This design comes from an exercise in tuning for small area on the open sky130 flow, not from production work.
RTL that was checked went through simulation tests only; none was proved equivalent to the original.
The series may have gaps, and a smaller design here may also do less where the tests do not look.
No functional check of the RTL was part of runs 4 and 5.
No activity file was given, so power comes from the tool's default toggle rates.

**design/flow/design.v**
```verilog
`timescale 1ns / 1ps
module lte_hw_acc_scrambler #(
    parameter IN_DATA_WIDTH = 1
)
(
    input  logic                         clk,
    input  logic                         ce,
    input  logic                         rstn,
    input  logic [3:0]                   sfn,         
    input [IN_DATA_WIDTH - 1 : 0]        s_data,      
    input                                s_valid,
    output                               s_ready,
    input                                in_sof,      
    input [7:0]                          in_lof,      
    input [4:0]                          cfg_addr,
    input [30:0]                         cfg_data,
    input                                cfg_wr,
    output [IN_DATA_WIDTH - 1 : 0]       m_data,
    output                               m_valid,
    input                                m_ready,
    output                               out_sof,     
    output [7:0]                         out_lof      
);
    logic [30:0]                    x_data_1;
    logic [30:0]                    x_data_2;
    logic [19:0] [30:0]             cfg_reg;         
    logic [7:0]                     counter;
    logic                           processing;      
    logic                           transfer;
    logic [30:0]                    effective_x1;
    logic [30:0]                    effective_x2;
    assign effective_x1 = (transfer && in_sof) ? cfg_reg[2 * sfn] : x_data_1;
    assign effective_x2 = (transfer && in_sof) ? cfg_reg[2 * sfn + 1] : x_data_2;
    always @(posedge clk) begin
        if(!rstn) begin
            for (int i = 0; i < 20; i++) begin
                if (i % 2 == 0) begin
                    cfg_reg[i] <= {30'b0, 1'b1};
                end
                else if (i % 2 == 1) begin
                    cfg_reg[i] <= (i >> 2) << 9;
                end
            end
        end
        if(cfg_wr && !processing) begin
            cfg_reg[cfg_addr] <= cfg_data;
        end
    end
    always_ff @(posedge clk) begin
        if (!rstn) begin
            x_data_1    <= 31'b0;
            x_data_2    <= 31'b0;
            processing  <= 1'b0;
            counter     <= 8'b0;
        end else if(ce) begin
            if (transfer) begin
                if (in_sof) begin
                    x_data_1 <= {effective_x1[0] ^ effective_x1[3], effective_x1[30:1]};
                    x_data_2 <= {effective_x2[0] ^ effective_x2[1] ^ effective_x2[2] ^ effective_x2[3], effective_x2[30:1]};
                    counter <= in_lof - 8'd1;
                    processing <= 1'b1;
                end else if (processing) begin
                    x_data_1 <= {x_data_1[0] ^ x_data_1[3], x_data_1[30:1]};
                    x_data_2 <= {x_data_2[0] ^ x_data_2[1] ^ x_data_2[2] ^ x_data_2[3], x_data_2[30:1]};
                    counter <= counter - 8'd1;
                    if (counter == 8'd1) begin 
                        processing <= 1'b0;
                    end
                end
            end
        end
    end
    assign m_data   = s_data ^ (effective_x1[0] ^ effective_x2[0]);
    assign transfer = s_valid && s_ready;
    assign s_ready  = m_ready;
    assign m_valid  = s_valid;
    assign out_lof  = in_lof;
    assign out_sof  = in_sof;
endmodule
```
**design/flow/run.sh**
```bash
#!/bin/bash
# synth_recipe.tcl (not shown) runs the flow's synth.tcl, then flattens the netlist and writes it again
# the make line also repeats each setting of config.mk as NAME=value (left out here)
make -C /OpenROAD-flow-scripts/flow DESIGN_CONFIG=/design/flow/config.mk WORK_HOME=/design/flow/orfs CLKGATE_MAP_FILE= SYNTH_SCRIPT=/design/flow/synth_recipe.tcl finish
```
**design/flow/config.mk**
```make
export PLATFORM = sky130hd
export DESIGN_NAME = lte_hw_acc_scrambler
export DESIGN_NICKNAME = lte_hw_acc_scrambler
export VERILOG_FILES = /design/flow/design.v
export SDC_FILE = /design/flow/constraint.sdc
export NUM_CORES = 4
export LEC_CHECK = 0
export CAP_MARGIN = 20
export CORE_MARGIN = 2
export CORE_UTILIZATION = 45
export SLEW_MARGIN = 20
```
**design/flow/constraint.sdc**
```tcl
create_clock -name core_clock -period 3.6 [get_ports {clk}]
set_input_delay 0.7200 -clock core_clock [delete_from_list [all_inputs] [get_ports {clk}]]
set_output_delay 0.7200 -clock core_clock [all_outputs]
set_load 0.01 [all_outputs]
```
run_1/logic_types.png
Bar = 100 µm.
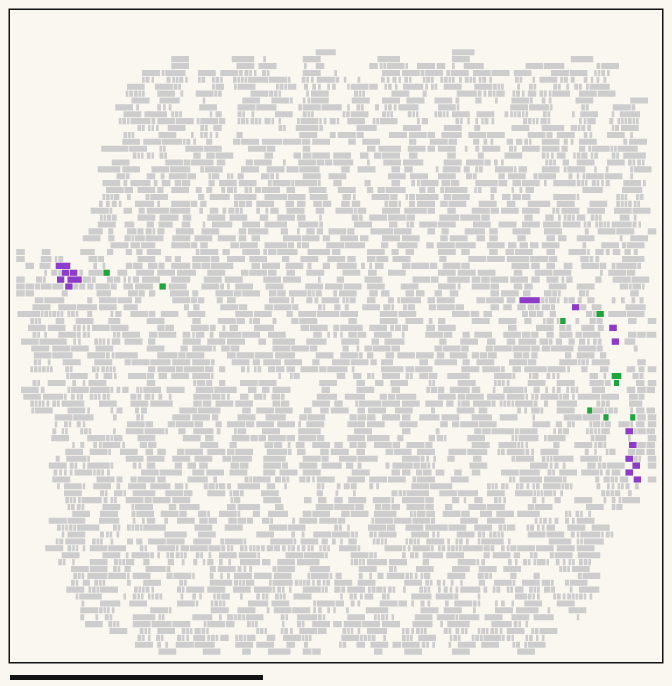
and/or cells: drawn in green, cells 9. xor and xnor cells: drawn in purple, cells 16.

run_1/clocks.png
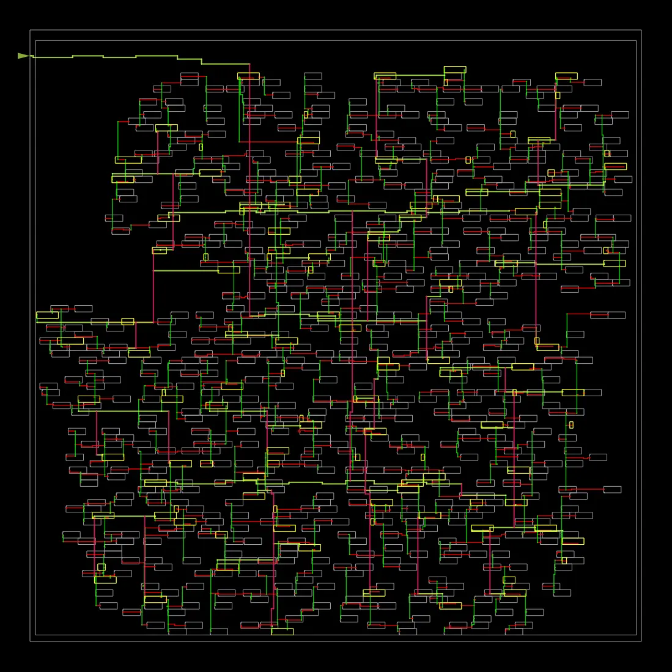
clock insertion delay at the later pin of the skew report: 0.61 ns
FFs & Latches: 691
clock buffers: 102

run_1/io_fan.png
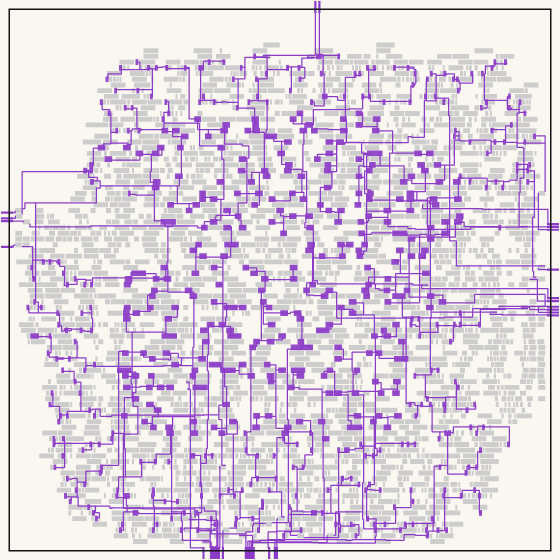
cfg_data: drawn in purple, bits 31, direction input, edge 15 bottom, 10 right, 4 left, 2 top, end cells 610, buffers 31, wire 8,470 µm.
buffers added on ports: 67
IO Count: 68

==> run_results.csv, run 1 <==
group,metric,value,unit
worst_hold_path,holdPathStages,2,
detailed_routing,drt_iter0_markers,1890,
global_route,grt_pass1_vias,23000,
global_route,use_met1,34.6,%
clocking,cts_num_sinks,691,
clocking,postCtsResizedCells,0,
worst_setup_path,worstPathRequired,2.88,ns
clocking,cts_tree,"done",
finish,area.growth.synth_to_final,13.8,%
yosys,synth_top_cell_by_area,"dfxtp_1",
floorplan,tap_cells,846,
clocking,cts_max_path_buffers,3,
yosys,synth.most_common_cell,"nand2_1",
power,p_leak,0.0111,µW
worst_setup_path,reg2reg_setup_slack,1.05,ns
global_route,use_met3,4.43,%
floorplan,die_w,257,µm
finish,utilization,51.9,%
worst_hold_path,min_path_type,"reg -> reg",
floorplan,rows,92,
global_route,antenna_found_initial,1,
finish,layout.nonclk_buf_share,5.56,%
global_route,gr-total-overflow,0,
finish,n_fill_cell,5650,
finish,nNetsFinal,3023,
floorplan,die_h,257,µm
yosys,synth.distinct_cells,54,
yosys,synth_xor_area_share,0.559,%
clocking,cts-root-buf,"clkbuf_16",
timing,rsz0062_at_grt,"false",
yosys,yosysWarnings,1,
worst_setup_path,regToRegStartpoint,"processing",
detailed_routing,antenna_left,0,
finish,multi_input_area_share,42.0,%
yosys,syn_avg_cell_area,9.40,µm²
detailed_routing,drc,0,
yosys,synth_top_area_share,47.9,%
worst_setup_path,worst-setup-path-type,"in -> out",
timing,period_needed,3.20,ns
timing,worstMarginPinSlew,1.17,ns
timing,max_slew_margin,21.7,%
placed_design,dp_hpwl,48400,µm
finish,largest_reg_flops,620,
finish,n_antenna_cell,2,
yosys,synth-simple-area-share,12.1,%
detailed_routing,routedWlPerCell,22.0,µm
worst_setup_path,cp_max_fo,3,
worst_setup_path,cp-start-kind,"input pin",
yosys,ys_seq_area_share,47.9,%
worst_hold_path,worstHoldStart,"x_data_1[6]",
timing,fin_worst_skew,0.0184,ns
worst_setup_path,reg2regPathDepth,6,
global_route,grt_pass1_wl,133000,µm
placed_design,place_inst,3732,
yosys,syn_inst,3073,
clocking,cts.clk_slew.worst_paths,0.06,ns
worst_setup_path,cp.arrival,2.48,ns
run_status,status,"no timing/DRC/antenna violations",
yosys,syn_area,28900,µm²
global_route,grt.busiest_layer,"met2",
[run 1: routing by layer]
metal | up-vias | part of all wire, %
met5 | - | 0
met4 | 0 | 2.5
met3 | 143 | 7.1
met2 | 828 | 46
met1 | 11500 | 44
li1 | 10800 | -
[run 1: metrics by stage]
stage / power (µW) / hold slack [ns]
after floorplan: 8770 / 0.432
after global placement: 9260 / 0.441
after detailed placement: 9280 / 0.447
after CTS: 16500 / 0.455
after global routing: 17000 / 0.475
final: 16400 / 0.455
[run 1: worst max-delay path, cell delays in order]
cell	delay (ns)
clkdlybuf4s50_1	0.48
or3b_2	0.49
nor3_1	0.24
a221oi_2	0.07
xor2_1	0.18
xnor2_1	0.13
dlymetal6s2s_1	0.17
[run 1: power breakdown]
| group | switching [µW] | internal, µW |
|---|---|---|
| logic | 855 | 429 |
| clock network | 3040 | 4260 |
| registers | 67.9 | 7780 |
| total | 3960 | 12500 |
[run 1: placed cells by master (no fill, tap or decap), types with 8 or more instances in the layout]
| cell | n |
|---|---|
| buf_12 | 30 |
| nor3_1 | 16 |
| a221oi_1 | 8 |
| a31oi_4 | 8 |
| a32o_1 | 185 |
| clkbuf_8 | 10 |
| nand2_1 | 732 |
| mux4_2 | 116 |
| a22o_1 | 118 |
| nand3_1 | 13 |
| clkdlybuf4s50_1 | 62 |
| nor2_1 | 83 |
| clkbuf_1 | 15 |
| buf_4 | 73 |
| dfxtp_1 | 691 |
| o211ai_1 | 112 |
| clkinv_2 | 14 |
| o21ai_0 | 313 |
| clkbuf_16 | 78 |
| a21oi_1 | 127 |
| xor2_1 | 8 |
| mux2i_1 | 83 |
| nor2_4 | 9 |
[run 1: worst max-delay path by stage]
stage | slack, ns | endpoint | startpoint
2_1_floorplan | 0.66 | m_data[0] | sfn[0]
3_3_place_gp | -0.06 | m_data[0] | sfn[3]
3_5_place_dp | 0.02 | m_data[0] | sfn[3]
4_1_cts | 0.01 | m_data[0] | sfn[3]
5_1_grt | 0.31 | m_data[0] | sfn[3]
6_report | 0.40 | m_data[0] | sfn[3]
[run 1: logic make-up (layout without fill, tap and decap cells)]
family                   count (synthesis)  in the layout
AO/OA/AOI/OAI                          907            907
XOR/XNOR                                16             16
adder cells (fa/ha/maj)                  6              6
buffers and inverters                  367            301
other                                    0              2
multiplexers                           200            200
flip-flops                             691            691
AND/OR/NAND/NOR                        886            886
run_1/wires.png
Bar = 100 µm.
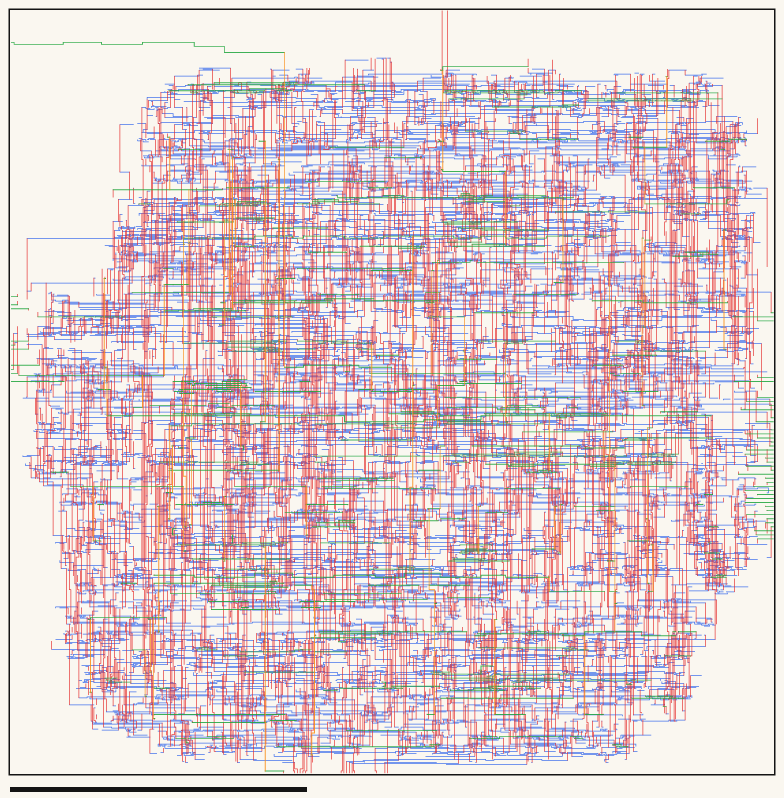

## Run 2: files that changed since run 1, shown whole
==> design/flow/design.v <==
`timescale 1ns / 1ps
module lte_scr_ao22 (
    input  logic a1, b1, a2, b2,
    output logic y
);
    assign y = (a1 & b1) | (a2 & b2);
endmodule
module lte_scr_aoi222 (
    input  logic a1, b1, a2, b2, a3, b3,
    output logic y
);
    assign y = !((a1 & b1) | (a2 & b2) | (a3 & b3));
endmodule
module lte_scr_aoi22 (
    input  logic a1, b1, a2, b2,
    output logic y
);
    assign y = !((a1 & b1) | (a2 & b2));
endmodule
module lte_scr_nand4 (
    input  logic a, b, c, d,
    output logic y
);
    assign y = !(a & b & c & d);
endmodule
module lte_scr_or12 (
    input  logic [11:0] s,
    input  logic [11:0] d,
    output logic        y
);
    logic [3:0] t;
    for (genvar g = 0; g < 4; g++) begin : g_t
        lte_scr_aoi222 u (.a1(s[3*g]), .b1(d[3*g]), .a2(s[3*g+1]), .b2(d[3*g+1]),
                          .a3(s[3*g+2]), .b3(d[3*g+2]), .y(t[g]));
    end
    lte_scr_nand4 u_o (.a(t[0]), .b(t[1]), .c(t[2]), .d(t[3]), .y(y));
endmodule
module lte_scr_or10 (
    input  logic [9:0] s,
    input  logic [9:0] d,
    output logic       y
);
    logic [3:0] t;
    for (genvar g = 0; g < 3; g++) begin : g_t
        lte_scr_aoi222 u (.a1(s[3*g]), .b1(d[3*g]), .a2(s[3*g+1]), .b2(d[3*g+1]),
                          .a3(s[3*g+2]), .b3(d[3*g+2]), .y(t[g]));
    end
    lte_scr_aoi22 u_3 (.a1(s[9]), .b1(d[9]), .a2(1'b0), .b2(1'b0), .y(t[3]));
    lte_scr_nand4 u_o (.a(t[0]), .b(t[1]), .c(t[2]), .d(t[3]), .y(y));
endmodule
module lte_hw_acc_scrambler #(
    parameter IN_DATA_WIDTH = 1
)
(
    input  logic                         clk,
    input  logic                         ce,
    input  logic                         rstn,
    input  logic [3:0]                   sfn,
    input [IN_DATA_WIDTH - 1 : 0]        s_data,
    input                                s_valid,
    output                               s_ready,
    input                                in_sof,
    input [7:0]                          in_lof,
    input [4:0]                          cfg_addr,
    input [30:0]                         cfg_data,
    input                                cfg_wr,
    output [IN_DATA_WIDTH - 1 : 0]       m_data,
    output                               m_valid,
    input                                m_ready,
    output                               out_sof,
    output [7:0]                         out_lof
);
    logic [19:0][30:0] cfg_reg;
    logic [30:0] x_data_1, x_data_2;
    logic [7:0]  counter;
    logic        processing;
    wire transfer = s_valid & m_ready;
    wire load     = transfer & in_sof;
    logic [9:0] dec;
    always_comb begin
        for (int k = 0; k < 8; k++)
            dec[k] = !sfn[3] && (sfn[2:0] == k[2:0]);
        dec[8] = sfn[3] & !sfn[0];
        dec[9] = sfn[3] &  sfn[0];
    end
    function automatic logic [30:0] rst_val(input int i);
        rst_val = (i % 2 == 0) ? 31'd1 : 31'((i >> 2) << 9);
    endfunction
    wire [30:0] dz = cfg_data & {31{rstn}};     
    wire [30:0] d1 = cfg_data | {31{!rstn}};    
    logic [19:0] we, keep;
    logic [19:0][30:0] cfg_nxt;
    always_comb begin
        for (int i = 0; i < 20; i++) begin
            we[i]   = !rstn || (cfg_wr && !processing && cfg_addr == i[4:0]);
            keep[i] = rstn && !(cfg_wr && !processing && cfg_addr == i[4:0]);
        end
    end
    for (genvar i = 0; i < 20; i++) begin : g_cfg
        localparam logic [30:0] RV = rst_val(i);
        for (genvar b = 0; b < 31; b++) begin : g_b
            lte_scr_ao22 u_hold (
                .a1(RV[b] ? d1[b] : dz[b]), .b1(we[i]),
                .a2(cfg_reg[i][b]), .b2(keep[i]),
                .y(cfg_nxt[i][b]));
        end
    end
    always_ff @(posedge clk)
        cfg_reg <= cfg_nxt;
    wire        go    = rstn & ce & transfer;
    wire        sel_a = go & in_sof;
    wire [9:0]  sel_l = dec & {10{sel_a}};
    wire        sel_s = go & !in_sof & processing;
    wire        sel_h = rstn & !(ce & transfer & (in_sof | processing));
    logic [3:0] rd1, rd2;
    for (genvar b = 0; b < 4; b++) begin : g_rd
        logic [9:0] c1, c2;
        for (genvar k = 0; k < 10; k++) begin : g_k
            assign c1[k] = cfg_reg[2*k][b];
            assign c2[k] = cfg_reg[2*k+1][b];
        end
        lte_scr_or10 u_r1 (.s(dec), .d(c1), .y(rd1[b]));
        lte_scr_or10 u_r2 (.s(dec), .d(c2), .y(rd2[b]));
    end
    wire [30:0] nx1, nx2;
    for (genvar b = 0; b < 3; b++) begin : g_lo
        logic t1, t2;
        lte_scr_aoi222 u_1 (.a1(sel_a), .b1(rd1[b+1]), .a2(sel_s), .b2(x_data_1[b+1]),
                            .a3(sel_h), .b3(x_data_1[b]), .y(t1));
        lte_scr_aoi222 u_2 (.a1(sel_a), .b1(rd2[b+1]), .a2(sel_s), .b2(x_data_2[b+1]),
                            .a3(sel_h), .b3(x_data_2[b]), .y(t2));
        assign nx1[b] = !t1;
        assign nx2[b] = !t2;
    end
    for (genvar b = 3; b < 30; b++) begin : g_hi
        logic [11:0] c1, c2;
        for (genvar k = 0; k < 10; k++) begin : g_k
            assign c1[k] = cfg_reg[2*k][b+1];
            assign c2[k] = cfg_reg[2*k+1][b+1];
        end
        assign c1[10] = x_data_1[b+1];
        assign c2[10] = x_data_2[b+1];
        assign c1[11] = x_data_1[b];
        assign c2[11] = x_data_2[b];
        lte_scr_or12 u_1 (.s({sel_h, sel_s, sel_l}), .d(c1), .y(nx1[b]));
        lte_scr_or12 u_2 (.s({sel_h, sel_s, sel_l}), .d(c2), .y(nx2[b]));
    end
    wire fb1_l = rd1[0] ^ rd1[3];
    wire fb2_l = rd2[0] ^ rd2[1] ^ rd2[2] ^ rd2[3];
    wire fb1_s = x_data_1[0] ^ x_data_1[3];
    wire fb2_s = x_data_2[0] ^ x_data_2[1] ^ x_data_2[2] ^ x_data_2[3];
    logic f1, f2;
    lte_scr_aoi222 u_f1 (.a1(sel_a), .b1(fb1_l), .a2(sel_s), .b2(fb1_s),
                         .a3(sel_h), .b3(x_data_1[30]), .y(f1));
    lte_scr_aoi222 u_f2 (.a1(sel_a), .b1(fb2_l), .a2(sel_s), .b2(fb2_s),
                         .a3(sel_h), .b3(x_data_2[30]), .y(f2));
    assign nx1[30] = !f1;
    assign nx2[30] = !f2;
    always_ff @(posedge clk) begin
        x_data_1 <= nx1;
        x_data_2 <= nx2;
    end
    always_ff @(posedge clk) begin
        if (ce && transfer) begin
            if (in_sof)
                counter <= in_lof - 8'd1;
            else if (processing)
                counter <= counter - 8'd1;
        end
    end
    always_ff @(posedge clk) begin
        if (!rstn)
            processing <= 1'b0;
        else if (ce && transfer) begin
            if (in_sof)
                processing <= 1'b1;
            else if (processing && counter == 8'd1)
                processing <= 1'b0;
        end
    end
    wire e0 = load ? (rd1[0] ^ rd2[0]) : (x_data_1[0] ^ x_data_2[0]);
    assign m_data   = s_data ^ e0;
    assign s_ready  = m_ready;
    assign m_valid  = s_valid;
    assign out_lof  = in_lof;
    assign out_sof  = in_sof;
endmodule
==> design/flow/config.mk <==
export PLATFORM = sky130hd
export DESIGN_NAME = lte_hw_acc_scrambler
export DESIGN_NICKNAME = lte_hw_acc_scrambler
export VERILOG_FILES = /design/flow/design.v
export SDC_FILE = /design/flow/constraint.sdc
export NUM_CORES = 4
export LEC_CHECK = 0
export CAP_MARGIN = 0
export CORE_MARGIN = 2
export CORE_UTILIZATION = 60
export SLEW_MARGIN = 0
export SYNTH_HIERARCHICAL = 1
export SYNTH_MINIMUM_KEEP_SIZE = 0
run_2/wires.png
Bar = 50 µm.
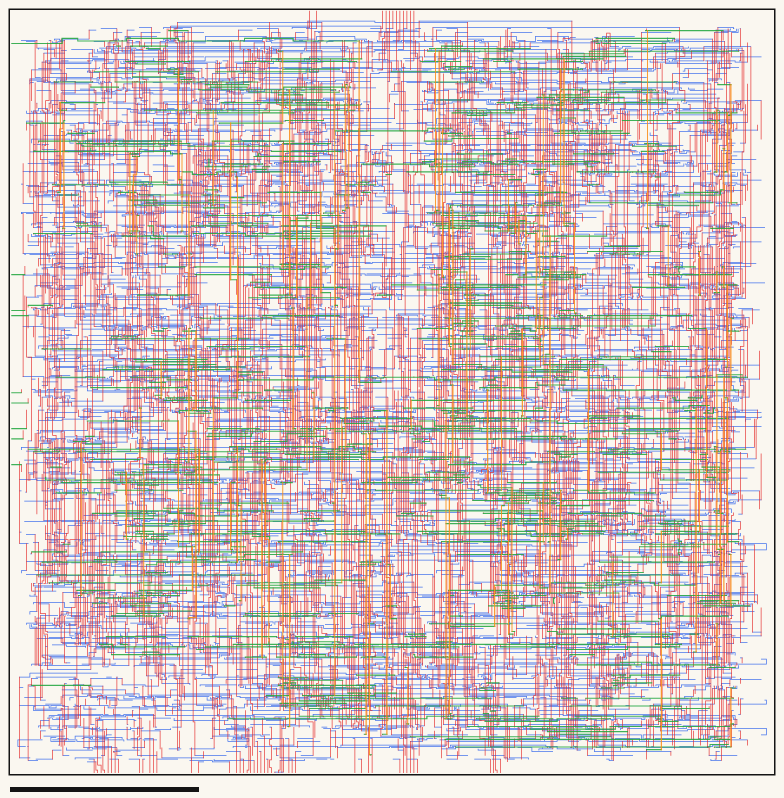
metal 3: drawn in green, wire length 9,240 µm. metal 4: drawn in orange, wire length 3,610 µm. metal 1: drawn in blue, wire length 32.1 mm. metal 2: drawn in red, wire length 34.9 mm.
wire per inst: 29.9 µm
final wirelength: 79,900 µm
total track usage: 38.3%
Via Count: 20.4k

run_2/io_fan.png
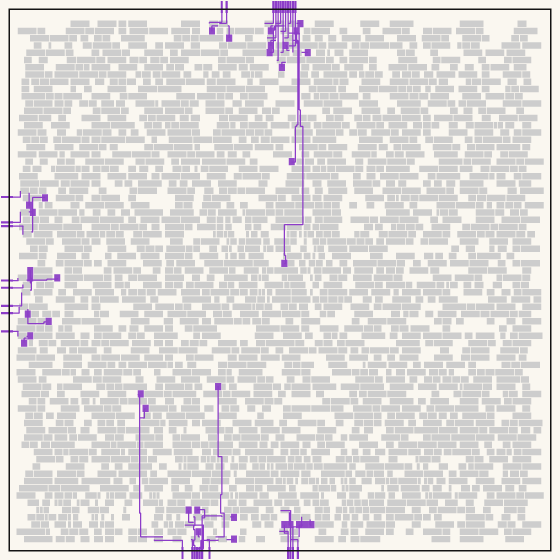
cfg_data: drawn in purple, bits 31, direction input, edge 12 top, 11 bottom, 8 left, end cells 35, buffers 31, wire 749 µm.

run_2/clocks.png
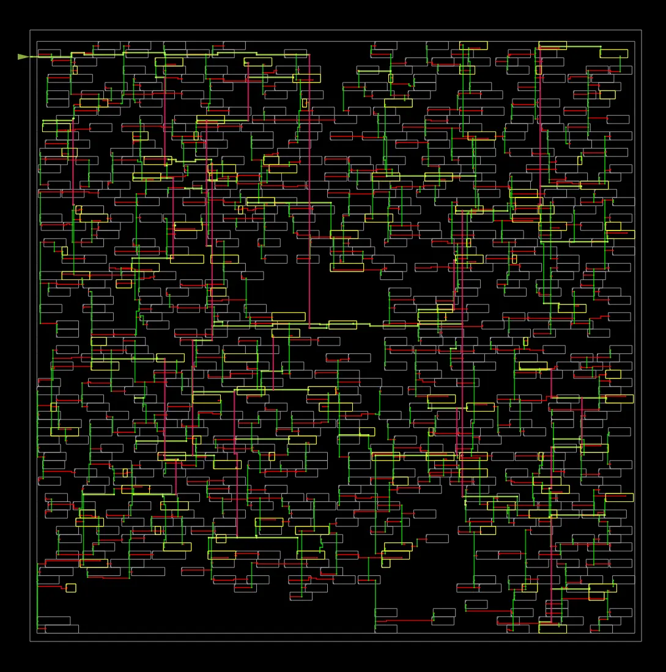
CTS sink cnt: 691
clock network power: 7440 µW
CTS Buf Count: 68
clock insertion delay at the later pin of the skew report: 0.59 ns

run_2/logic_types.png
Bar = 50 µm.
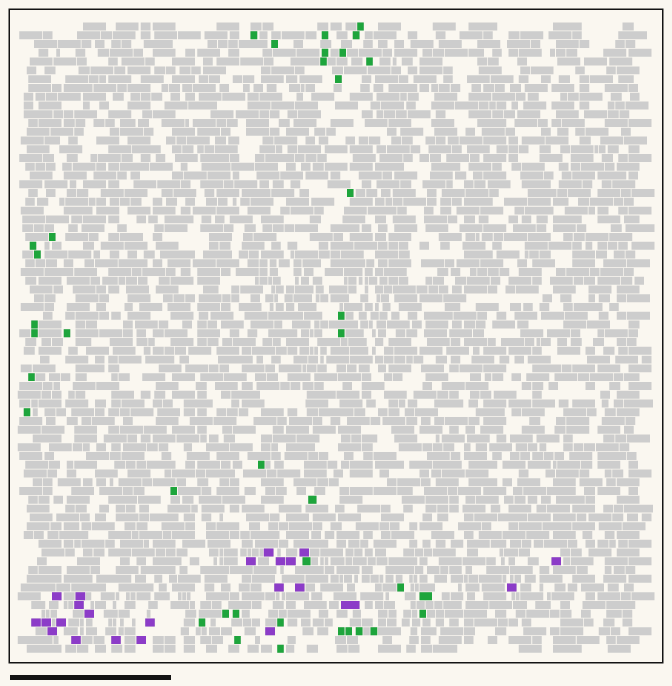
xor and xnor cells: drawn in purple, cells 23. and/or cells: drawn in green, cells 38.
multi-input combinational area share: 34.1%
Non-Filler Instances: 2,668

==> run 2 against run 1 <==
Effect of this change: critical path type unchanged; die area shrank 38%; synthesized cell count decreased by 40%; still clean on timing, DRC and antenna; non-clock buffer count rose by 24; setup slack worse by 0.31 ns; final area down 13%; power is 6.7% higher; highest routed layer unchanged; core utilization up 22 points; clock skew fell by 0.0023 ns; synthesized area down 18%; combinational power up 15%; largest power group unchanged; flip-flop and latch count is the same; largest cell class unchanged.
==> run_results.csv, run 2 <==
group,metric,value,unit
global_route,use_met3,6.97,%
timing,max_slew_margin,31.4,%
timing,timing.fmax,284,MHz
worst_setup_path,reg2reg_setup_slack,1.33,ns
placed_design,dp_hpwl,43300,µm
yosys,async_flop_share,0,%
placed_design,numPortBuffers,67,
yosys,ys.flop_type,"dfxtp_1",
floorplan,dieArea,40900,µm²
floorplan,rows,72,
timing,whs,0.473,ns
detailed_routing,vias_per_cell,7.63,
worst_hold_path,min_path_type,"reg -> reg",
yosys,synth_enable_flop_cells,8,
power,seqPwrFrac,49.1,%
yosys,synth.distinct_cells,35,
worst_setup_path,reg2regPathDepth,6,
timing,fin_setup_tns,0,ns
run_status,status,"no timing/DRC/antenna violations",
worst_setup_path,cp_max_fo,7,
power,power_density,610,nW/µm²
global_route,gr-total-overflow,0,
finish,final_cell_mix,"683 x dfxtp_1, 620 x a22o_1, 248 x a222oi_1, 104 x buf_4, 73 x clkbuf_16",
job,maxCapViolCount,0,
finish,drive_above_1_share,13.5,%
worst_setup_path,cp.arrival,2.80,ns
worst_setup_path,worst-setup-path-type,"in -> out",
clocking,cts_tree,"done",
detailed_routing,first_pass_iters,10,
global_route,use_met1,53.1,%
finish,nNetsFinal,2159,
timing,min_period_over_period,97.7,%
yosys,yosysWarnings,7,
global_route,grt_pass1_vias,20100,
power,finalPower,17500,µW
clocking,cts.clk_slew.worst_paths,0.06,ns
detailed_routing,antenna_left,0,
timing,worstMarginPinSlew,1.03,ns
floorplan,coreArea,38700,µm²
clocking,cts_max_path_buffers,3,
clocking,cts-root-buf,"clkbuf_16",
power,vdd_drop_max,0.000474,V
power,p_sw,4100,µW
yosys,synth.most_common_cell,"dfxtp_1",
finish,largest_reg_flops,620,
global_route,grt_pass1_wl,122000,µm
clocking,cts-htree-levels,3,
timing,period_needed,3.52,ns
finish,area.growth.synth_to_final,21.8,%
yosys,ys_seq_area_share,58.9,%
global_route,grt_max_degree,63,
timing,drv_slew,0,
timing,worst_slack,0.0827,ns
yosys,syn_area,23600,µm²
yosys,syn_inst,1847,
floorplan,die_h,202,µm
finish,final_common_cell,"dfxtp_1",
worst_setup_path,worstPathRequired,2.88,ns
floorplan,die_w,202,µm
floorplan,io_pins,68,
worst_setup_path,cp-start-kind,"input pin",
power,p_clk_share,42.5,%
power,p_sw_share,23.4,%
yosys,synth_top_area_share,57.9,%
worst_setup_path,cp-end-kind,"primary output",
power,combPwrFrac,8.4,%
global_route,grt.busiest_layer,"met2",
yosys,netlist_top_cells_count,"683 x dfxtp_1, 620 x a22o_1, 248 x a222oi_1, 62 x nand4_1, 34 x and2_1",
yosys,syn_avg_cell_area,12.8,µm²
global_route,antenna_found_initial,0,
worst_hold_path,holdPathStages,1,
detailed_routing,drt_iter0_markers,3354,
power,internal-power,13400,µW
placed_design,gp_congestion,0.870,
yosys,synth_top_cell_by_area,"dfxtp_1",
yosys,synthTopCellsByArea,"dfxtp_1 58%, a22o_1 23%, a222oi_1 11%, nand4_1 1.6%, edfxtp_1 1.0%",
timing,fin_worst_skew,0.0161,ns
power,p_leak,0.0115,µW
detailed_routing,drc,0,
run 2: cell count changes after synthesis, sizes merged, moves of 32 or more:
cell	before	now
a21oi	129	3
a222oi	0	248
a22o	118	620
a32o	185	0
and2	2	34
buf	93	15
clkbuf	264	4
mux2i	83	5
mux4	116	0
nand2	732	11
nand4	0	62
nor2	92	17
o211ai	112	0
o21ai	314	22
run 2: logic make-up (layout without fill, tap and decap cells):
logic type / Yosys count / in the layout / share of synthesized area [%]
compound gates: 901 / 901 / 34.5
flops: 691 / 691 / 58.9
simple gates: 164 / 164 / 4.20
buf+inv: 52 / 346 / 1.02
xor+xnor: 23 / 23 / 0.853
other cells: 8 / 17 / 0.127
mux: 5 / 5 / 0.212
fa+ha+maj: 3 / 3 / 0.159
run 2: final timing paths:
check / endpoint / start
worst max-delay path: m_data[0] / sfn[3]
worst max register to register: cfg_reg[464] / processing
worst min register to register: cfg_reg[112] / cfg_reg[112]
worst min-delay path: cfg_reg[112] / cfg_reg[112]
run 2: power by group through the flow:
stage                     combinational (µW)  sequential (µW)  clock [µW]
after CTS                               1440             8600        7470
after detailed placement                1420             8750           0
final                                   1470             8610        7440
after global placement                  1380             8730           0
after floorplan                          877             8660           0
after global routing                    1550             8670        7780
run 2: per-stage QoR:
stage	utilization (%)	cell area, µm²	std cells
after floorplan	-	23600	1855
after CTS	74.2	28700	2666
final	74.2	28700	2668
after global placement	67.9	26300	2545
after global routing	74.2	28700	2667
after detailed placement	67.9	26300	2545
run 2: layout make-up:
| cell class | instances | area (µm²) |
|---|---|---|
| clock inverters | 16 | 243 |
| well taps | 518 | 648 |
| diodes | 1 | 2.50 |
| inverters | 33 | 124 |
| multi-input cells | 1112 | 9800 |
| repair buffers | 194 | 1900 |
| clock buffers | 103 | 2120 |
| fillers | 2606 | 9990 |
| flip-flops and latches | 691 | 13900 |
run 2: worst max-delay path, cell delays in order:
cell and delay (ns):
clkdlybuf4s50_1 0.44, buf_4 0.18, nor2b_1 0.19, a222oi_1 0.32
nand4_1 0.23, xnor2_2 0.24, nor2_1 0.07, a21oi_2 0.12
xnor2_1 0.13, buf_2 0.15
run 2: routing by layer:
metal	part of all wire (%)	wire, µm
met1	40	32100
met2	44	34900
met3	12	9240
met4	4.5	3610
met5	0	0
run 2: repair_timing:
action,in CTS,in global routing
setup endpoints to repair,1,1
pin swaps,4,4
hold buffers,0,0
setup buffers,2,1
resized for setup,12,3
run_2/layer_met2.png
Bar = 50 µm.
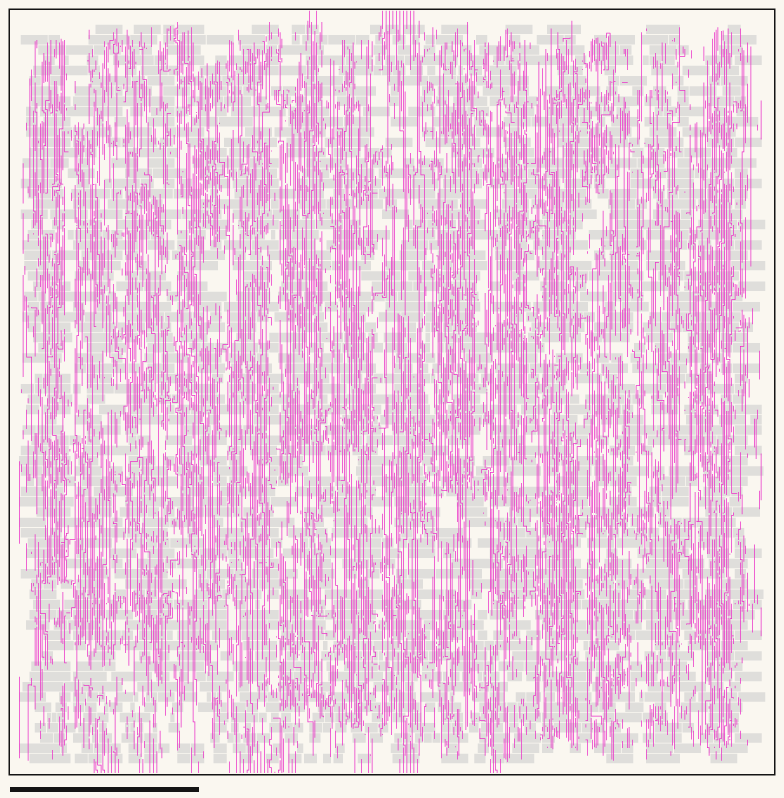

--- run 3 (diff from run 2) ---
--- a/design/flow/config.mk
+++ b/design/flow/config.mk
@@ -7,6 +7,6 @@
 export LEC_CHECK = 0
-export CAP_MARGIN = 0
+export CAP_MARGIN = 20
 export CORE_MARGIN = 2
-export CORE_UTILIZATION = 60
-export SLEW_MARGIN = 0
+export CORE_UTILIZATION = 45
+export SLEW_MARGIN = 20
 export SYNTH_HIERARCHICAL = 1
run_3/layer_met2.png
Bar = 50 µm.
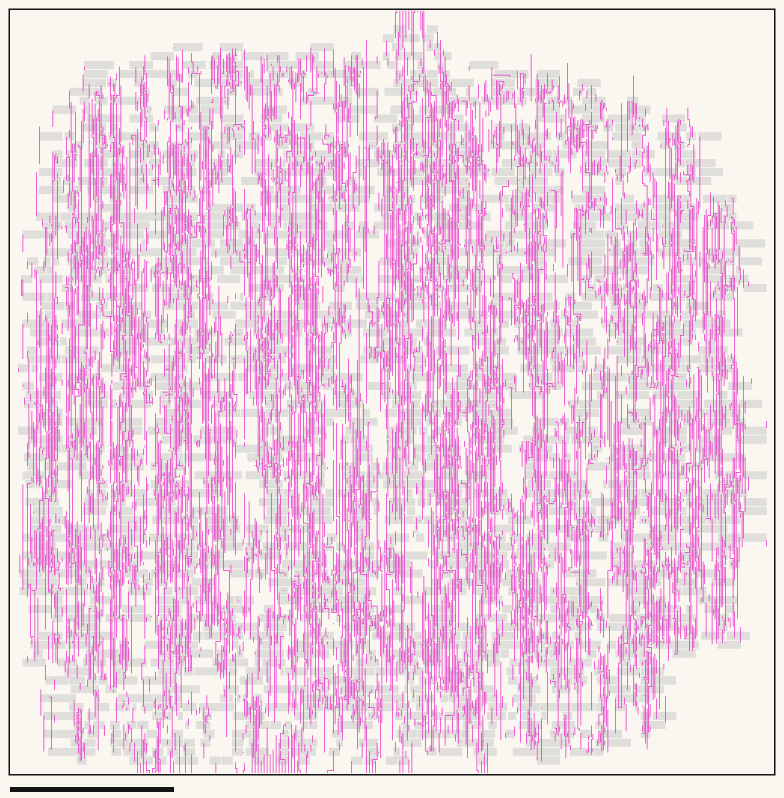
The layer holds 45% of the routed length. The longest straight run is 79.0 µm. The layer carries 37.0 mm of wire. 1,888 nets have wire on it. The wires run mostly vertical.
Via Count: 20.1k
GRT met2 Usage: 47.5%
final wirelength: 83,000 µm

run_3/io_fan.png
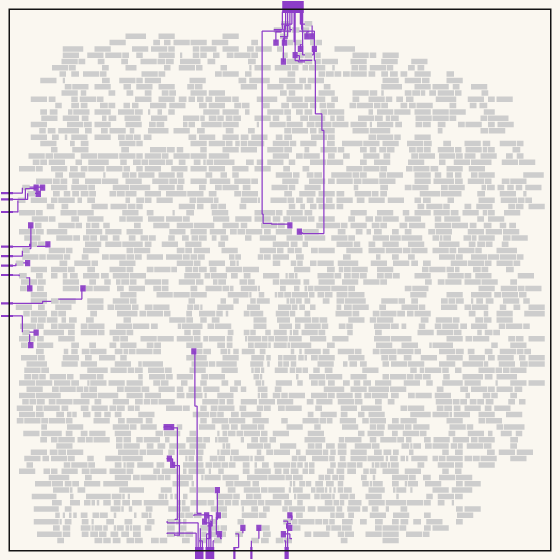
cfg_data: drawn in purple, bits 31, direction input, edge 12 bottom, 10 top, 9 left, end cells 35, buffers 31, wire 903 µm.

==> run 3 against run 2 <==
Effect of this change: synthesized area is the same; power shrank 2.1%; flip-flop and latch count is the same; clock skew is essentially flat; non-clock buffer count grew 1; synthesized cell count is the same.
==> run_results.csv, run 3 <==
group,metric,value,unit
detailed_routing,first_pass_iters,9,
power,p_sw,4180,µW
worst_hold_path,worstHoldStart,"cfg_reg[423]",
worst_hold_path,hold_path_end,"cfg_reg[423]",
yosys,async_flop_share,0,%
worst_setup_path,cp-end-kind,"primary output",
power,seq_power,8610,µW
finish,nNetsFinal,2163,
clocking,cts_tree,"done",
finish,n_fill_cell,4243,
timing,min_period_over_period,94.5,%
detailed_routing,drt_iter0_markers,3045,
global_route,grt_usage,30.3,%
yosys,synthTopCellsByArea,"dfxtp_1 58%, a22o_1 23%, a222oi_1 11%, nand4_1 1.6%, edfxtp_1 1.0%",
clocking,cts-htree-levels,3,
worst_setup_path,regToRegStartpoint,"processing",
job,maxCapViolCount,0,
timing,drv_slew,0,
yosys,netlist_top_cells_count,"683 x dfxtp_1, 620 x a22o_1, 248 x a222oi_1, 62 x nand4_1, 34 x and2_1",
global_route,antenna_found_initial,0,
finish,largest_reg_flops,620,
worst_setup_path,cp-start-kind,"input pin",
worst_setup_path,worst-setup-path-type,"in -> out",
placed_design,placedInstanceArea,26400,µm²
power,combPwrFrac,8.7,%
yosys,ys_seq_area_share,58.9,%
yosys,syn_inst,1847,
finish,final_area,28700,µm²
global_route,gr-total-overflow,0,
power,vdd_drop_max,0.000455,V
placed_design,place_inst,2708,
finish,utilization,55.7,%
finish,final_cells,2833,
global_route,use_met3,4.83,%
yosys,synth_enable_flop_cells,8,
timing,worstMarginPinSlew,1.06,ns
finish,area.growth.synth_to_final,21.8,%
power,maxPowerGroup,"sequential cells",
yosys,synth_top_cell_by_area,"dfxtp_1",
finish,n_antenna_cell,0,
worst_setup_path,reg2regPathDepth,6,
power,seqPwrFrac,50.1,%
run_status,status,"no timing/DRC/antenna violations",
timing,whs,0.473,ns
detailed_routing,vias_per_cell,7.09,
power,p_sw_share,24.4,%
yosys,synth_top_area_share,57.9,%
global_route,grt_max_degree,63,
power,p_leak,0.0114,µW
clocking,cts_made_buffers,71,
floorplan,rows,83,
yosys,syn_area,23600,µm²
floorplan,io_pins,68,
global_route,grt.busiest_layer,"met2",
finish,final_common_cell,"dfxtp_1",
clocking,hold_buffers,0,
floorplan,dieArea,54300,µm²
finish,final_cell_mix,"683 x dfxtp_1, 620 x a22o_1, 248 x a222oi_1, 114 x buf_4, 74 x clkbuf_16",
worst_setup_path,rr_endpoint,"cfg_reg[247]",
timing,timing.fmax,294,MHz
worst_setup_path,reg2reg_setup_slack,1.29,ns
timing,period_needed,3.40,ns
finish,drive_above_1_share,13.3,%
floorplan,die_h,233,µm
clocking,cts-root-buf,"clkbuf_16",
yosys,syn_avg_cell_area,12.8,µm²
worst_setup_path,cp.arrival,2.68,ns
power,comb_power,1490,µW
floorplan,coreArea,51600,µm²
power,pg_clk,7080,µW
worst_setup_path,cp_max_fo,5,
floorplan,die_w,233,µm
run_3/clocks.png
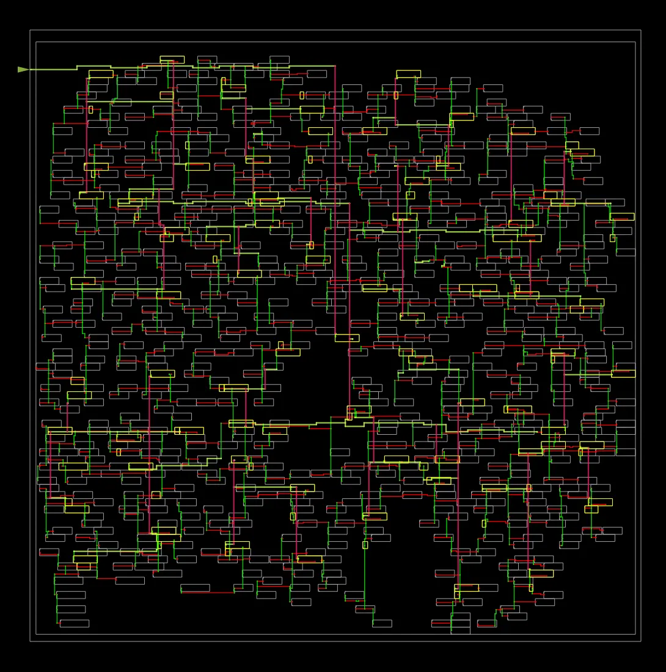
clock insertion delay at the later pin of the skew report: 0.61 ns
Clock Skews: 0.0158 ns

run_3/logic_types.png
Bar = 50 µm.
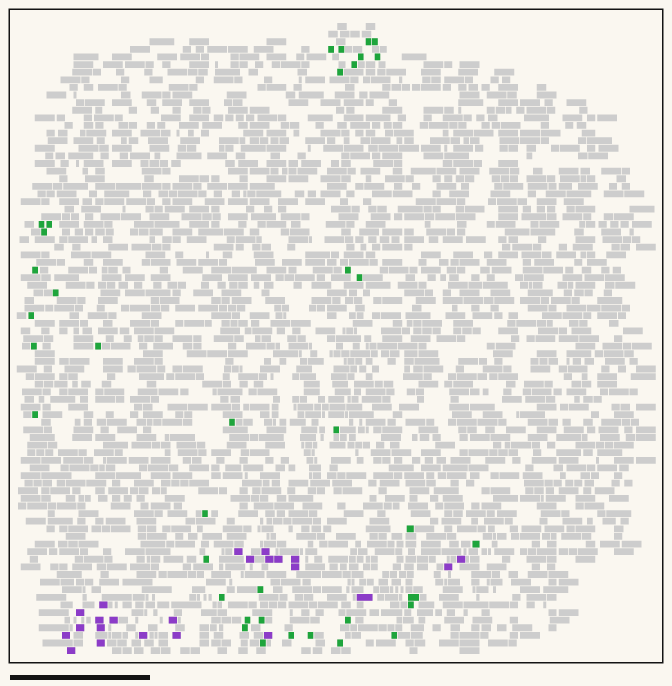
xor and xnor cells: drawn in purple, cells 23. and/or cells: drawn in green, cells 38.

[run 3: Yosys stat by module, one instance, submodules excluded, excerpt]
module                cells inside  cell area (µm²)  copies in the design  flip-flops and latches
lte_hw_acc_scrambler           901            15200                     1                     691
lte_scr_aoi22                    1             12.5                     8                       0
lte_scr_aoi222                   1             10.0                   248                       0
lte_scr_ao22                     1             8.76                   620                       0
lte_scr_nand4                    1             6.26                    62                       0
lte_scr_or10                     1             3.75                     8                       0
[run 3: logic make-up after synthesis]
family | synth area share [%]
muxes | 0.212
adders and majority gates | 0.159
other | 0.127
and+or+nand+nor | 4.20
buffers and inverters | 1.02
DFF | 58.9
AOI/OAI and AO/OA | 34.5
xor gates and xnor gates | 0.853
[run 3: area by class of cell]
class,instances,area [µm²],share of cell area (%)
Clock inverter,15,125,0.435
Multi-Input combinational cell,1112,9850,34.3
Timing Repair Buffer,195,1800,6.25
Inverter,33,124,0.431
Clock buffer,107,2080,7.22
Tap cell,680,851,2.96
Sequential cell,691,13900,48.4
[run 3: stage by stage]
step                      setup WS (ns)  TNS [ns]  power, µW
after floorplan                  -0.586   -217.37       9530
after global placement           -0.412    -0.412      10100
after detailed placement         -0.506    -0.506      10200
after CTS                      0.000458         0      17200
after global routing              0.125         0      17700
final                             0.197         0      17200
[run 3: repair_timing]
item / 4_1_cts / 5_1_grt
gates resized for setup: 16 / 6
setup buffers: 2 / 1
endpoints found under the setup margin: 1 / 1
hold endpoints to repair: 0 / 0
pin swaps: 6 / 3
[run 3: critical path, stage by stage]
cell           delay [ns]
dlygate4sd2_1        0.34
buf_4                0.20
nor3_2               0.08
a222oi_1             0.37
nand4_1              0.27
xnor2_2              0.24
nor2_1               0.07
a21oi_2              0.12
xnor2_1              0.12
buf_2                0.14
[run 3: worst max path at each step]
stage,startpoint,slack [ns],depth (start not counted),endpoint
after floorplan,cfg_addr[4],-0.59,5,cfg_reg[248]
after global placement,sfn[0],-0.41,10,m_data[0]
after global routing,sfn[1],0.12,10,m_data[0]
after detailed placement,sfn[0],-0.51,10,m_data[0]
after CTS,sfn[2],0.0005,10,m_data[0]
final,sfn[1],0.20,10,m_data[0]
[run 3: metal layers]
| metal | vias up | part of all wire (%) |
|---|---|---|
| met5 | - | 0 |
| met4 | 0 | 3.8 |
| met3 | 235 | 8.9 |
| met2 | 1178 | 45 |
| met1 | 10100 | 43 |
| li1 | 8558 | - |
run_3/wires.png
Bar = 50 µm.
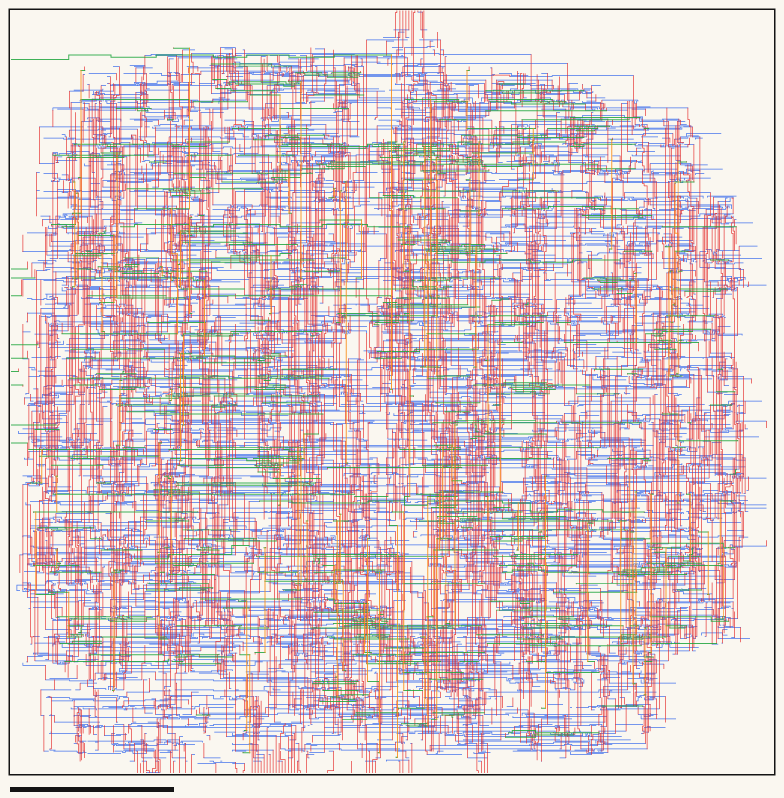

--- run 4 (diff from run 3) ---
--- a/design/flow/design.v
+++ b/design/flow/design.v
@@ -13,7 +13,7 @@
 endmodule
-module lte_scr_aoi22 (
-    input  logic a1, b1, a2, b2,
+module lte_scr_nand2 (
+    input  logic a, b,
     output logic y
 );
-    assign y = !((a1 & b1) | (a2 & b2));
+    assign y = !(a & b);
 endmodule
@@ -47,3 +47,3 @@
     end
-    lte_scr_aoi22 u_3 (.a1(s[9]), .b1(d[9]), .a2(1'b0), .b2(1'b0), .y(t[3]));
+    lte_scr_nand2 u_3 (.a(s[9]), .b(d[9]), .y(t[3]));
     lte_scr_nand4 u_o (.a(t[0]), .b(t[1]), .c(t[2]), .d(t[3]), .y(y));
@@ -165,3 +165,3 @@
             if (in_sof)
-                counter <= in_lof - 8'd1;
+                counter <= in_lof;
             else if (processing)
@@ -176,3 +176,3 @@
                 processing <= 1'b1;
-            else if (processing && counter == 8'd1)
+            else if (processing && counter == 8'd2)
                 processing <= 1'b0;
--- a/design/flow/config.mk
+++ b/design/flow/config.mk
@@ -10,2 +10,5 @@
 export CORE_UTILIZATION = 45
+export CTS_BUF_LIST = sky130_fd_sc_hd__clkbuf_16
+export CTS_CLUSTER_DIAMETER = 60
+export CTS_CLUSTER_SIZE = 30
 export SLEW_MARGIN = 20
run_4/wires.png
Bar = 50 µm.
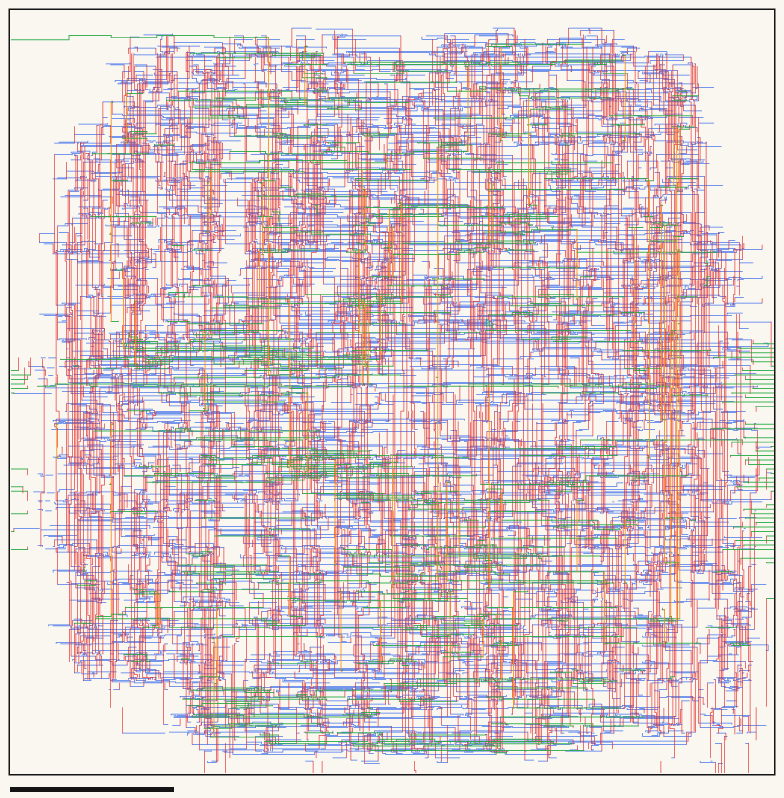
metal 4: drawn in orange, wire length 2,190 µm. metal 2: drawn in red, wire length 37.7 mm. metal 3: drawn in green, wire length 8,550 µm. metal 1: drawn in blue, wire length 34.8 mm.

run_4/clocks.png
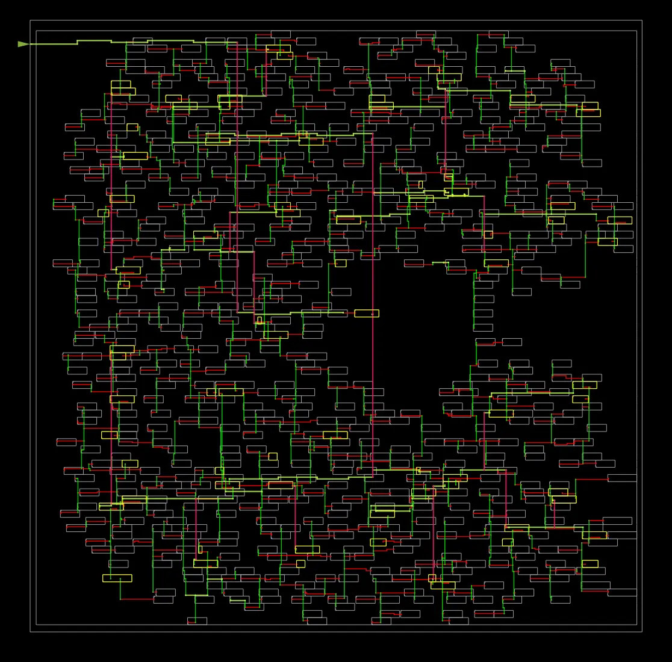
clock insertion delay at the later pin of the skew report: 0.63 ns
CTS Buf Count: 42
clock buffers: 42
Clock Skews: 0.0396 ns
clock network power: 5500 µW

==> run 4 against run 3 <==
Effect of this change: flip-flop and latch count did not move; non-clock buffer count up 5; combinational power hardly changed; critical path depth stayed put; synthesized cell count decreased by 0.60%; die area fell by 0.48%; setup slack worse by 0.0021 ns; fmax about the same; sequential power barely moved; power shrank 9.1%; clock-buffer cell count down 65.
==> run_results.csv, run 4 <==
group,metric,value,unit
run_status,status,"no timing/DRC/antenna violations",
clocking,cts.clk_slew.worst_paths,0.09,ns
global_route,grt_max_degree,70,
worst_setup_path,rr_endpoint,"x_data_1[3]",
worst_hold_path,holdPathStages,2,
finish,n_fill_cell,4350,
finish,largest_reg_flops,620,
worst_setup_path,cp-end-kind,"primary output",
timing,min_period_over_period,94.6,%
power,vdd_drop_max,0.000356,V
timing,timing.fmax,294,MHz
worst_setup_path,reg2regPathDepth,6,
yosys,synth.distinct_cells,40,
yosys,ys.flop_type,"dfxtp_1",
yosys,ys_seq_area_share,59.2,%
detailed_routing,drt_iter0_markers,3392,
yosys,synthTopCellsByArea,"dfxtp_1 58%, a22o_1 23%, a222oi_1 11%, nand4_1 1.7%, edfxtp_1 1.0%",
placed_design,dp_slack,-0.423,ns
finish,area.growth.synth_to_final,20.1,%
finish,final_cell_mix,"683 x dfxtp_1, 620 x a22o_1, 248 x a222oi_1, 94 x buf_4, 62 x nand4_1",
worst_setup_path,cp-start-kind,"input pin",
clocking,cts_tree,"done",
worst_setup_path,worst-path-stages,10,
floorplan,io_pins,68,
finish,final_area,28200,µm²
worst_setup_path,worstPathRequired,2.88,ns
worst_setup_path,endpoint,"m_data[0]",
timing,whs,0.478,ns
yosys,syn_area,23500,µm²
finish,nNetsFinal,2113,
clocking,hold_buffers,0,
worst_setup_path,crit_slowest_cell,"a222oi_1",
clocking,cts-root-buf,"clkbuf_16",
yosys,syn_inst,1836,
worst_setup_path,critPathLaunch,"sfn[2]",
worst_setup_path,reg2reg_setup_slack,1.34,ns
detailed_routing,totalWireLength,83200,µm
global_route,antenna_found_initial,0,
floorplan,dieArea,54000,µm²
power,p_leak,0.0110,µW
worst_setup_path,worst-setup-path-type,"in -> out",
detailed_routing,first_pass_iters,9,
job,maxCapViolCount,0,
worst_hold_path,min_path_type,"reg -> reg",
floorplan,die_w,232,µm
power,finalPower,15600,µW
detailed_routing,routed-via-count,19800,
yosys,synth_top_area_share,58.2,%
floorplan,rows,83,
global_route,gr-total-overflow,0,
timing,worst_slack,0.195,ns
floorplan,die_h,232,µm
timing,final-setup-viol-count,0,
placed_design,gp_congestion,0.880,
finish,drive_above_1_share,11.9,%
worst_setup_path,crit_path_cell_trace,"dlygate4sd2_1, buf_4, nand2_1, nor3_2, a222oi_1, nand4_1, xor2_1, mux2i_1, xnor2_1, clkdlybuf4s15_2",
worst_setup_path,cpPeakStageDelay,0.41,ns
detailed_routing,vias_per_cell,7.16,
yosys,syn_avg_cell_area,12.8,µm²
clocking,cts-htree-levels,2,
timing,rsz0062_at_grt,"false",
floorplan,coreArea,51500,µm²
yosys,synth_enable_flop_cells,8,
worst_setup_path,cp.arrival,2.68,ns
finish,utilization,54.8,%
yosys,synth_top_cell_by_area,"dfxtp_1",
yosys,netlist_top_cells_count,"683 x dfxtp_1, 620 x a22o_1, 248 x a222oi_1, 62 x nand4_1, 32 x and2_1",
placed_design,place_inst,2685,
timing,worstMarginPinSlew,1.12,ns
worst_setup_path,cp_max_fo,4,
timing,period_needed,3.40,ns
power,power_density,553,nW/µm²
placed_design,placedInstanceArea,26600,µm²
yosys,async_flop_share,0,%
worst_setup_path,crit_buf_inv,3,
worst_setup_path,cpLargestDelayFamily,"buffers and inverters",
worst_setup_path,regToRegStartpoint,"processing",
timing,drv_slew,0,
global_route,grt_usage,30.0,%
timing,fin_setup_tns,0,ns
run_4/io_fan.png
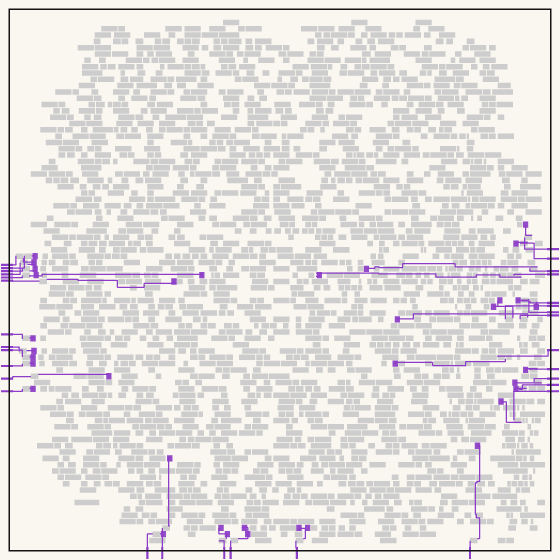
cfg_data: drawn in purple, bits 31, direction input, edge 13 right, 12 left, 6 bottom, end cells 35, buffers 31, wire 996 µm.

run_4/logic_types.png
Bar = 50 µm.
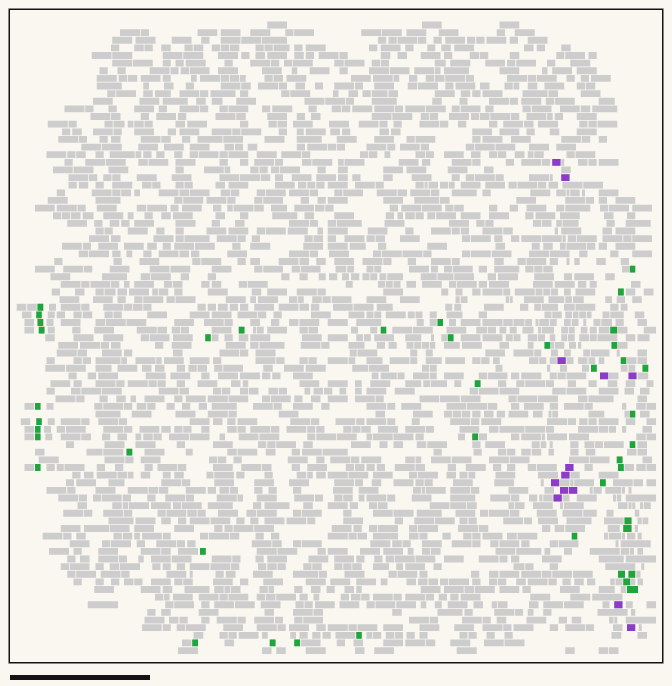
xor and xnor cells: drawn in purple, cells 13. and/or cells: drawn in green, cells 42.
multi-input combinational area share: 34.5%
most common cell after layout, fill and taps aside: dfxtp_1
Non-Filler Instances: 2,770

-- run 4: changes by cell type after synthesis, moves of 7 or more --
cell / before / now
clkbuf_1: 4 / 12
nand2_1: 11 / 19
o21a_1: 0 / 20
conb_1: 8 / 0
inv_1: 33 / 11
xor2_1: 13 / 6
a22oi_2: 8 / 0
-- run 4: cells by family (layout without fill, tap and decap cells) --
kind of cell / Yosys count / in the layout / synth area share (%)
AOI/OAI and AO/OA: 920 / 920 / 35.0
DFF: 691 / 691 / 59.2
and+or+nand+nor: 173 / 173 / 4.30
buffers and inverters: 36 / 289 / 0.783
xor gates and xnor gates: 13 / 13 / 0.485
adders and majority gates: 2 / 2 / 0.107
muxes: 1 / 1 / 0.0426
other: 0 / 1 / 0
-- run 4: per-layer routing --
metal | vias to the layer above | GRT usage [%] | routed length [µm]
li1 | 8487 | - | -
met1 | 10000 | 41.4 | 34800
met2 | 1190 | 47.5 | 37700
met3 | 151 | 5.38 | 8550
met4 | 0 | 9.51 | 2190
met5 | - | 0 | 0
-- run 4: per-module statistics from Yosys (local to each module, per instance), a selection --
module	cells	flip-flops and latches	cell area (µm²)	copies in the design
lte_scr_aoi222	1	0	10.0	248
lte_hw_acc_scrambler	898	691	15200	1
lte_scr_ao22	1	0	8.76	620
lte_scr_nand2	1	0	3.75	8
lte_scr_nand4	1	0	6.26	62
-- run 4: area by class of cell --
type	count	area (µm²)	share of cell area [%]
inverters	11	41.3	0.146
clock buffers	42	1050	3.73
multi-input cells	1109	9730	34.5
flip-flops and latches	691	13900	49.3
well taps	680	851	3.02
diodes	1	2.50	0.00887
repair buffers	200	2160	7.66
clock inverters	36	463	1.64
-- run 4: worst min-delay path by stage --
stage | startpoint | endpoint | slack [ns]
6_report | x_data_1[1] | x_data_1[0] | 0.48
4_1_cts | x_data_1[2] | x_data_1[1] | 0.48
2_1_floorplan | x_data_1[1] | x_data_1[0] | 0.43
3_3_place_gp | x_data_1[2] | x_data_1[1] | 0.44
3_5_place_dp | x_data_1[1] | x_data_1[0] | 0.45
5_1_grt | cfg_reg[492] | cfg_reg[492] | 0.49
-- run 4: timing repair --
action / 4_1_cts / 5_1_grt
buffers inserted: 6 / 0
pin swaps: 2 / 2
resized for setup: 9 / 4
setup endpoints to repair: 1 / 1
-- run 4: report_power, final --
part / internal (µW) / switching [µW]
registers: 8260 / 336
clock network: 2400 / 3100
logic: 687 / 821
run_4/layer_met2.png
Bar = 50 µm.
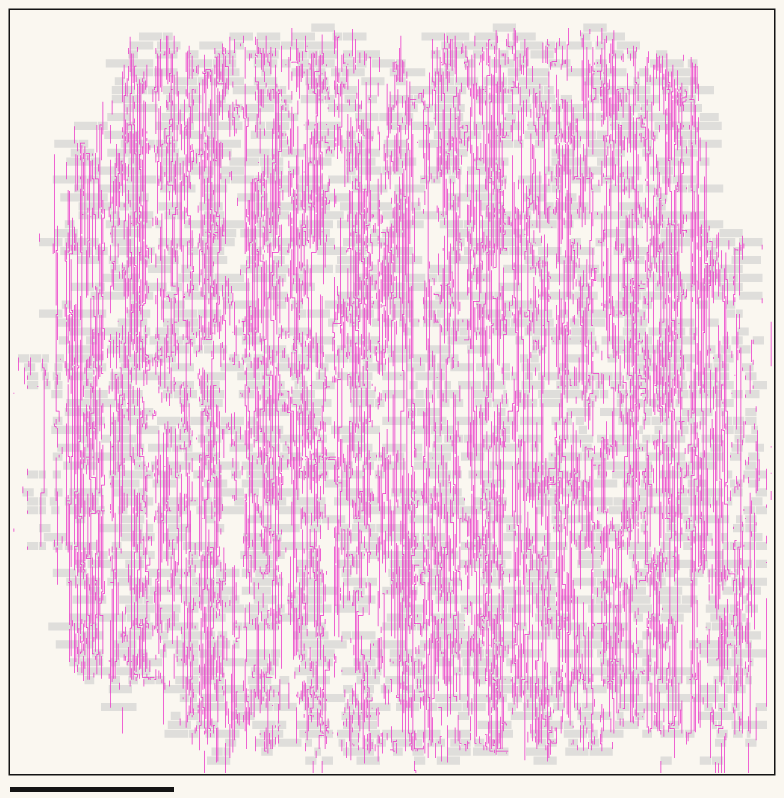

--- run 5 (diff from run 4) ---
--- a/design/flow/config.mk
+++ b/design/flow/config.mk
@@ -10,5 +10,5 @@
 export CORE_UTILIZATION = 45
-export CTS_BUF_LIST = sky130_fd_sc_hd__clkbuf_16
-export CTS_CLUSTER_DIAMETER = 60
-export CTS_CLUSTER_SIZE = 30
+export CTS_BUF_LIST = sky130_fd_sc_hd__clkbuf_8
+export CTS_CLUSTER_DIAMETER = 40
+export CTS_CLUSTER_SIZE = 12
 export SLEW_MARGIN = 20
run_5/layer_met2.png
Bar = 50 µm.
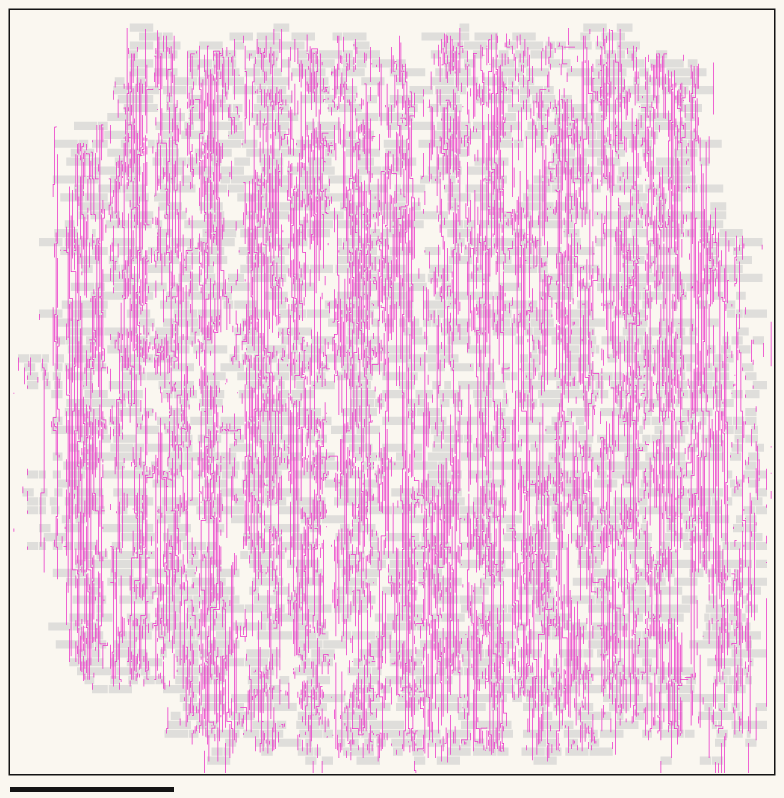
The wires run mostly vertical. The layer carries 37.9 mm of wire. 1,873 nets have wire on it. The longest straight run is 128 µm. The layer holds 45% of the routed length.
Via Count: 20.2k
final wirelength: 84,400 µm
GRT met2 Usage: 47.7%

run_5/io_fan.png
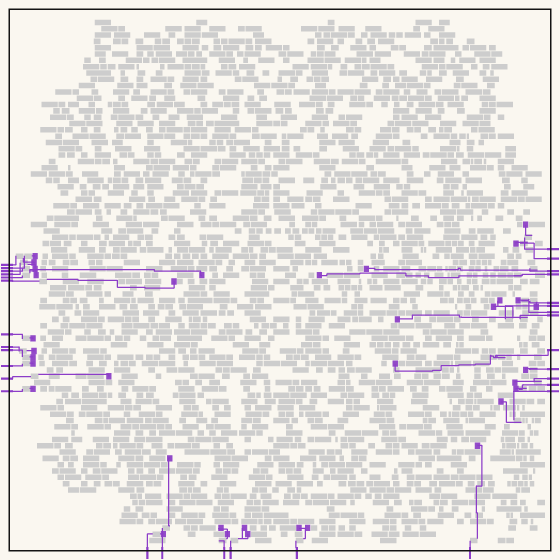
cfg_data: drawn in purple, bits 31, direction input, edge 13 right, 12 left, 6 bottom, end cells 35, buffers 31, wire 1,000 µm.

==> run 5 against run 4 <==
Effect of this change: still clean on timing, DRC and antenna; power grew 9.6%; synthesized cell count is the same; die area did not move; global-route usage is 0.45 points higher; clock power increased by 27%; clock skew decreased by 0.0070 ns; critical path type unchanged; largest power group unchanged; highest routed layer unchanged.
==> run_results.csv, run 5 <==
group,metric,value,unit
clocking,cts-htree-levels,3,
power,vdd_drop_max,0.000258,V
power,p_leak,0.0113,µW
yosys,syn_area,23500,µm²
yosys,synth-adder-area-share,0.107,%
timing,period_needed,3.41,ns
yosys,synth.distinct_cells,40,
run_status,status,"no timing/DRC/antenna violations",
yosys,ys_seq_area_share,59.2,%
yosys,synth-compound-area-share,35.0,%
finish,n_antenna_cell,0,
worst_setup_path,cp.arrival,2.69,ns
floorplan,die_w,232,µm
yosys,async_flop_share,0,%
timing,timing.fmax,294,MHz
worst_setup_path,cpLargestDelayFamily,"buffers and inverters",
yosys,syn_inst,1836,
placed_design,place_inst,2685,
worst_setup_path,crit_slowest_cell,"a222oi_1",
finish,final_cell_mix,"683 x dfxtp_1, 620 x a22o_1, 248 x a222oi_1, 101 x clkbuf_8, 94 x buf_4",
clocking,cts_tree,"done",
yosys,synth_enable_flop_cells,8,
global_route,grt_pass1_vias,19500,
timing,drv_slew,0,
worst_setup_path,cp-start-kind,"input pin",
finish,area.growth.synth_to_final,22.9,%
timing,min_period_over_period,94.6,%
power,finalPower,17100,µW
timing,fin_worst_skew,0.0326,ns
floorplan,die_h,232,µm
clocking,cts-root-buf,"clkbuf_8",
yosys,synth.area.mux_share,0.0426,%
yosys,synth_top_cell_by_area,"dfxtp_1",
timing,finalHoldViolations,0,
global_route,grt_max_degree,70,
worst_setup_path,crit_buf_inv,3,
timing,max_slew_margin,25.1,%
floorplan,initial_utilization,45.6,%
worst_setup_path,cp_max_fo,4,
timing,final-setup-viol-count,0,
clocking,cts_num_sinks,691,
detailed_routing,first_pass_iters,10,
clocking,cts_max_path_buffers,3,
yosys,syn_avg_cell_area,12.8,µm²
yosys,synthTopCellsByArea,"dfxtp_1 58%, a22o_1 23%, a222oi_1 11%, nand4_1 1.7%, edfxtp_1 1.0%",
worst_setup_path,worstPathRequired,2.88,ns
floorplan,rows,83,
finish,utilization,56.1,%
floorplan,dieArea,54000,µm²
power,power_density,592,nW/µm²
worst_setup_path,cp-end-kind,"primary output",
placed_design,gp_congestion,0.880,
worst_hold_path,min_path_type,"reg -> reg",
yosys,synth_xor_area_share,0.485,%
yosys,synth_top_area_share,58.2,%
yosys,netlist_top_cells_count,"683 x dfxtp_1, 620 x a22o_1, 248 x a222oi_1, 62 x nand4_1, 32 x and2_1",
yosys,synth_top_family_by_area,"compound AO/OA/AOI/OAI gates",
timing,rsz0062_at_grt,"false",
timing,fin_setup_tns,0,ns
timing,worstMarginPinSlew,1.12,ns
placed_design,placedInstanceArea,26600,µm²
worst_setup_path,worst-setup-path-type,"in -> out",
clocking,clk_latency,0.70,ns
yosys,synth.most_common_cell,"dfxtp_1",
worst_setup_path,cpPeakStageDelay,0.40,ns
clocking,cts.clk_slew.worst_paths,0.07,ns
detailed_routing,vias_per_cell,7.07,
detailed_routing,drt_iter0_markers,3090,
finish,final_cells,2855,
floorplan,io_pins,68,
yosys,yosysWarnings,7,
global_route,gr-total-overflow,0,
yosys,synth-simple-area-share,4.30,%
floorplan,coreArea,51500,µm²
global_route,grt_pass1_wl,125000,µm
finish,final_area,28900,µm²
yosys,ys.flop_type,"dfxtp_1",
finish,nNetsFinal,2162,
global_route,antenna_found_initial,0,
finish,largest_reg_flops,620,
finish,drive_above_1_share,15.4,%
worst_setup_path,crit_path_cell_trace,"dlygate4sd2_1, buf_4, nand2_1, nor3_2, a222oi_1, nand4_1, xor2_1, mux2i_1, xnor2_1, clkdlybuf4s15_2",
finish,final_common_cell,"dfxtp_1",
job,maxCapViolCount,0,
finish,n_fill_cell,4327,
run_5/clocks.png
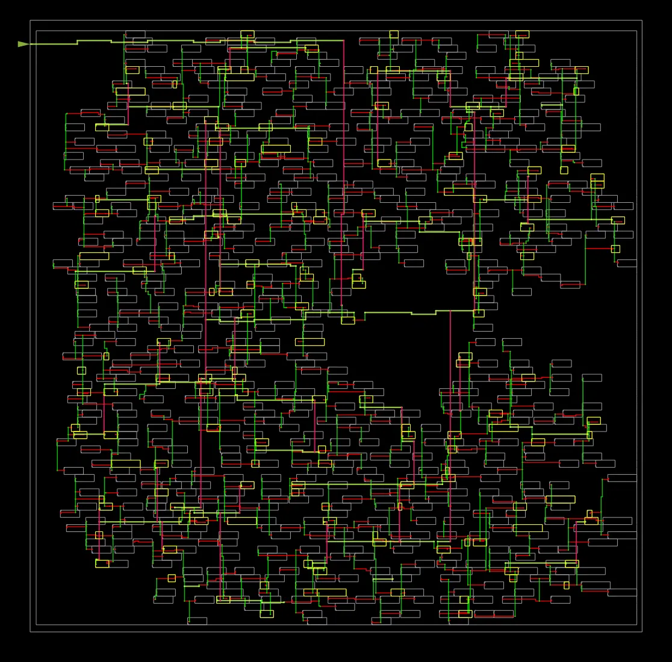
clock network power: 6990 µW
CTS Buf Count: 91

run_5/wires.png
Bar = 50 µm.
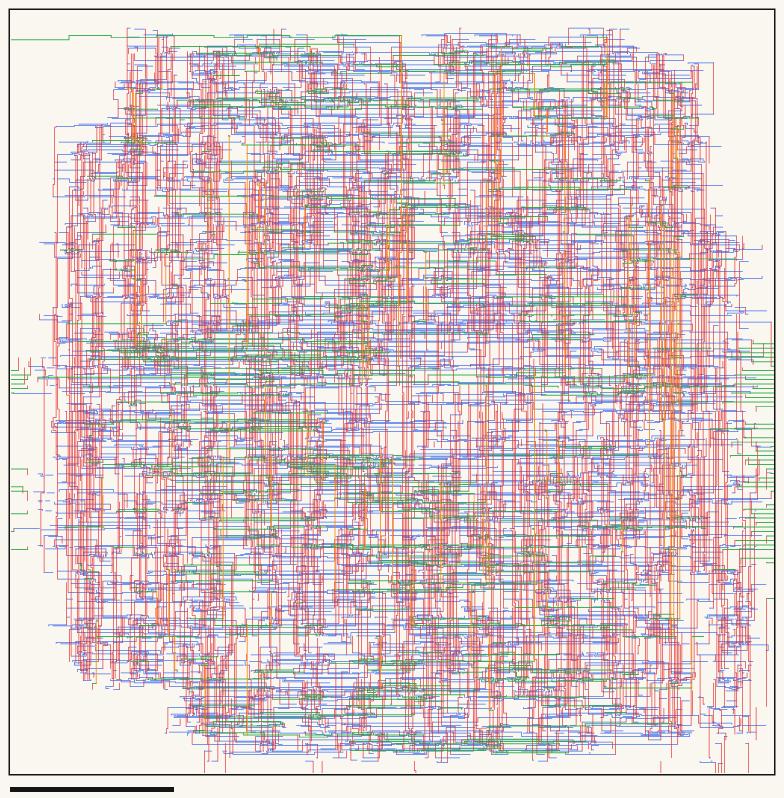
metal 1: drawn in blue, wire length 35.3 mm. metal 2: drawn in red, wire length 37.9 mm. metal 3: drawn in green, wire length 8,720 µm. metal 4: drawn in orange, wire length 2,490 µm.
wire per inst: 29.6 µm
total track usage: 30.4%

run 5: cell counts after synthesis:
No cell type changed its count.
run 5: logic make-up after synthesis:
kind of cell | after synthesis
adder cells (fa/ha/maj) | 2
AND/OR/NAND/NOR | 173
buffers and inverters | 36
AO/OA/AOI/OAI | 920
flip-flops | 691
XOR/XNOR | 13
multiplexers | 1
run 5: Yosys stat by module (local to each module, per instance), excerpt:
module | cells inside | times used | flops+latches | area, µm²
lte_hw_acc_scrambler | 898 | 1 | 691 | 15200
lte_scr_aoi222 | 1 | 248 | 0 | 10.0
lte_scr_ao22 | 1 | 620 | 0 | 8.76
lte_scr_nand4 | 1 | 62 | 0 | 6.26
lte_scr_nand2 | 1 | 8 | 0 | 3.75
run 5: worst min-delay path, stage by stage, from the launching register on:
cell and delay, ns:
dfxtp_1 0.33, a222oi_1 0.06, inv_1 0.05
run 5: repair_timing:
item,in CTS,in global routing
hold buffers,0,0
setup buffers,6,0
resized for setup,9,4
setup endpoints to repair,1,1
pin swaps,2,2
run 5: per-layer routing:
metal / vias to the layer above / track usage (%) / share of wire [%]
li1: 8622 / - / -
met1: 10100 / 41.9 / 42
met2: 1259 / 47.7 / 45
met3: 191 / 5.22 / 10
met4: 0 / 11.6 / 2.9
met5: - / 0 / 0
run 5: path summary, 6_finish.rpt:
path | slack (ns) | to | startpoint | cells past startpoint
max | 0.19 | m_data[0] | sfn[2] | 10
min | 0.47 | x_data_1[1] | x_data_1[2] | 2
max reg2reg | 1.31 | x_data_1[3] | processing | 6
min reg2reg | 0.47 | x_data_1[1] | x_data_1[2] | 2
run 5: area by class of cell:
cell class	count	area, µm²	area share (%)
tap	680	851	2.95
clock inverter	63	792	2.74
inverter	11	41.3	0.143
clock buffer	101	1390	4.81
timing repair buffer	200	2160	7.49
multi-input combinational	1109	9730	33.7
sequential	691	13900	48.2
run 5: where the power goes:
group          switching [µW]  internal (µW)
logic                     821            687
clock network            3220           3770
registers                 334           8260
total                    4380          12700
run 5: metrics by stage:
stage / setup WS, ns / hold slack, ns
2_1_floorplan: 0.000259 / 0.433
3_3_place_gp: -0.338 / 0.445
3_5_place_dp: -0.423 / 0.453
4_1_cts: 0.00448 / 0.434
5_1_grt: 0.0887 / 0.477
6_report: 0.194 / 0.470
run_5/logic_types.png
Bar = 50 µm.
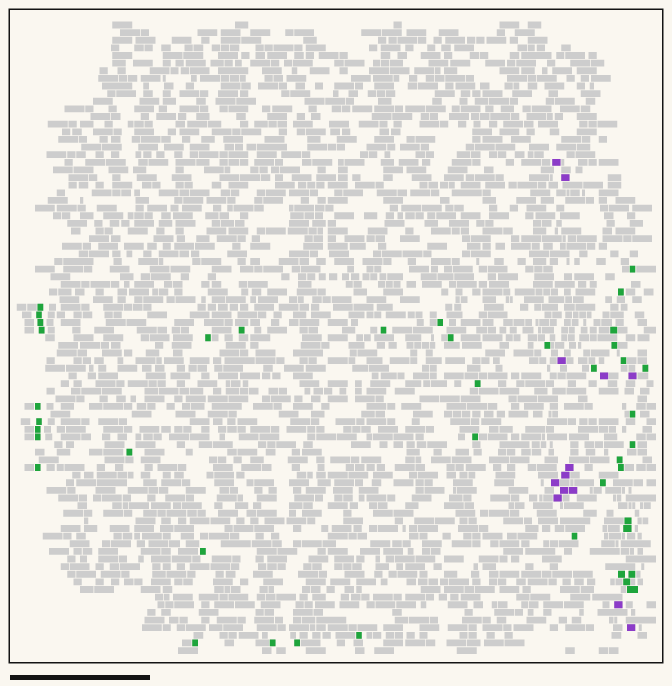

--- run 6 (diff from run 5) ---
--- a/design/flow/design.v
+++ b/design/flow/design.v
@@ -121,3 +121,7 @@
         end
-        lte_scr_or10 u_r1 (.s(dec), .d(c1), .y(rd1[b]));
+        if (b == 0 || b == 3) begin : g_r1
+            lte_scr_or10 u_r1 (.s(dec), .d(c1), .y(rd1[b]));
+        end else begin : g_n1
+            assign rd1[b] = 1'b0;    
+        end
         lte_scr_or10 u_r2 (.s(dec), .d(c2), .y(rd2[b]));
@@ -126,11 +130,12 @@
     for (genvar b = 0; b < 3; b++) begin : g_lo
-        logic t1, t2;
-        lte_scr_aoi222 u_1 (.a1(sel_a), .b1(rd1[b+1]), .a2(sel_s), .b2(x_data_1[b+1]),
-                            .a3(sel_h), .b3(x_data_1[b]), .y(t1));
+        logic t2;
         lte_scr_aoi222 u_2 (.a1(sel_a), .b1(rd2[b+1]), .a2(sel_s), .b2(x_data_2[b+1]),
                             .a3(sel_h), .b3(x_data_2[b]), .y(t2));
-        assign nx1[b] = !t1;
         assign nx2[b] = !t2;
     end
-    for (genvar b = 3; b < 30; b++) begin : g_hi
+    logic t1;
+    lte_scr_aoi222 u_lo1 (.a1(sel_a), .b1(rd1[3]), .a2(sel_s), .b2(x_data_1[3]),
+                          .a3(sel_h), .b3(x_data_1[2]), .y(t1));
+    assign nx1[2] = !t1;
+    for (genvar b = 0; b < 30; b++) begin : g_hi
         logic [11:0] c1, c2;
@@ -144,4 +149,8 @@
         assign c2[11] = x_data_2[b];
-        lte_scr_or12 u_1 (.s({sel_h, sel_s, sel_l}), .d(c1), .y(nx1[b]));
-        lte_scr_or12 u_2 (.s({sel_h, sel_s, sel_l}), .d(c2), .y(nx2[b]));
+        if (b != 2) begin : g_1
+            lte_scr_or12 u_1 (.s({sel_h, sel_s, sel_l}), .d(c1), .y(nx1[b]));
+        end
+        if (b >= 3) begin : g_2
+            lte_scr_or12 u_2 (.s({sel_h, sel_s, sel_l}), .d(c2), .y(nx2[b]));
+        end
     end
--- a/design/flow/config.mk
+++ b/design/flow/config.mk
@@ -10,5 +10,5 @@
 export CORE_UTILIZATION = 45
-export CTS_BUF_LIST = sky130_fd_sc_hd__clkbuf_8
-export CTS_CLUSTER_DIAMETER = 40
-export CTS_CLUSTER_SIZE = 12
+export CTS_BUF_LIST = sky130_fd_sc_hd__clkbuf_16
+export CTS_CLUSTER_DIAMETER = 60
+export CTS_CLUSTER_SIZE = 30
 export SLEW_MARGIN = 20
run_6/logic_types.png
Bar = 50 µm.
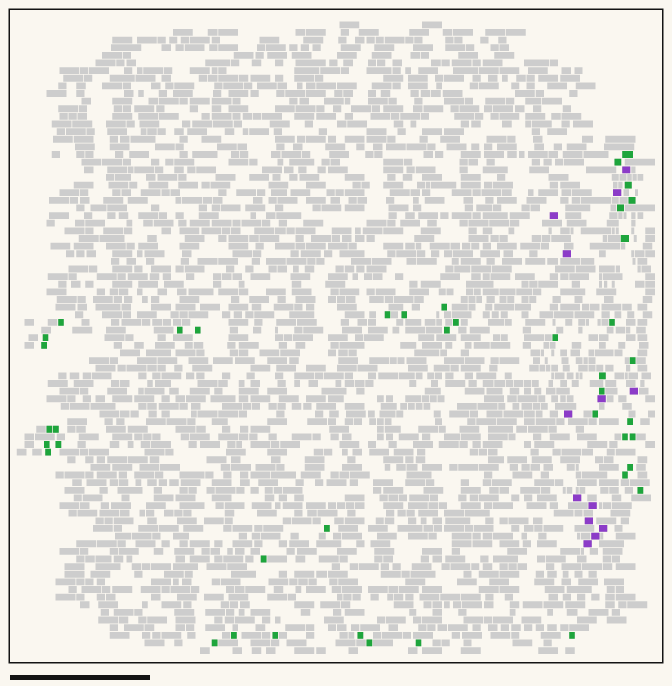
and/or cells: drawn in green, cells 42, where widely spread. xor and xnor cells: drawn in purple, cells 13.
multi-input combinational area share: 35.0%
Non-Filler Instances: 2,738

run_6/clocks.png
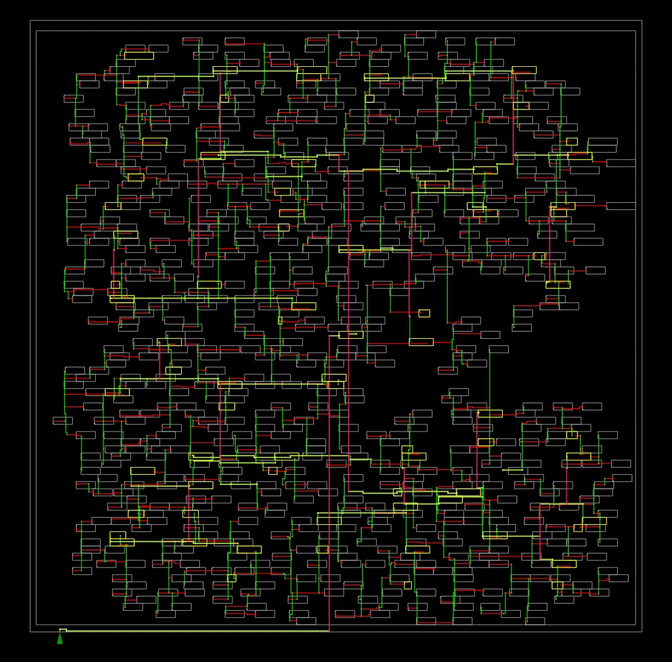
Clock Skews: 0.0231 ns
CTS Buf Count: 43
clock network power: 5660 µW
clock buffers: 45

run_6/wires.png
Bar = 50 µm.
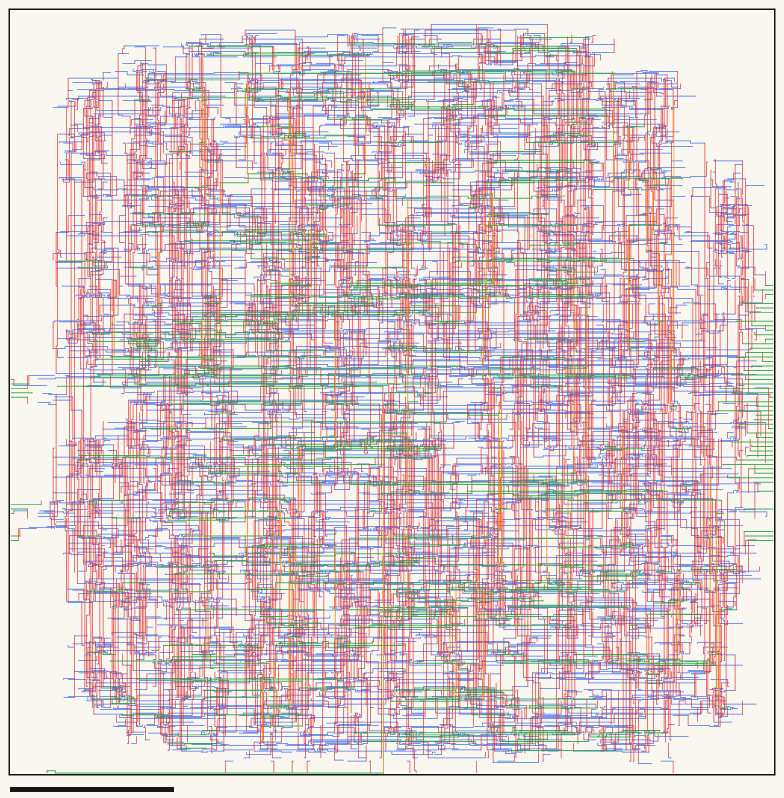
metal 2: drawn in red, wire length 38.0 mm. metal 4: drawn in orange, wire length 1,800 µm. metal 3: drawn in green, wire length 8,460 µm. metal 1: drawn in blue, wire length 34.7 mm.
final wirelength: 82,900 µm
wire per inst: 30.3 µm
Via Count: 19.7k
total track usage: 30.0%

run_6/layer_met2.png
Bar = 50 µm.
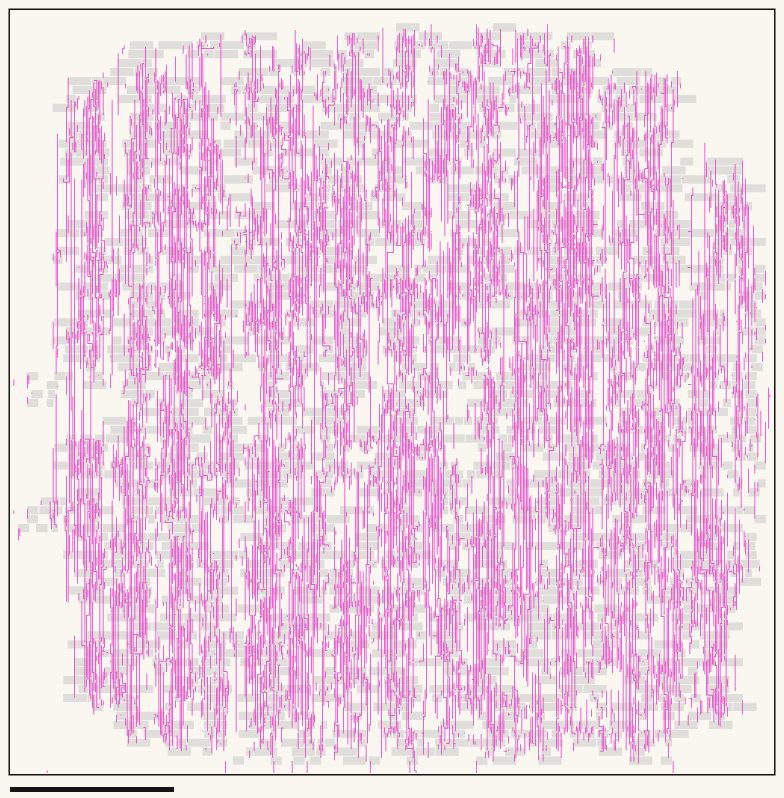
1,814 nets have wire on it. The longest straight run is 118 µm. The layer carries 38.0 mm of wire. The wires run mostly vertical. The layer holds 46% of the routed length.
GRT met2 Usage: 48.0%

==> run 6 against run 5 <==
Effect of this change: still clean on timing, DRC and antenna; global-route usage decreased by 0.37 points; clock power shrank 19%; wire length decreased by 1.7%; die area is essentially flat; synthesized cell count is 0.22% lower; critical path depth is 1 lower; sequential power about the same; hold slack better by 0.0083 ns; synthesized area about the same; register-to-register slack worse by 0.13 ns; via count is 2.6% lower; critical path type unchanged; largest power group unchanged.
==> run_results.csv, run 6 <==
group,metric,value,unit
yosys,synth.most_common_cell,"dfxtp_1",
yosys,syn_area,23500,µm²
worst_setup_path,worst-setup-path-type,"in -> out",
floorplan,die_h,232,µm
finish,n_fill_cell,4359,
run_status,status,"no timing/DRC/antenna violations",
yosys,async_flop_share,0,%
power,power_density,564,nW/µm²
yosys,yosysWarnings,7,
timing,final-setup-viol-count,0,
clocking,cts-root-buf,"clkbuf_16",
clocking,cts-htree-levels,2,
yosys,synthTopCellsByArea,"dfxtp_1 58%, a22o_1 23%, a222oi_1 11%, nand4_1 1.7%, edfxtp_1 1.0%",
clocking,cts_setup_buffers,1,
yosys,synth_top_cell_by_area,"dfxtp_1",
yosys,synth-compound-area-share,35.1,%
power,vdd_drop_max,0.000318,V
clocking,hold_buffers,0,
clocking,cts_num_sinks,691,
yosys,synth_xor_area_share,0.485,%
detailed_routing,vias_per_cell,7.18,
clocking,cts_max_path_buffers,3,
yosys,synth.area.mux_share,0.0426,%
clocking,cts.clk_slew.worst_paths,0.09,ns
global_route,gr-total-overflow,0,
worst_setup_path,cpPeakStageDelay,0.42,ns
yosys,synth-simple-area-share,4.27,%
yosys,syn_inst,1832,
job,maxCapViolCount,0,
placed_design,placedInstanceArea,26200,µm²
yosys,synth_top_area_share,58.2,%
floorplan,io_pins,68,
finish,final_common_cell,"dfxtp_1",
finish,largest_reg_flops,620,
floorplan,coreArea,51400,µm²
worst_setup_path,cp.arrival,2.79,ns
timing,rsz0062_at_grt,"false",
detailed_routing,first_pass_iters,8,
floorplan,initial_utilization,45.7,%
global_route,grt_max_degree,63,
worst_setup_path,crit_path_cell_trace,"dlygate4sd2_1, nand2b_1, nor2_1, a222oi_1, nand4_1, xor2_1, mux2i_1, xnor2_1, buf_2",
power,p_leak,0.0108,µW
-- run 6: cell count changes after synthesis, sizes merged --
cell / before / now
buf: 13 / 12
clkbuf: 12 / 13
inv: 11 / 9
nand2: 19 / 17
-- run 6: layer usage --
| layer | vias to the layer above | part of all wire [%] | track usage [%] |
|---|---|---|---|
| met2 | 1179 | 46 | 48.0 |
| met4 | 0 | 2.2 | 8.19 |
| met3 | 126 | 10 | 5.48 |
| li1 | 8416 | - | - |
| met1 | 9940 | 42 | 41.7 |
| met5 | - | 0 | 0 |
-- run 6: per-module statistics from Yosys, one instance, submodules excluded, a selection --
module                times used  flip-flops and latches
lte_hw_acc_scrambler           1                     691
lte_scr_ao22                 620                       0
lte_scr_nand2                  6                       0
lte_scr_nand4                 62                       0
lte_scr_aoi222               248                       0
-- run 6: worst paths after layout --
kind                     start            to  slack, ns  depth (start not counted)
hold reg to reg   cfg_reg[578]  cfg_reg[578]       0.48                          1
hold / removal    cfg_reg[578]  cfg_reg[578]       0.48                          1
setup / recovery        sfn[1]     m_data[0]       0.09                          9
setup reg to reg    processing   cfg_reg[29]       1.18                          5
-- run 6: logic make-up (layout without fill, tap and decap cells) --
| group | Yosys count | count (layout) |
|---|---|---|
| AOI/OAI and AO/OA | 920 | 920 |
| xor gates and xnor gates | 13 | 13 |
| buffers and inverters | 34 | 260 |
| DFF | 691 | 691 |
| adders and majority gates | 2 | 2 |
| and+or+nand+nor | 171 | 171 |
| muxes | 1 | 1 |
-- run 6: layout make-up --
type | instances | area, µm² | share of cell area [%]
clock buffer | 45 | 1130 | 4.04
clock inverter | 33 | 439 | 1.57
inverter | 9 | 33.8 | 0.121
multi-input combinational | 1107 | 9750 | 35.0
sequential | 691 | 13900 | 49.9
tap | 680 | 851 | 3.05
timing repair buffer | 173 | 1770 | 6.35
-- run 6: where the power goes --
group | switching [µW] | total (µW) | leakage [µW] | internal, µW
Combinational | 808 | 1460 | 0.00429 | 651
Sequential | 335 | 8590 | 0.00574 | 8260
Clock | 3030 | 5660 | 0.000760 | 2630
-- run 6: per-stage QoR --
step,TNS [ns],setup WS [ns],util [%],power (µW),cells
after global routing,0,0.000908,54.2,16200,2738
after CTS,0,0.000285,54.1,15700,2736
after global placement,-0.375,-0.375,51.0,10100,2656
after floorplan,0,0.0394,-,9520,1832
after detailed placement,-0.518,-0.518,51.0,10200,2657
final,0,0.0909,54.2,15700,2738
run_6/io_fan.png
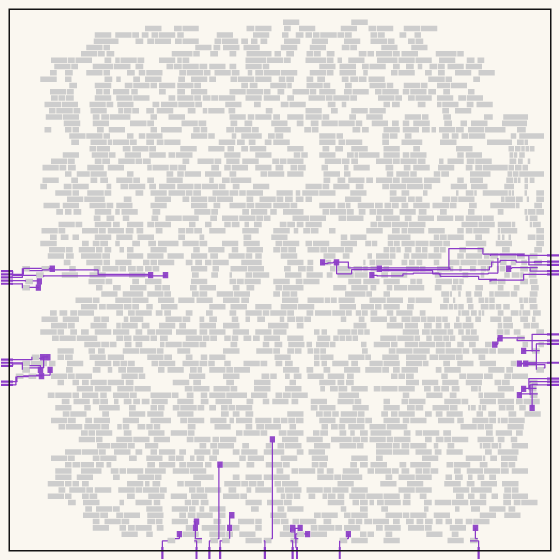

--- run 7 (diff from run 6) ---
--- a/design/flow/design.v
+++ b/design/flow/design.v
@@ -6,2 +6,8 @@
     assign y = (a1 & b1) | (a2 & b2);
+endmodule
+module lte_scr_ao221 (
+    input  logic a1, b1, a2, b2, c,
+    output logic y
+);
+    assign y = (a1 & b1) | (a2 & b2) | c;
 endmodule
@@ -88,4 +94,2 @@
     endfunction
-    wire [30:0] dz = cfg_data & {31{rstn}};     
-    wire [30:0] d1 = cfg_data | {31{!rstn}};    
     logic [19:0] we, keep;
@@ -94,3 +98,3 @@
         for (int i = 0; i < 20; i++) begin
-            we[i]   = !rstn || (cfg_wr && !processing && cfg_addr == i[4:0]);
+            we[i]   = rstn && cfg_wr && !processing && cfg_addr == i[4:0];
             keep[i] = rstn && !(cfg_wr && !processing && cfg_addr == i[4:0]);
@@ -98,2 +102,3 @@
     end
+    wire rst = !rstn;
     for (genvar i = 0; i < 20; i++) begin : g_cfg
@@ -101,6 +106,11 @@
         for (genvar b = 0; b < 31; b++) begin : g_b
-            lte_scr_ao22 u_hold (
-                .a1(RV[b] ? d1[b] : dz[b]), .b1(we[i]),
-                .a2(cfg_reg[i][b]), .b2(keep[i]),
-                .y(cfg_nxt[i][b]));
+            if (RV[b]) begin : g_one
+                lte_scr_ao221 u_hold (
+                    .a1(cfg_data[b]), .b1(we[i]), .a2(cfg_reg[i][b]), .b2(keep[i]),
+                    .c(rst), .y(cfg_nxt[i][b]));
+            end else begin : g_zero
+                lte_scr_ao22 u_hold (
+                    .a1(cfg_data[b]), .b1(we[i]), .a2(cfg_reg[i][b]), .b2(keep[i]),
+                    .y(cfg_nxt[i][b]));
+            end
         end
==> design/flow/flow/run.sh (new file) <==
#!/bin/bash
# Standard layout, with the smallest buffer on the ports.
export BUFFER_PORTS_ARGS="-buffer_cell sky130_fd_sc_hd__buf_1"
bash standard.sh > standard.log 2>&1
==> design/flow/standard.sh (new file) <==
#!/bin/bash
# synth_recipe.tcl (not shown) runs the flow's synth.tcl, then flattens the netlist and writes it again
# the make line also repeats each setting of config.mk as NAME=value (left out here)
make -C /OpenROAD-flow-scripts/flow DESIGN_CONFIG=/design/flow/config.mk WORK_HOME=/design/flow/orfs CLKGATE_MAP_FILE= SYNTH_SCRIPT=/design/flow/synth_recipe.tcl "${@:-finish}"
--- a/design/flow/config.mk
+++ b/design/flow/config.mk
@@ -9,3 +9,3 @@
 export CORE_MARGIN = 2
-export CORE_UTILIZATION = 45
+export CORE_UTILIZATION = 70
 export CTS_BUF_LIST = sky130_fd_sc_hd__clkbuf_16
removed: design/flow/run.sh
run_7/io_fan.png
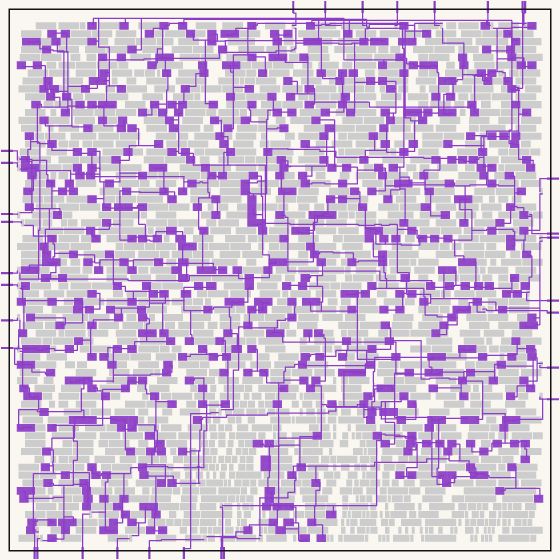
cfg_data: drawn in purple, bits 31, direction input, edge 8 bottom, 8 left, 8 top, 7 right, end cells 620, buffers 31, wire 7,100 µm.

run_7/layer_met2.png
Bar = 50 µm.
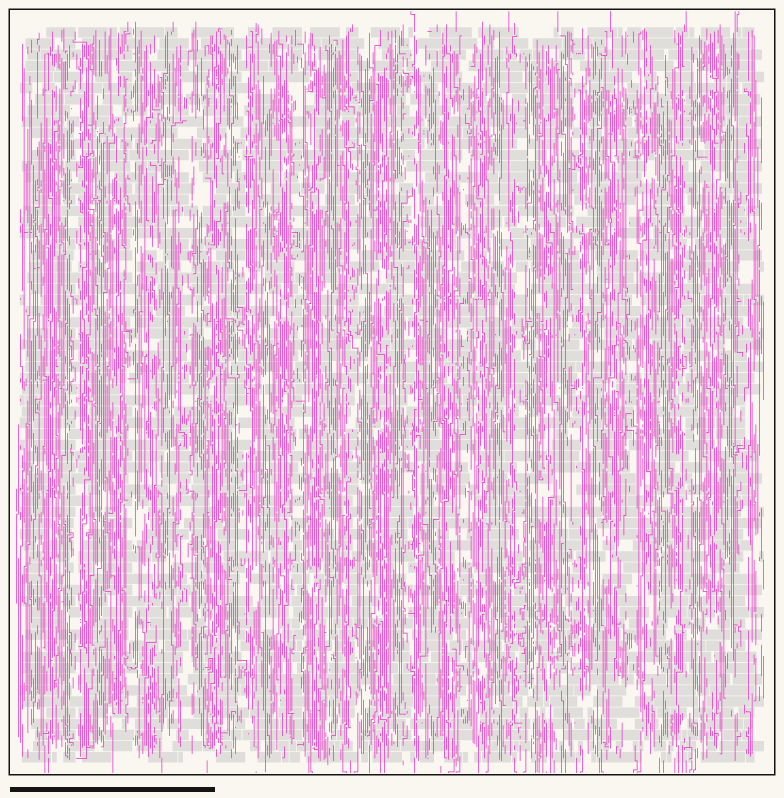
1,879 nets have wire on it. The wires run mostly vertical. The layer carries 35.1 mm of wire. The layer holds 44% of the routed length. The longest straight run is 73.8 µm.

run_7/wires.png
Bar = 50 µm.
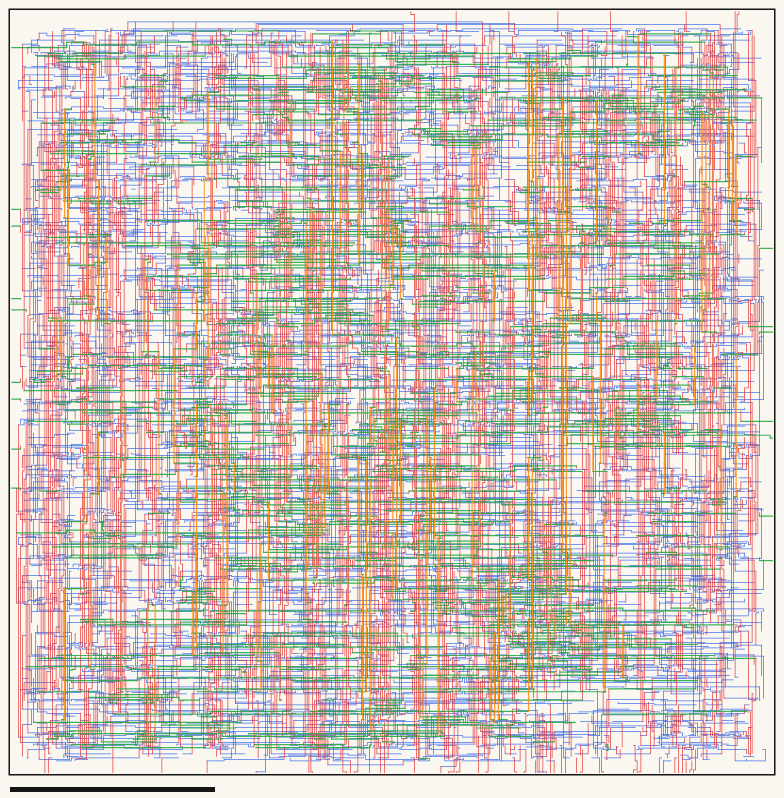
metal 1: drawn in blue, wire length 28.7 mm. metal 3: drawn in green, wire length 11,800 µm. metal 2: drawn in red, wire length 35.1 mm. metal 4: drawn in orange, wire length 4,780 µm.

run_7/clocks.png
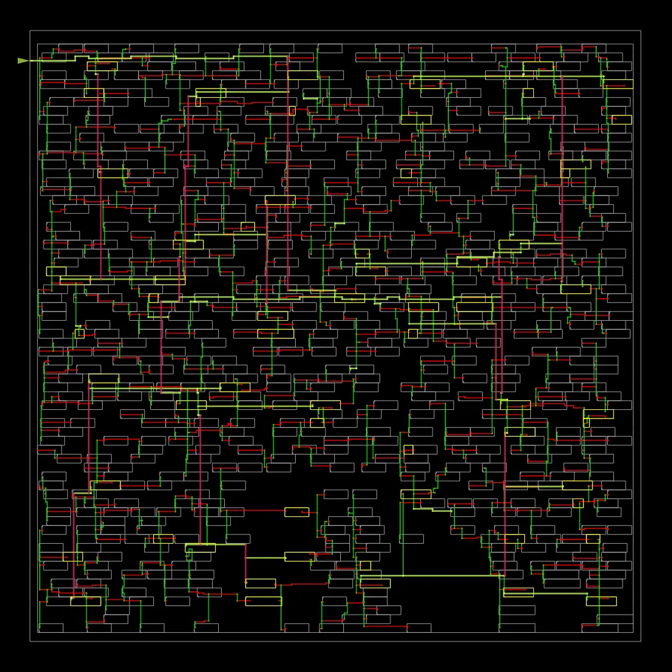
CTS Buf Count: 37
clock insertion delay at the later pin of the skew report: 0.58 ns

==> run 7 against run 6 <==
Effect of this change: via count up 3.9%; clock power down 13%; fmax up 2.8%.
==> run_results.csv, run 7 <==
group,metric,value,unit
timing,fin_setup_tns,0,ns
floorplan,coreArea,32600,µm²
yosys,syn_inst,1803,
detailed_routing,routed-via-count,20400,
worst_setup_path,cpPeakStageDelay,0.59,ns
worst_hold_path,worstHoldStart,"in_lof[7]",
timing,fin_worst_skew,0.0223,ns
worst_setup_path,cp_max_fo,6,
worst_setup_path,cp.arrival,2.69,ns
global_route,grt_usage,45.0,%
yosys,syn_area,23300,µm²
yosys,synth_top_cell_by_area,"dfxtp_1",
floorplan,initial_utilization,71.4,%
placed_design,placedInstanceArea,25200,µm²
worst_setup_path,endpoint,"m_data[0]",
worst_setup_path,critPathLaunch,"sfn[2]",
yosys,synth-simple-area-share,4.04,%
detailed_routing,routedWlPerCell,32.9,µm
yosys,yosysWarnings,7,
yosys,synth_xor_area_share,0.489,%
yosys,synthTopCellsByArea,"dfxtp_1 59%, a22o_1 23%, a222oi_1 11%, nand4_1 1.7%, edfxtp_1 1.0%",
yosys,synth.most_common_cell,"dfxtp_1",
worst_setup_path,reg2reg_setup_slack,1.10,ns
power,p_leak,0.00974,µW
finish,n_fill_cell,1933,
yosys,synth_top_area_share,58.7,%
worst_setup_path,regToRegStartpoint,"processing",
yosys,synth-compound-area-share,34.9,%
clocking,cts_max_path_buffers,3,
finish,final_common_cell,"dfxtp_1",
worst_hold_path,holdPathStages,3,
yosys,synth.area.mux_share,0.0430,%
finish,largest_reg_flops,620,
job,maxCapViolCount,0,
detailed_routing,vias_per_cell,8.35,
run_status,status,"no timing/DRC/antenna violations",
worst_setup_path,crit_path_cell_trace,"buf_1, nand2b_1, nor3_1, a222oi_1, nand4_1, xor2_1, mux2i_1, xnor2_1, buf_1",
detailed_routing,first_pass_iters,12,
placed_design,gp_congestion,0.952,
timing,rsz0062_at_grt,"false",
floorplan,die_h,186,µm
floorplan,io_pins,68,
global_route,gr-total-overflow,0,
clocking,cts.clk_slew.worst_paths,0.08,ns
worst_setup_path,reg2regPathDepth,5,
worst_setup_path,rr_endpoint,"cfg_reg[485]",
power,vdd_drop_max,0.000490,V
[run 7: worst min path at each step]
stage / slack [ns] / end
global route: 0.49 / cfg_reg[540]
detailed placement: 0.45 / cfg_reg[605]
global placement: 0.45 / cfg_reg[562]
floorplan: 0.44 / cfg_reg[10]
CTS: 0.47 / counter[1]
finish: 0.48 / counter[7]
[run 7: worst max-delay path, delay by kind of cell]
family | cells | cell delay [ns]
buffers and inverters | 2 | 0.41
multiplexers | 1 | 0.11
AND/OR/NAND/NOR | 3 | 0.93
XOR/XNOR | 2 | 0.34
AO/OA/AOI/OAI | 1 | 0.16
[run 7: final cells by class]
class / instances / area [µm²] / share of cell area [%]
Clock inverter: 26 / 339 / 1.28
Timing Repair Buffer: 154 / 1200 / 4.51
Clock buffer: 37 / 926 / 3.49
Sequential cell: 691 / 13900 / 52.4
Inverter: 10 / 37.5 / 0.141
Tap cell: 442 / 553 / 2.08
Multi-Input combinational cell: 1086 / 9560 / 36.0
[run 7: per-module statistics from Yosys, one instance, submodules excluded, excerpt]
| module | flops+latches | times used | cells |
|---|---|---|---|
| lte_hw_acc_scrambler | 691 | 1 | 867 |
| lte_scr_ao221 | 0 | 20 | 1 |
| lte_scr_aoi222 | 0 | 248 | 1 |
| lte_scr_ao22 | 0 | 600 | 1 |
| lte_scr_nand4 | 0 | 62 | 1 |
| lte_scr_nand2 | 0 | 6 | 1 |
[run 7: layer usage]
metal	global-route usage [%]	vias to the layer above	part of all wire, %
met5	0.549	-	0
met4	23.8	0	6.0
met3	11.0	417	15
met2	69.0	1804	44
met1	59.2	9900	36
li1	-	8302	-
[run 7: where the power goes]
part,internal (µW),switching [µW]
Combinational,139,491
Sequential,7720,44.5
Clock,2180,2730
Total,10000,3270
[run 7: stage by stage]
step | power [µW] | worst slack, ns | std cells | hold WS, ns | utilization, %
5_1_grt | 13600 | 0.0223 | 2446 | 0.493 | 81.3
6_report | 13300 | 0.187 | 2446 | 0.476 | 81.3
3_5_place_dp | 8530 | 0.106 | 2383 | 0.453 | 77.4
3_3_place_gp | 8510 | 0.210 | 2383 | 0.454 | 77.4
4_1_cts | 13300 | 0.119 | 2446 | 0.465 | 81.2
2_1_floorplan | 8160 | 0.0394 | 1803 | 0.441 | -
[run 7: repair_timing]
action                     CTS  global route
resized for setup            0             8
setup buffers                0             0
setup endpoints to repair    0             1
run_7/logic_types.png
Bar = 50 µm.
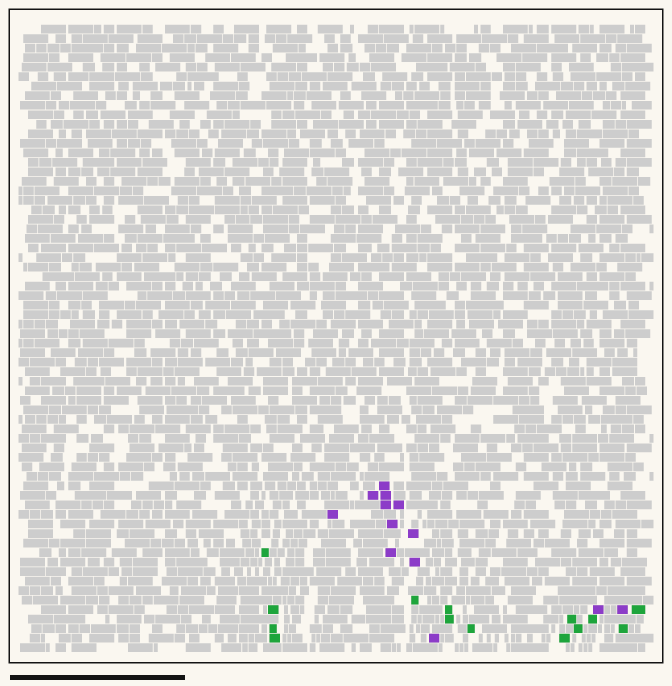

--- run 8 (diff from run 7) ---
--- a/design/flow/config.mk
+++ b/design/flow/config.mk
@@ -9,3 +9,3 @@
 export CORE_MARGIN = 2
-export CORE_UTILIZATION = 70
+export CORE_UTILIZATION = 65
 export CTS_BUF_LIST = sky130_fd_sc_hd__clkbuf_16
@@ -13,2 +13,3 @@
 export CTS_CLUSTER_SIZE = 30
+export GPL_TIMING_DRIVEN = 0
 export SLEW_MARGIN = 20
run_8/logic_types.png
Bar = 50 µm.
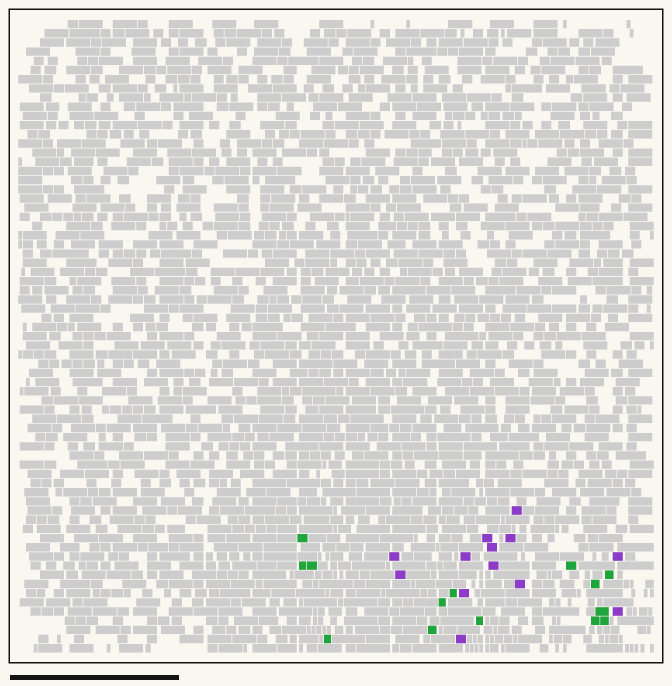
xor and xnor cells: drawn in purple, cells 13. and/or cells: drawn in green, cells 14.
Non-Filler Instances: 2,480
multi-input combinational area share: 35.0%

run_8/layer_met2.png
Bar = 50 µm.
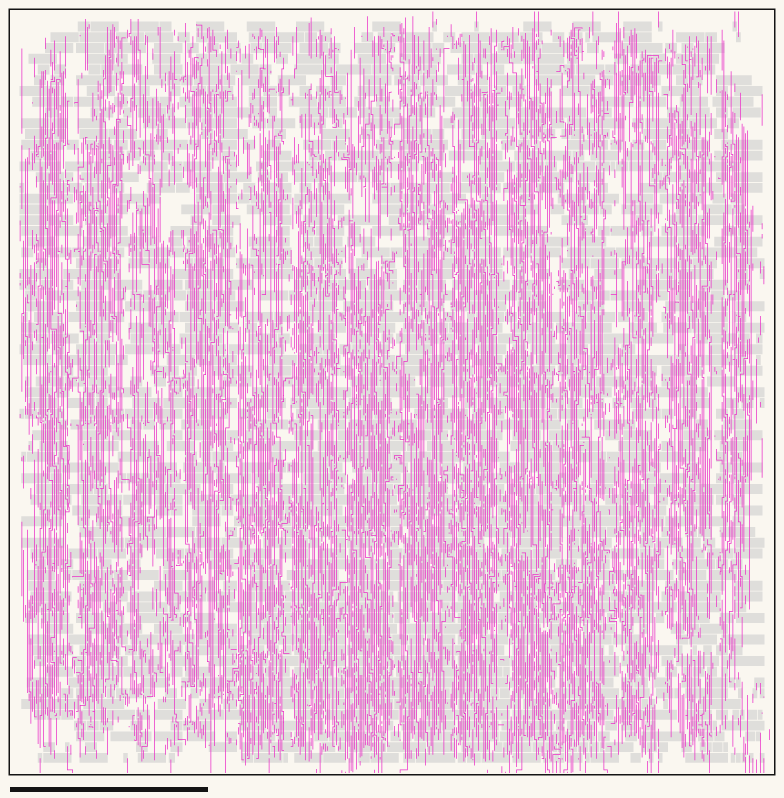
The layer carries 37.0 mm of wire. 1,883 nets have wire on it. The wires run mostly vertical.

run_8/wires.png
Bar = 50 µm.
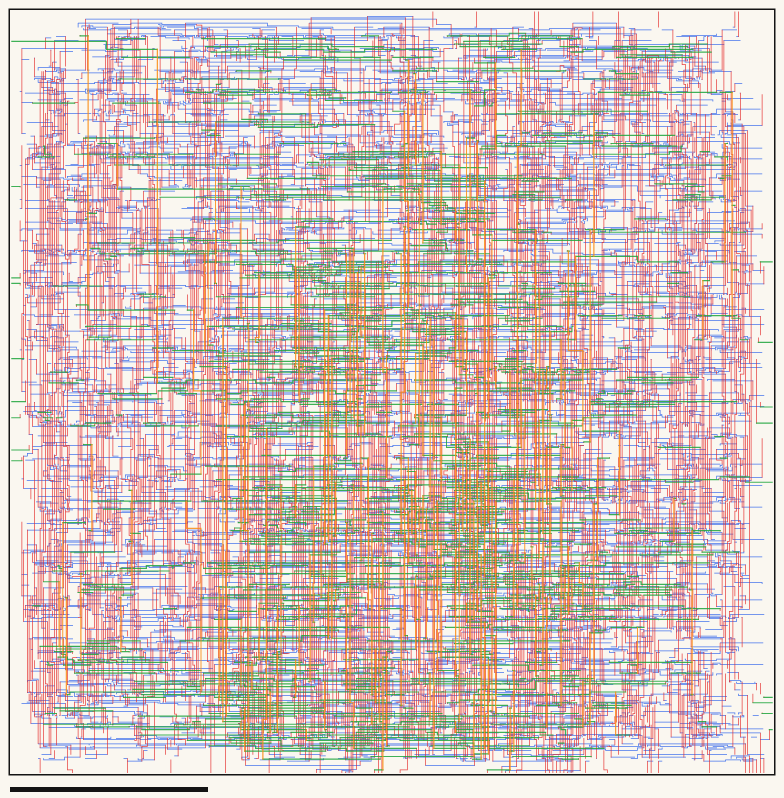
metal 1: drawn in blue, wire length 30.2 mm. metal 2: drawn in red, wire length 37.0 mm. metal 3: drawn in green, wire length 11,300 µm. metal 4: drawn in orange, wire length 5,340 µm.
Via Count: 20.6k
wire per inst: 33.8 µm
total track usage: 42.8%
final wirelength: 83,900 µm

run_8/clocks.png
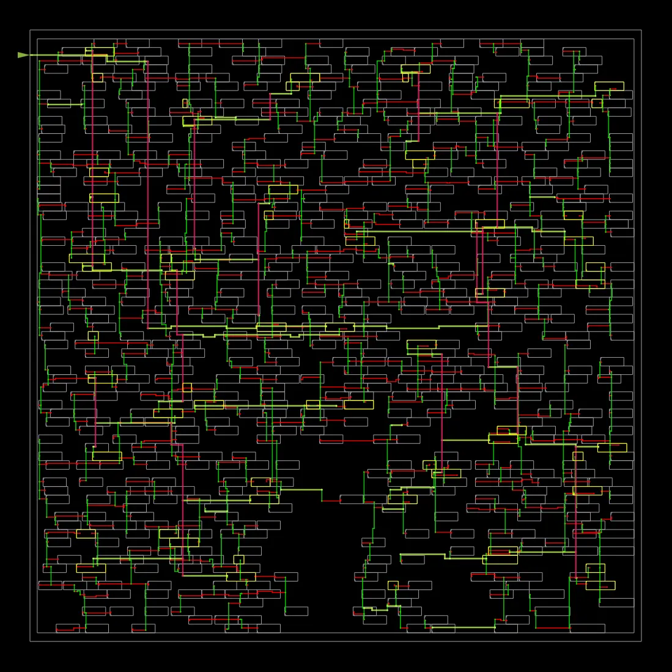
clock buffers: 37
Clock Skews: 0.0261 ns
clock network power: 4900 µW

==> run 8 against run 7 <==
Effect of this change: the layout now fails its checks (setup timing); combinational power increased by 18%; clock power about the same; global-route usage down 2.2 points; fmax shrank 8.4%; power grew 0.78%; sequential power is essentially flat; core utilization decreased by 3.2 points; via count rose by 1.0%; synthesized cell count unchanged; hold slack better by 0.0048 ns; wire length increased by 4.4%; critical endpoint unchanged.
==> run_results.csv, run 8 <==
group,metric,value,unit
yosys,yosysWarnings,7,
global_route,use_met3,11.1,%
yosys,ys.flop_type,"dfxtp_1",
worst_setup_path,cp.arrival,3.01,ns
worst_setup_path,critPathLaunch,"sfn[1]",
clocking,cts_made_buffers,37,
global_route,gr-total-overflow,0,
timing,final-setup-viol-count,1,
worst_setup_path,cp_max_fo,7,
detailed_routing,vias_per_cell,8.32,
floorplan,rows,69,
detailed_routing,route.layer.met1.wl,30200,µm
finish,largest_reg_flops,620,
floorplan,coreArea,35400,µm²
worst_setup_path,worst-setup-path-type,"in -> out",
placed_design,placedInstanceArea,26300,µm²
timing,fin_setup_tns,-0.126,ns
run_status,so_faults,"setup timing",
detailed_routing,dr_wl_met3,11300,µm
finish,n_fill_cell,2114,
yosys,synth.most_common_cell,"dfxtp_1",
timing,worst_slack,-0.126,ns
worst_hold_path,worstHoldStart,"in_lof[7]",
global_route,grt_use_met2,66.4,%
finish,final_common_cell,"dfxtp_1",
run_status,status,"complete, but fails checks",
placed_design,gp_congestion,0.855,
global_route,use_met1,54.2,%
yosys,syn_inst,1803,
placed_design,dp_hpwl,51800,µm
floorplan,io_pins,68,
detailed_routing,highest_layer,"met4",
global_route,grt_pass1_vias,20800,
floorplan,initial_utilization,65.8,%
job,maxCapViolCount,0,
clocking,clk_latency,0.58,ns
power,p_leak,0.0101,µW
detailed_routing,wl_met2,37000,µm
detailed_routing,drc,0,
floorplan,die_h,193,µm
clocking,cts.clk_slew.worst_paths,0.07,ns
clocking,cts_max_path_buffers,3,
worst_setup_path,worstPathRequired,2.88,ns
yosys,synth_top_cell_by_area,"dfxtp_1",
placed_design,dp_slack,-0.364,ns
yosys,synth_top_area_share,58.7,%
worst_setup_path,cp-end-kind,"primary output",
global_route,grt.busiest_layer,"met2",
[run 8: cells by family (layout without fill, tap and decap cells)]
kind of cell,count (synthesis),after routing,share of synthesized area (%)
AO/OA/AOI/OAI,900,900,34.9
XOR/XNOR,13,13,0.489
adder cells (fa/ha/maj),2,2,0.108
buffers and inverters,26,241,0.629
flip-flops,691,691,59.8
multiplexers,1,1,0.0430
other,0,1,0
AND/OR/NAND/NOR,170,170,4.04
[run 8: power by group]
group | total [µW] | internal [µW] | switching (µW) | leakage [µW]
Clock | 4900 | 2170 | 2730 | 0.000604
Combinational | 743 | 208 | 535 | 0.00395
Sequential | 7770 | 7720 | 45.9 | 0.00558
Total | 13400 | 10100 | 3310 | 0.0101
[run 8: critical path: stages]
cell and delay (ns):
buf_2 0.27, nand2b_2 0.35, nor2_2 0.18, a222oi_1 0.47, nand4_1 0.28, xor2_1 0.23
mux2i_1 0.20, xnor2_1 0.14, clkbuf_2 0.15
[run 8: worst paths after layout]
kind	to	slack [ns]	cells past startpoint
setup / recovery	m_data[0]	-0.13	9
hold / removal	counter[7]	0.48	3
setup reg to reg	cfg_reg[518]	0.41	6
hold reg to reg	cfg_reg[245]	0.48	1
[run 8: cell type report]
class,count,area (µm²),area share (%)
sequential,691,13900,50.3
buffer,16,114,0.412
inverter,10,37.5,0.136
antenna,1,2.50,0.00905
multi-input combinational,1086,9690,35.0
clock inverter,26,313,1.13
timing repair buffer,152,2070,7.50
tap,461,577,2.09
clock buffer,37,926,3.35
[run 8: modules after synthesis (local to each module, per instance), a selection]
module | flops+latches | cells inside
lte_scr_aoi222 | 0 | 1
lte_scr_nand2 | 0 | 1
lte_scr_nand4 | 0 | 1
lte_hw_acc_scrambler | 691 | 867
lte_scr_ao22 | 0 | 1
lte_scr_ao221 | 0 | 1
[run 8: what timing repair did]
| action | 4_1_cts | 5_1_grt |
|---|---|---|
| gates resized for setup | 10 | 12 |
| endpoints found under the setup margin | 1 | 1 |
| buffers inserted | 0 | 3 |
| pin swaps | 0 | 4 |
[run 8: metrics by stage]
stage	power, µW	util [%]	hold slack (ns)	instances
after CTS	13300	77.8	0.481	2474
after global routing	13700	78.1	0.491	2480
after floorplan	8160	-	0.441	1803
final	13400	78.1	0.480	2480
after global placement	8460	68.2	0.455	2330
after detailed placement	8610	74.2	0.454	2411

[what the ideal ports hide]
Ports are ideal in the flow. The routed layouts listed here were re-timed in OpenROAD.
Step 1, drivers: a clkbuf_16 drives clk and a buf_2 each remaining input, both assumed.
Step 2, shift: input delay + t, output delay - t, t = (earliest + latest rising clock arrival at the registers) / 2. This alone moves slack from input paths to output paths.
Slacks: no drivers / after step 1 / after step 2; pairs: no drivers / after step 1.
| run | t, ns | setup slack, ns | worst hold slack (ns) | worst register clock-pin slew, ns |
|---|---|---|---|---|
| run 1 | 0.664 | 0.396 / 0.364 / 0.111 | 0.455 / 0.455 / 0.455 | 0.06 / 0.06 |
| run 2 | 0.637 | 0.083 / 0.061 / 0.061 | 0.473 / 0.473 / 0.473 | 0.07 / 0.07 |
| run 3 | 0.666 | 0.197 / 0.178 / 0.178 | 0.473 / 0.473 / 0.473 | 0.06 / 0.06 |
| run 4 | 0.665 | 0.195 / 0.170 / 0.170 | 0.478 / 0.478 / 0.478 | 0.11 / 0.11 |
| run 5 | 0.744 | 0.194 / 0.169 / 0.169 | 0.470 / 0.436 / 0.470 | 0.09 / 0.09 |
| run 6 | 0.659 | 0.091 / 0.062 / 0.062 | 0.479 / 0.479 / 0.479 | 0.11 / 0.11 |
| run 7 | 0.619 | 0.187 / 0.162 / 0.162 | 0.476 / 0.442 / 0.482 | 0.11 / 0.11 |
| run 8 | 0.619 | -0.126 / -0.175 / -0.228 | 0.480 / 0.446 / 0.482 | 0.11 / 0.11 |
For run 1, which loses most, drivers alone change the setup slack by -0.032 ns; drivers and shift together by -0.285 ns.
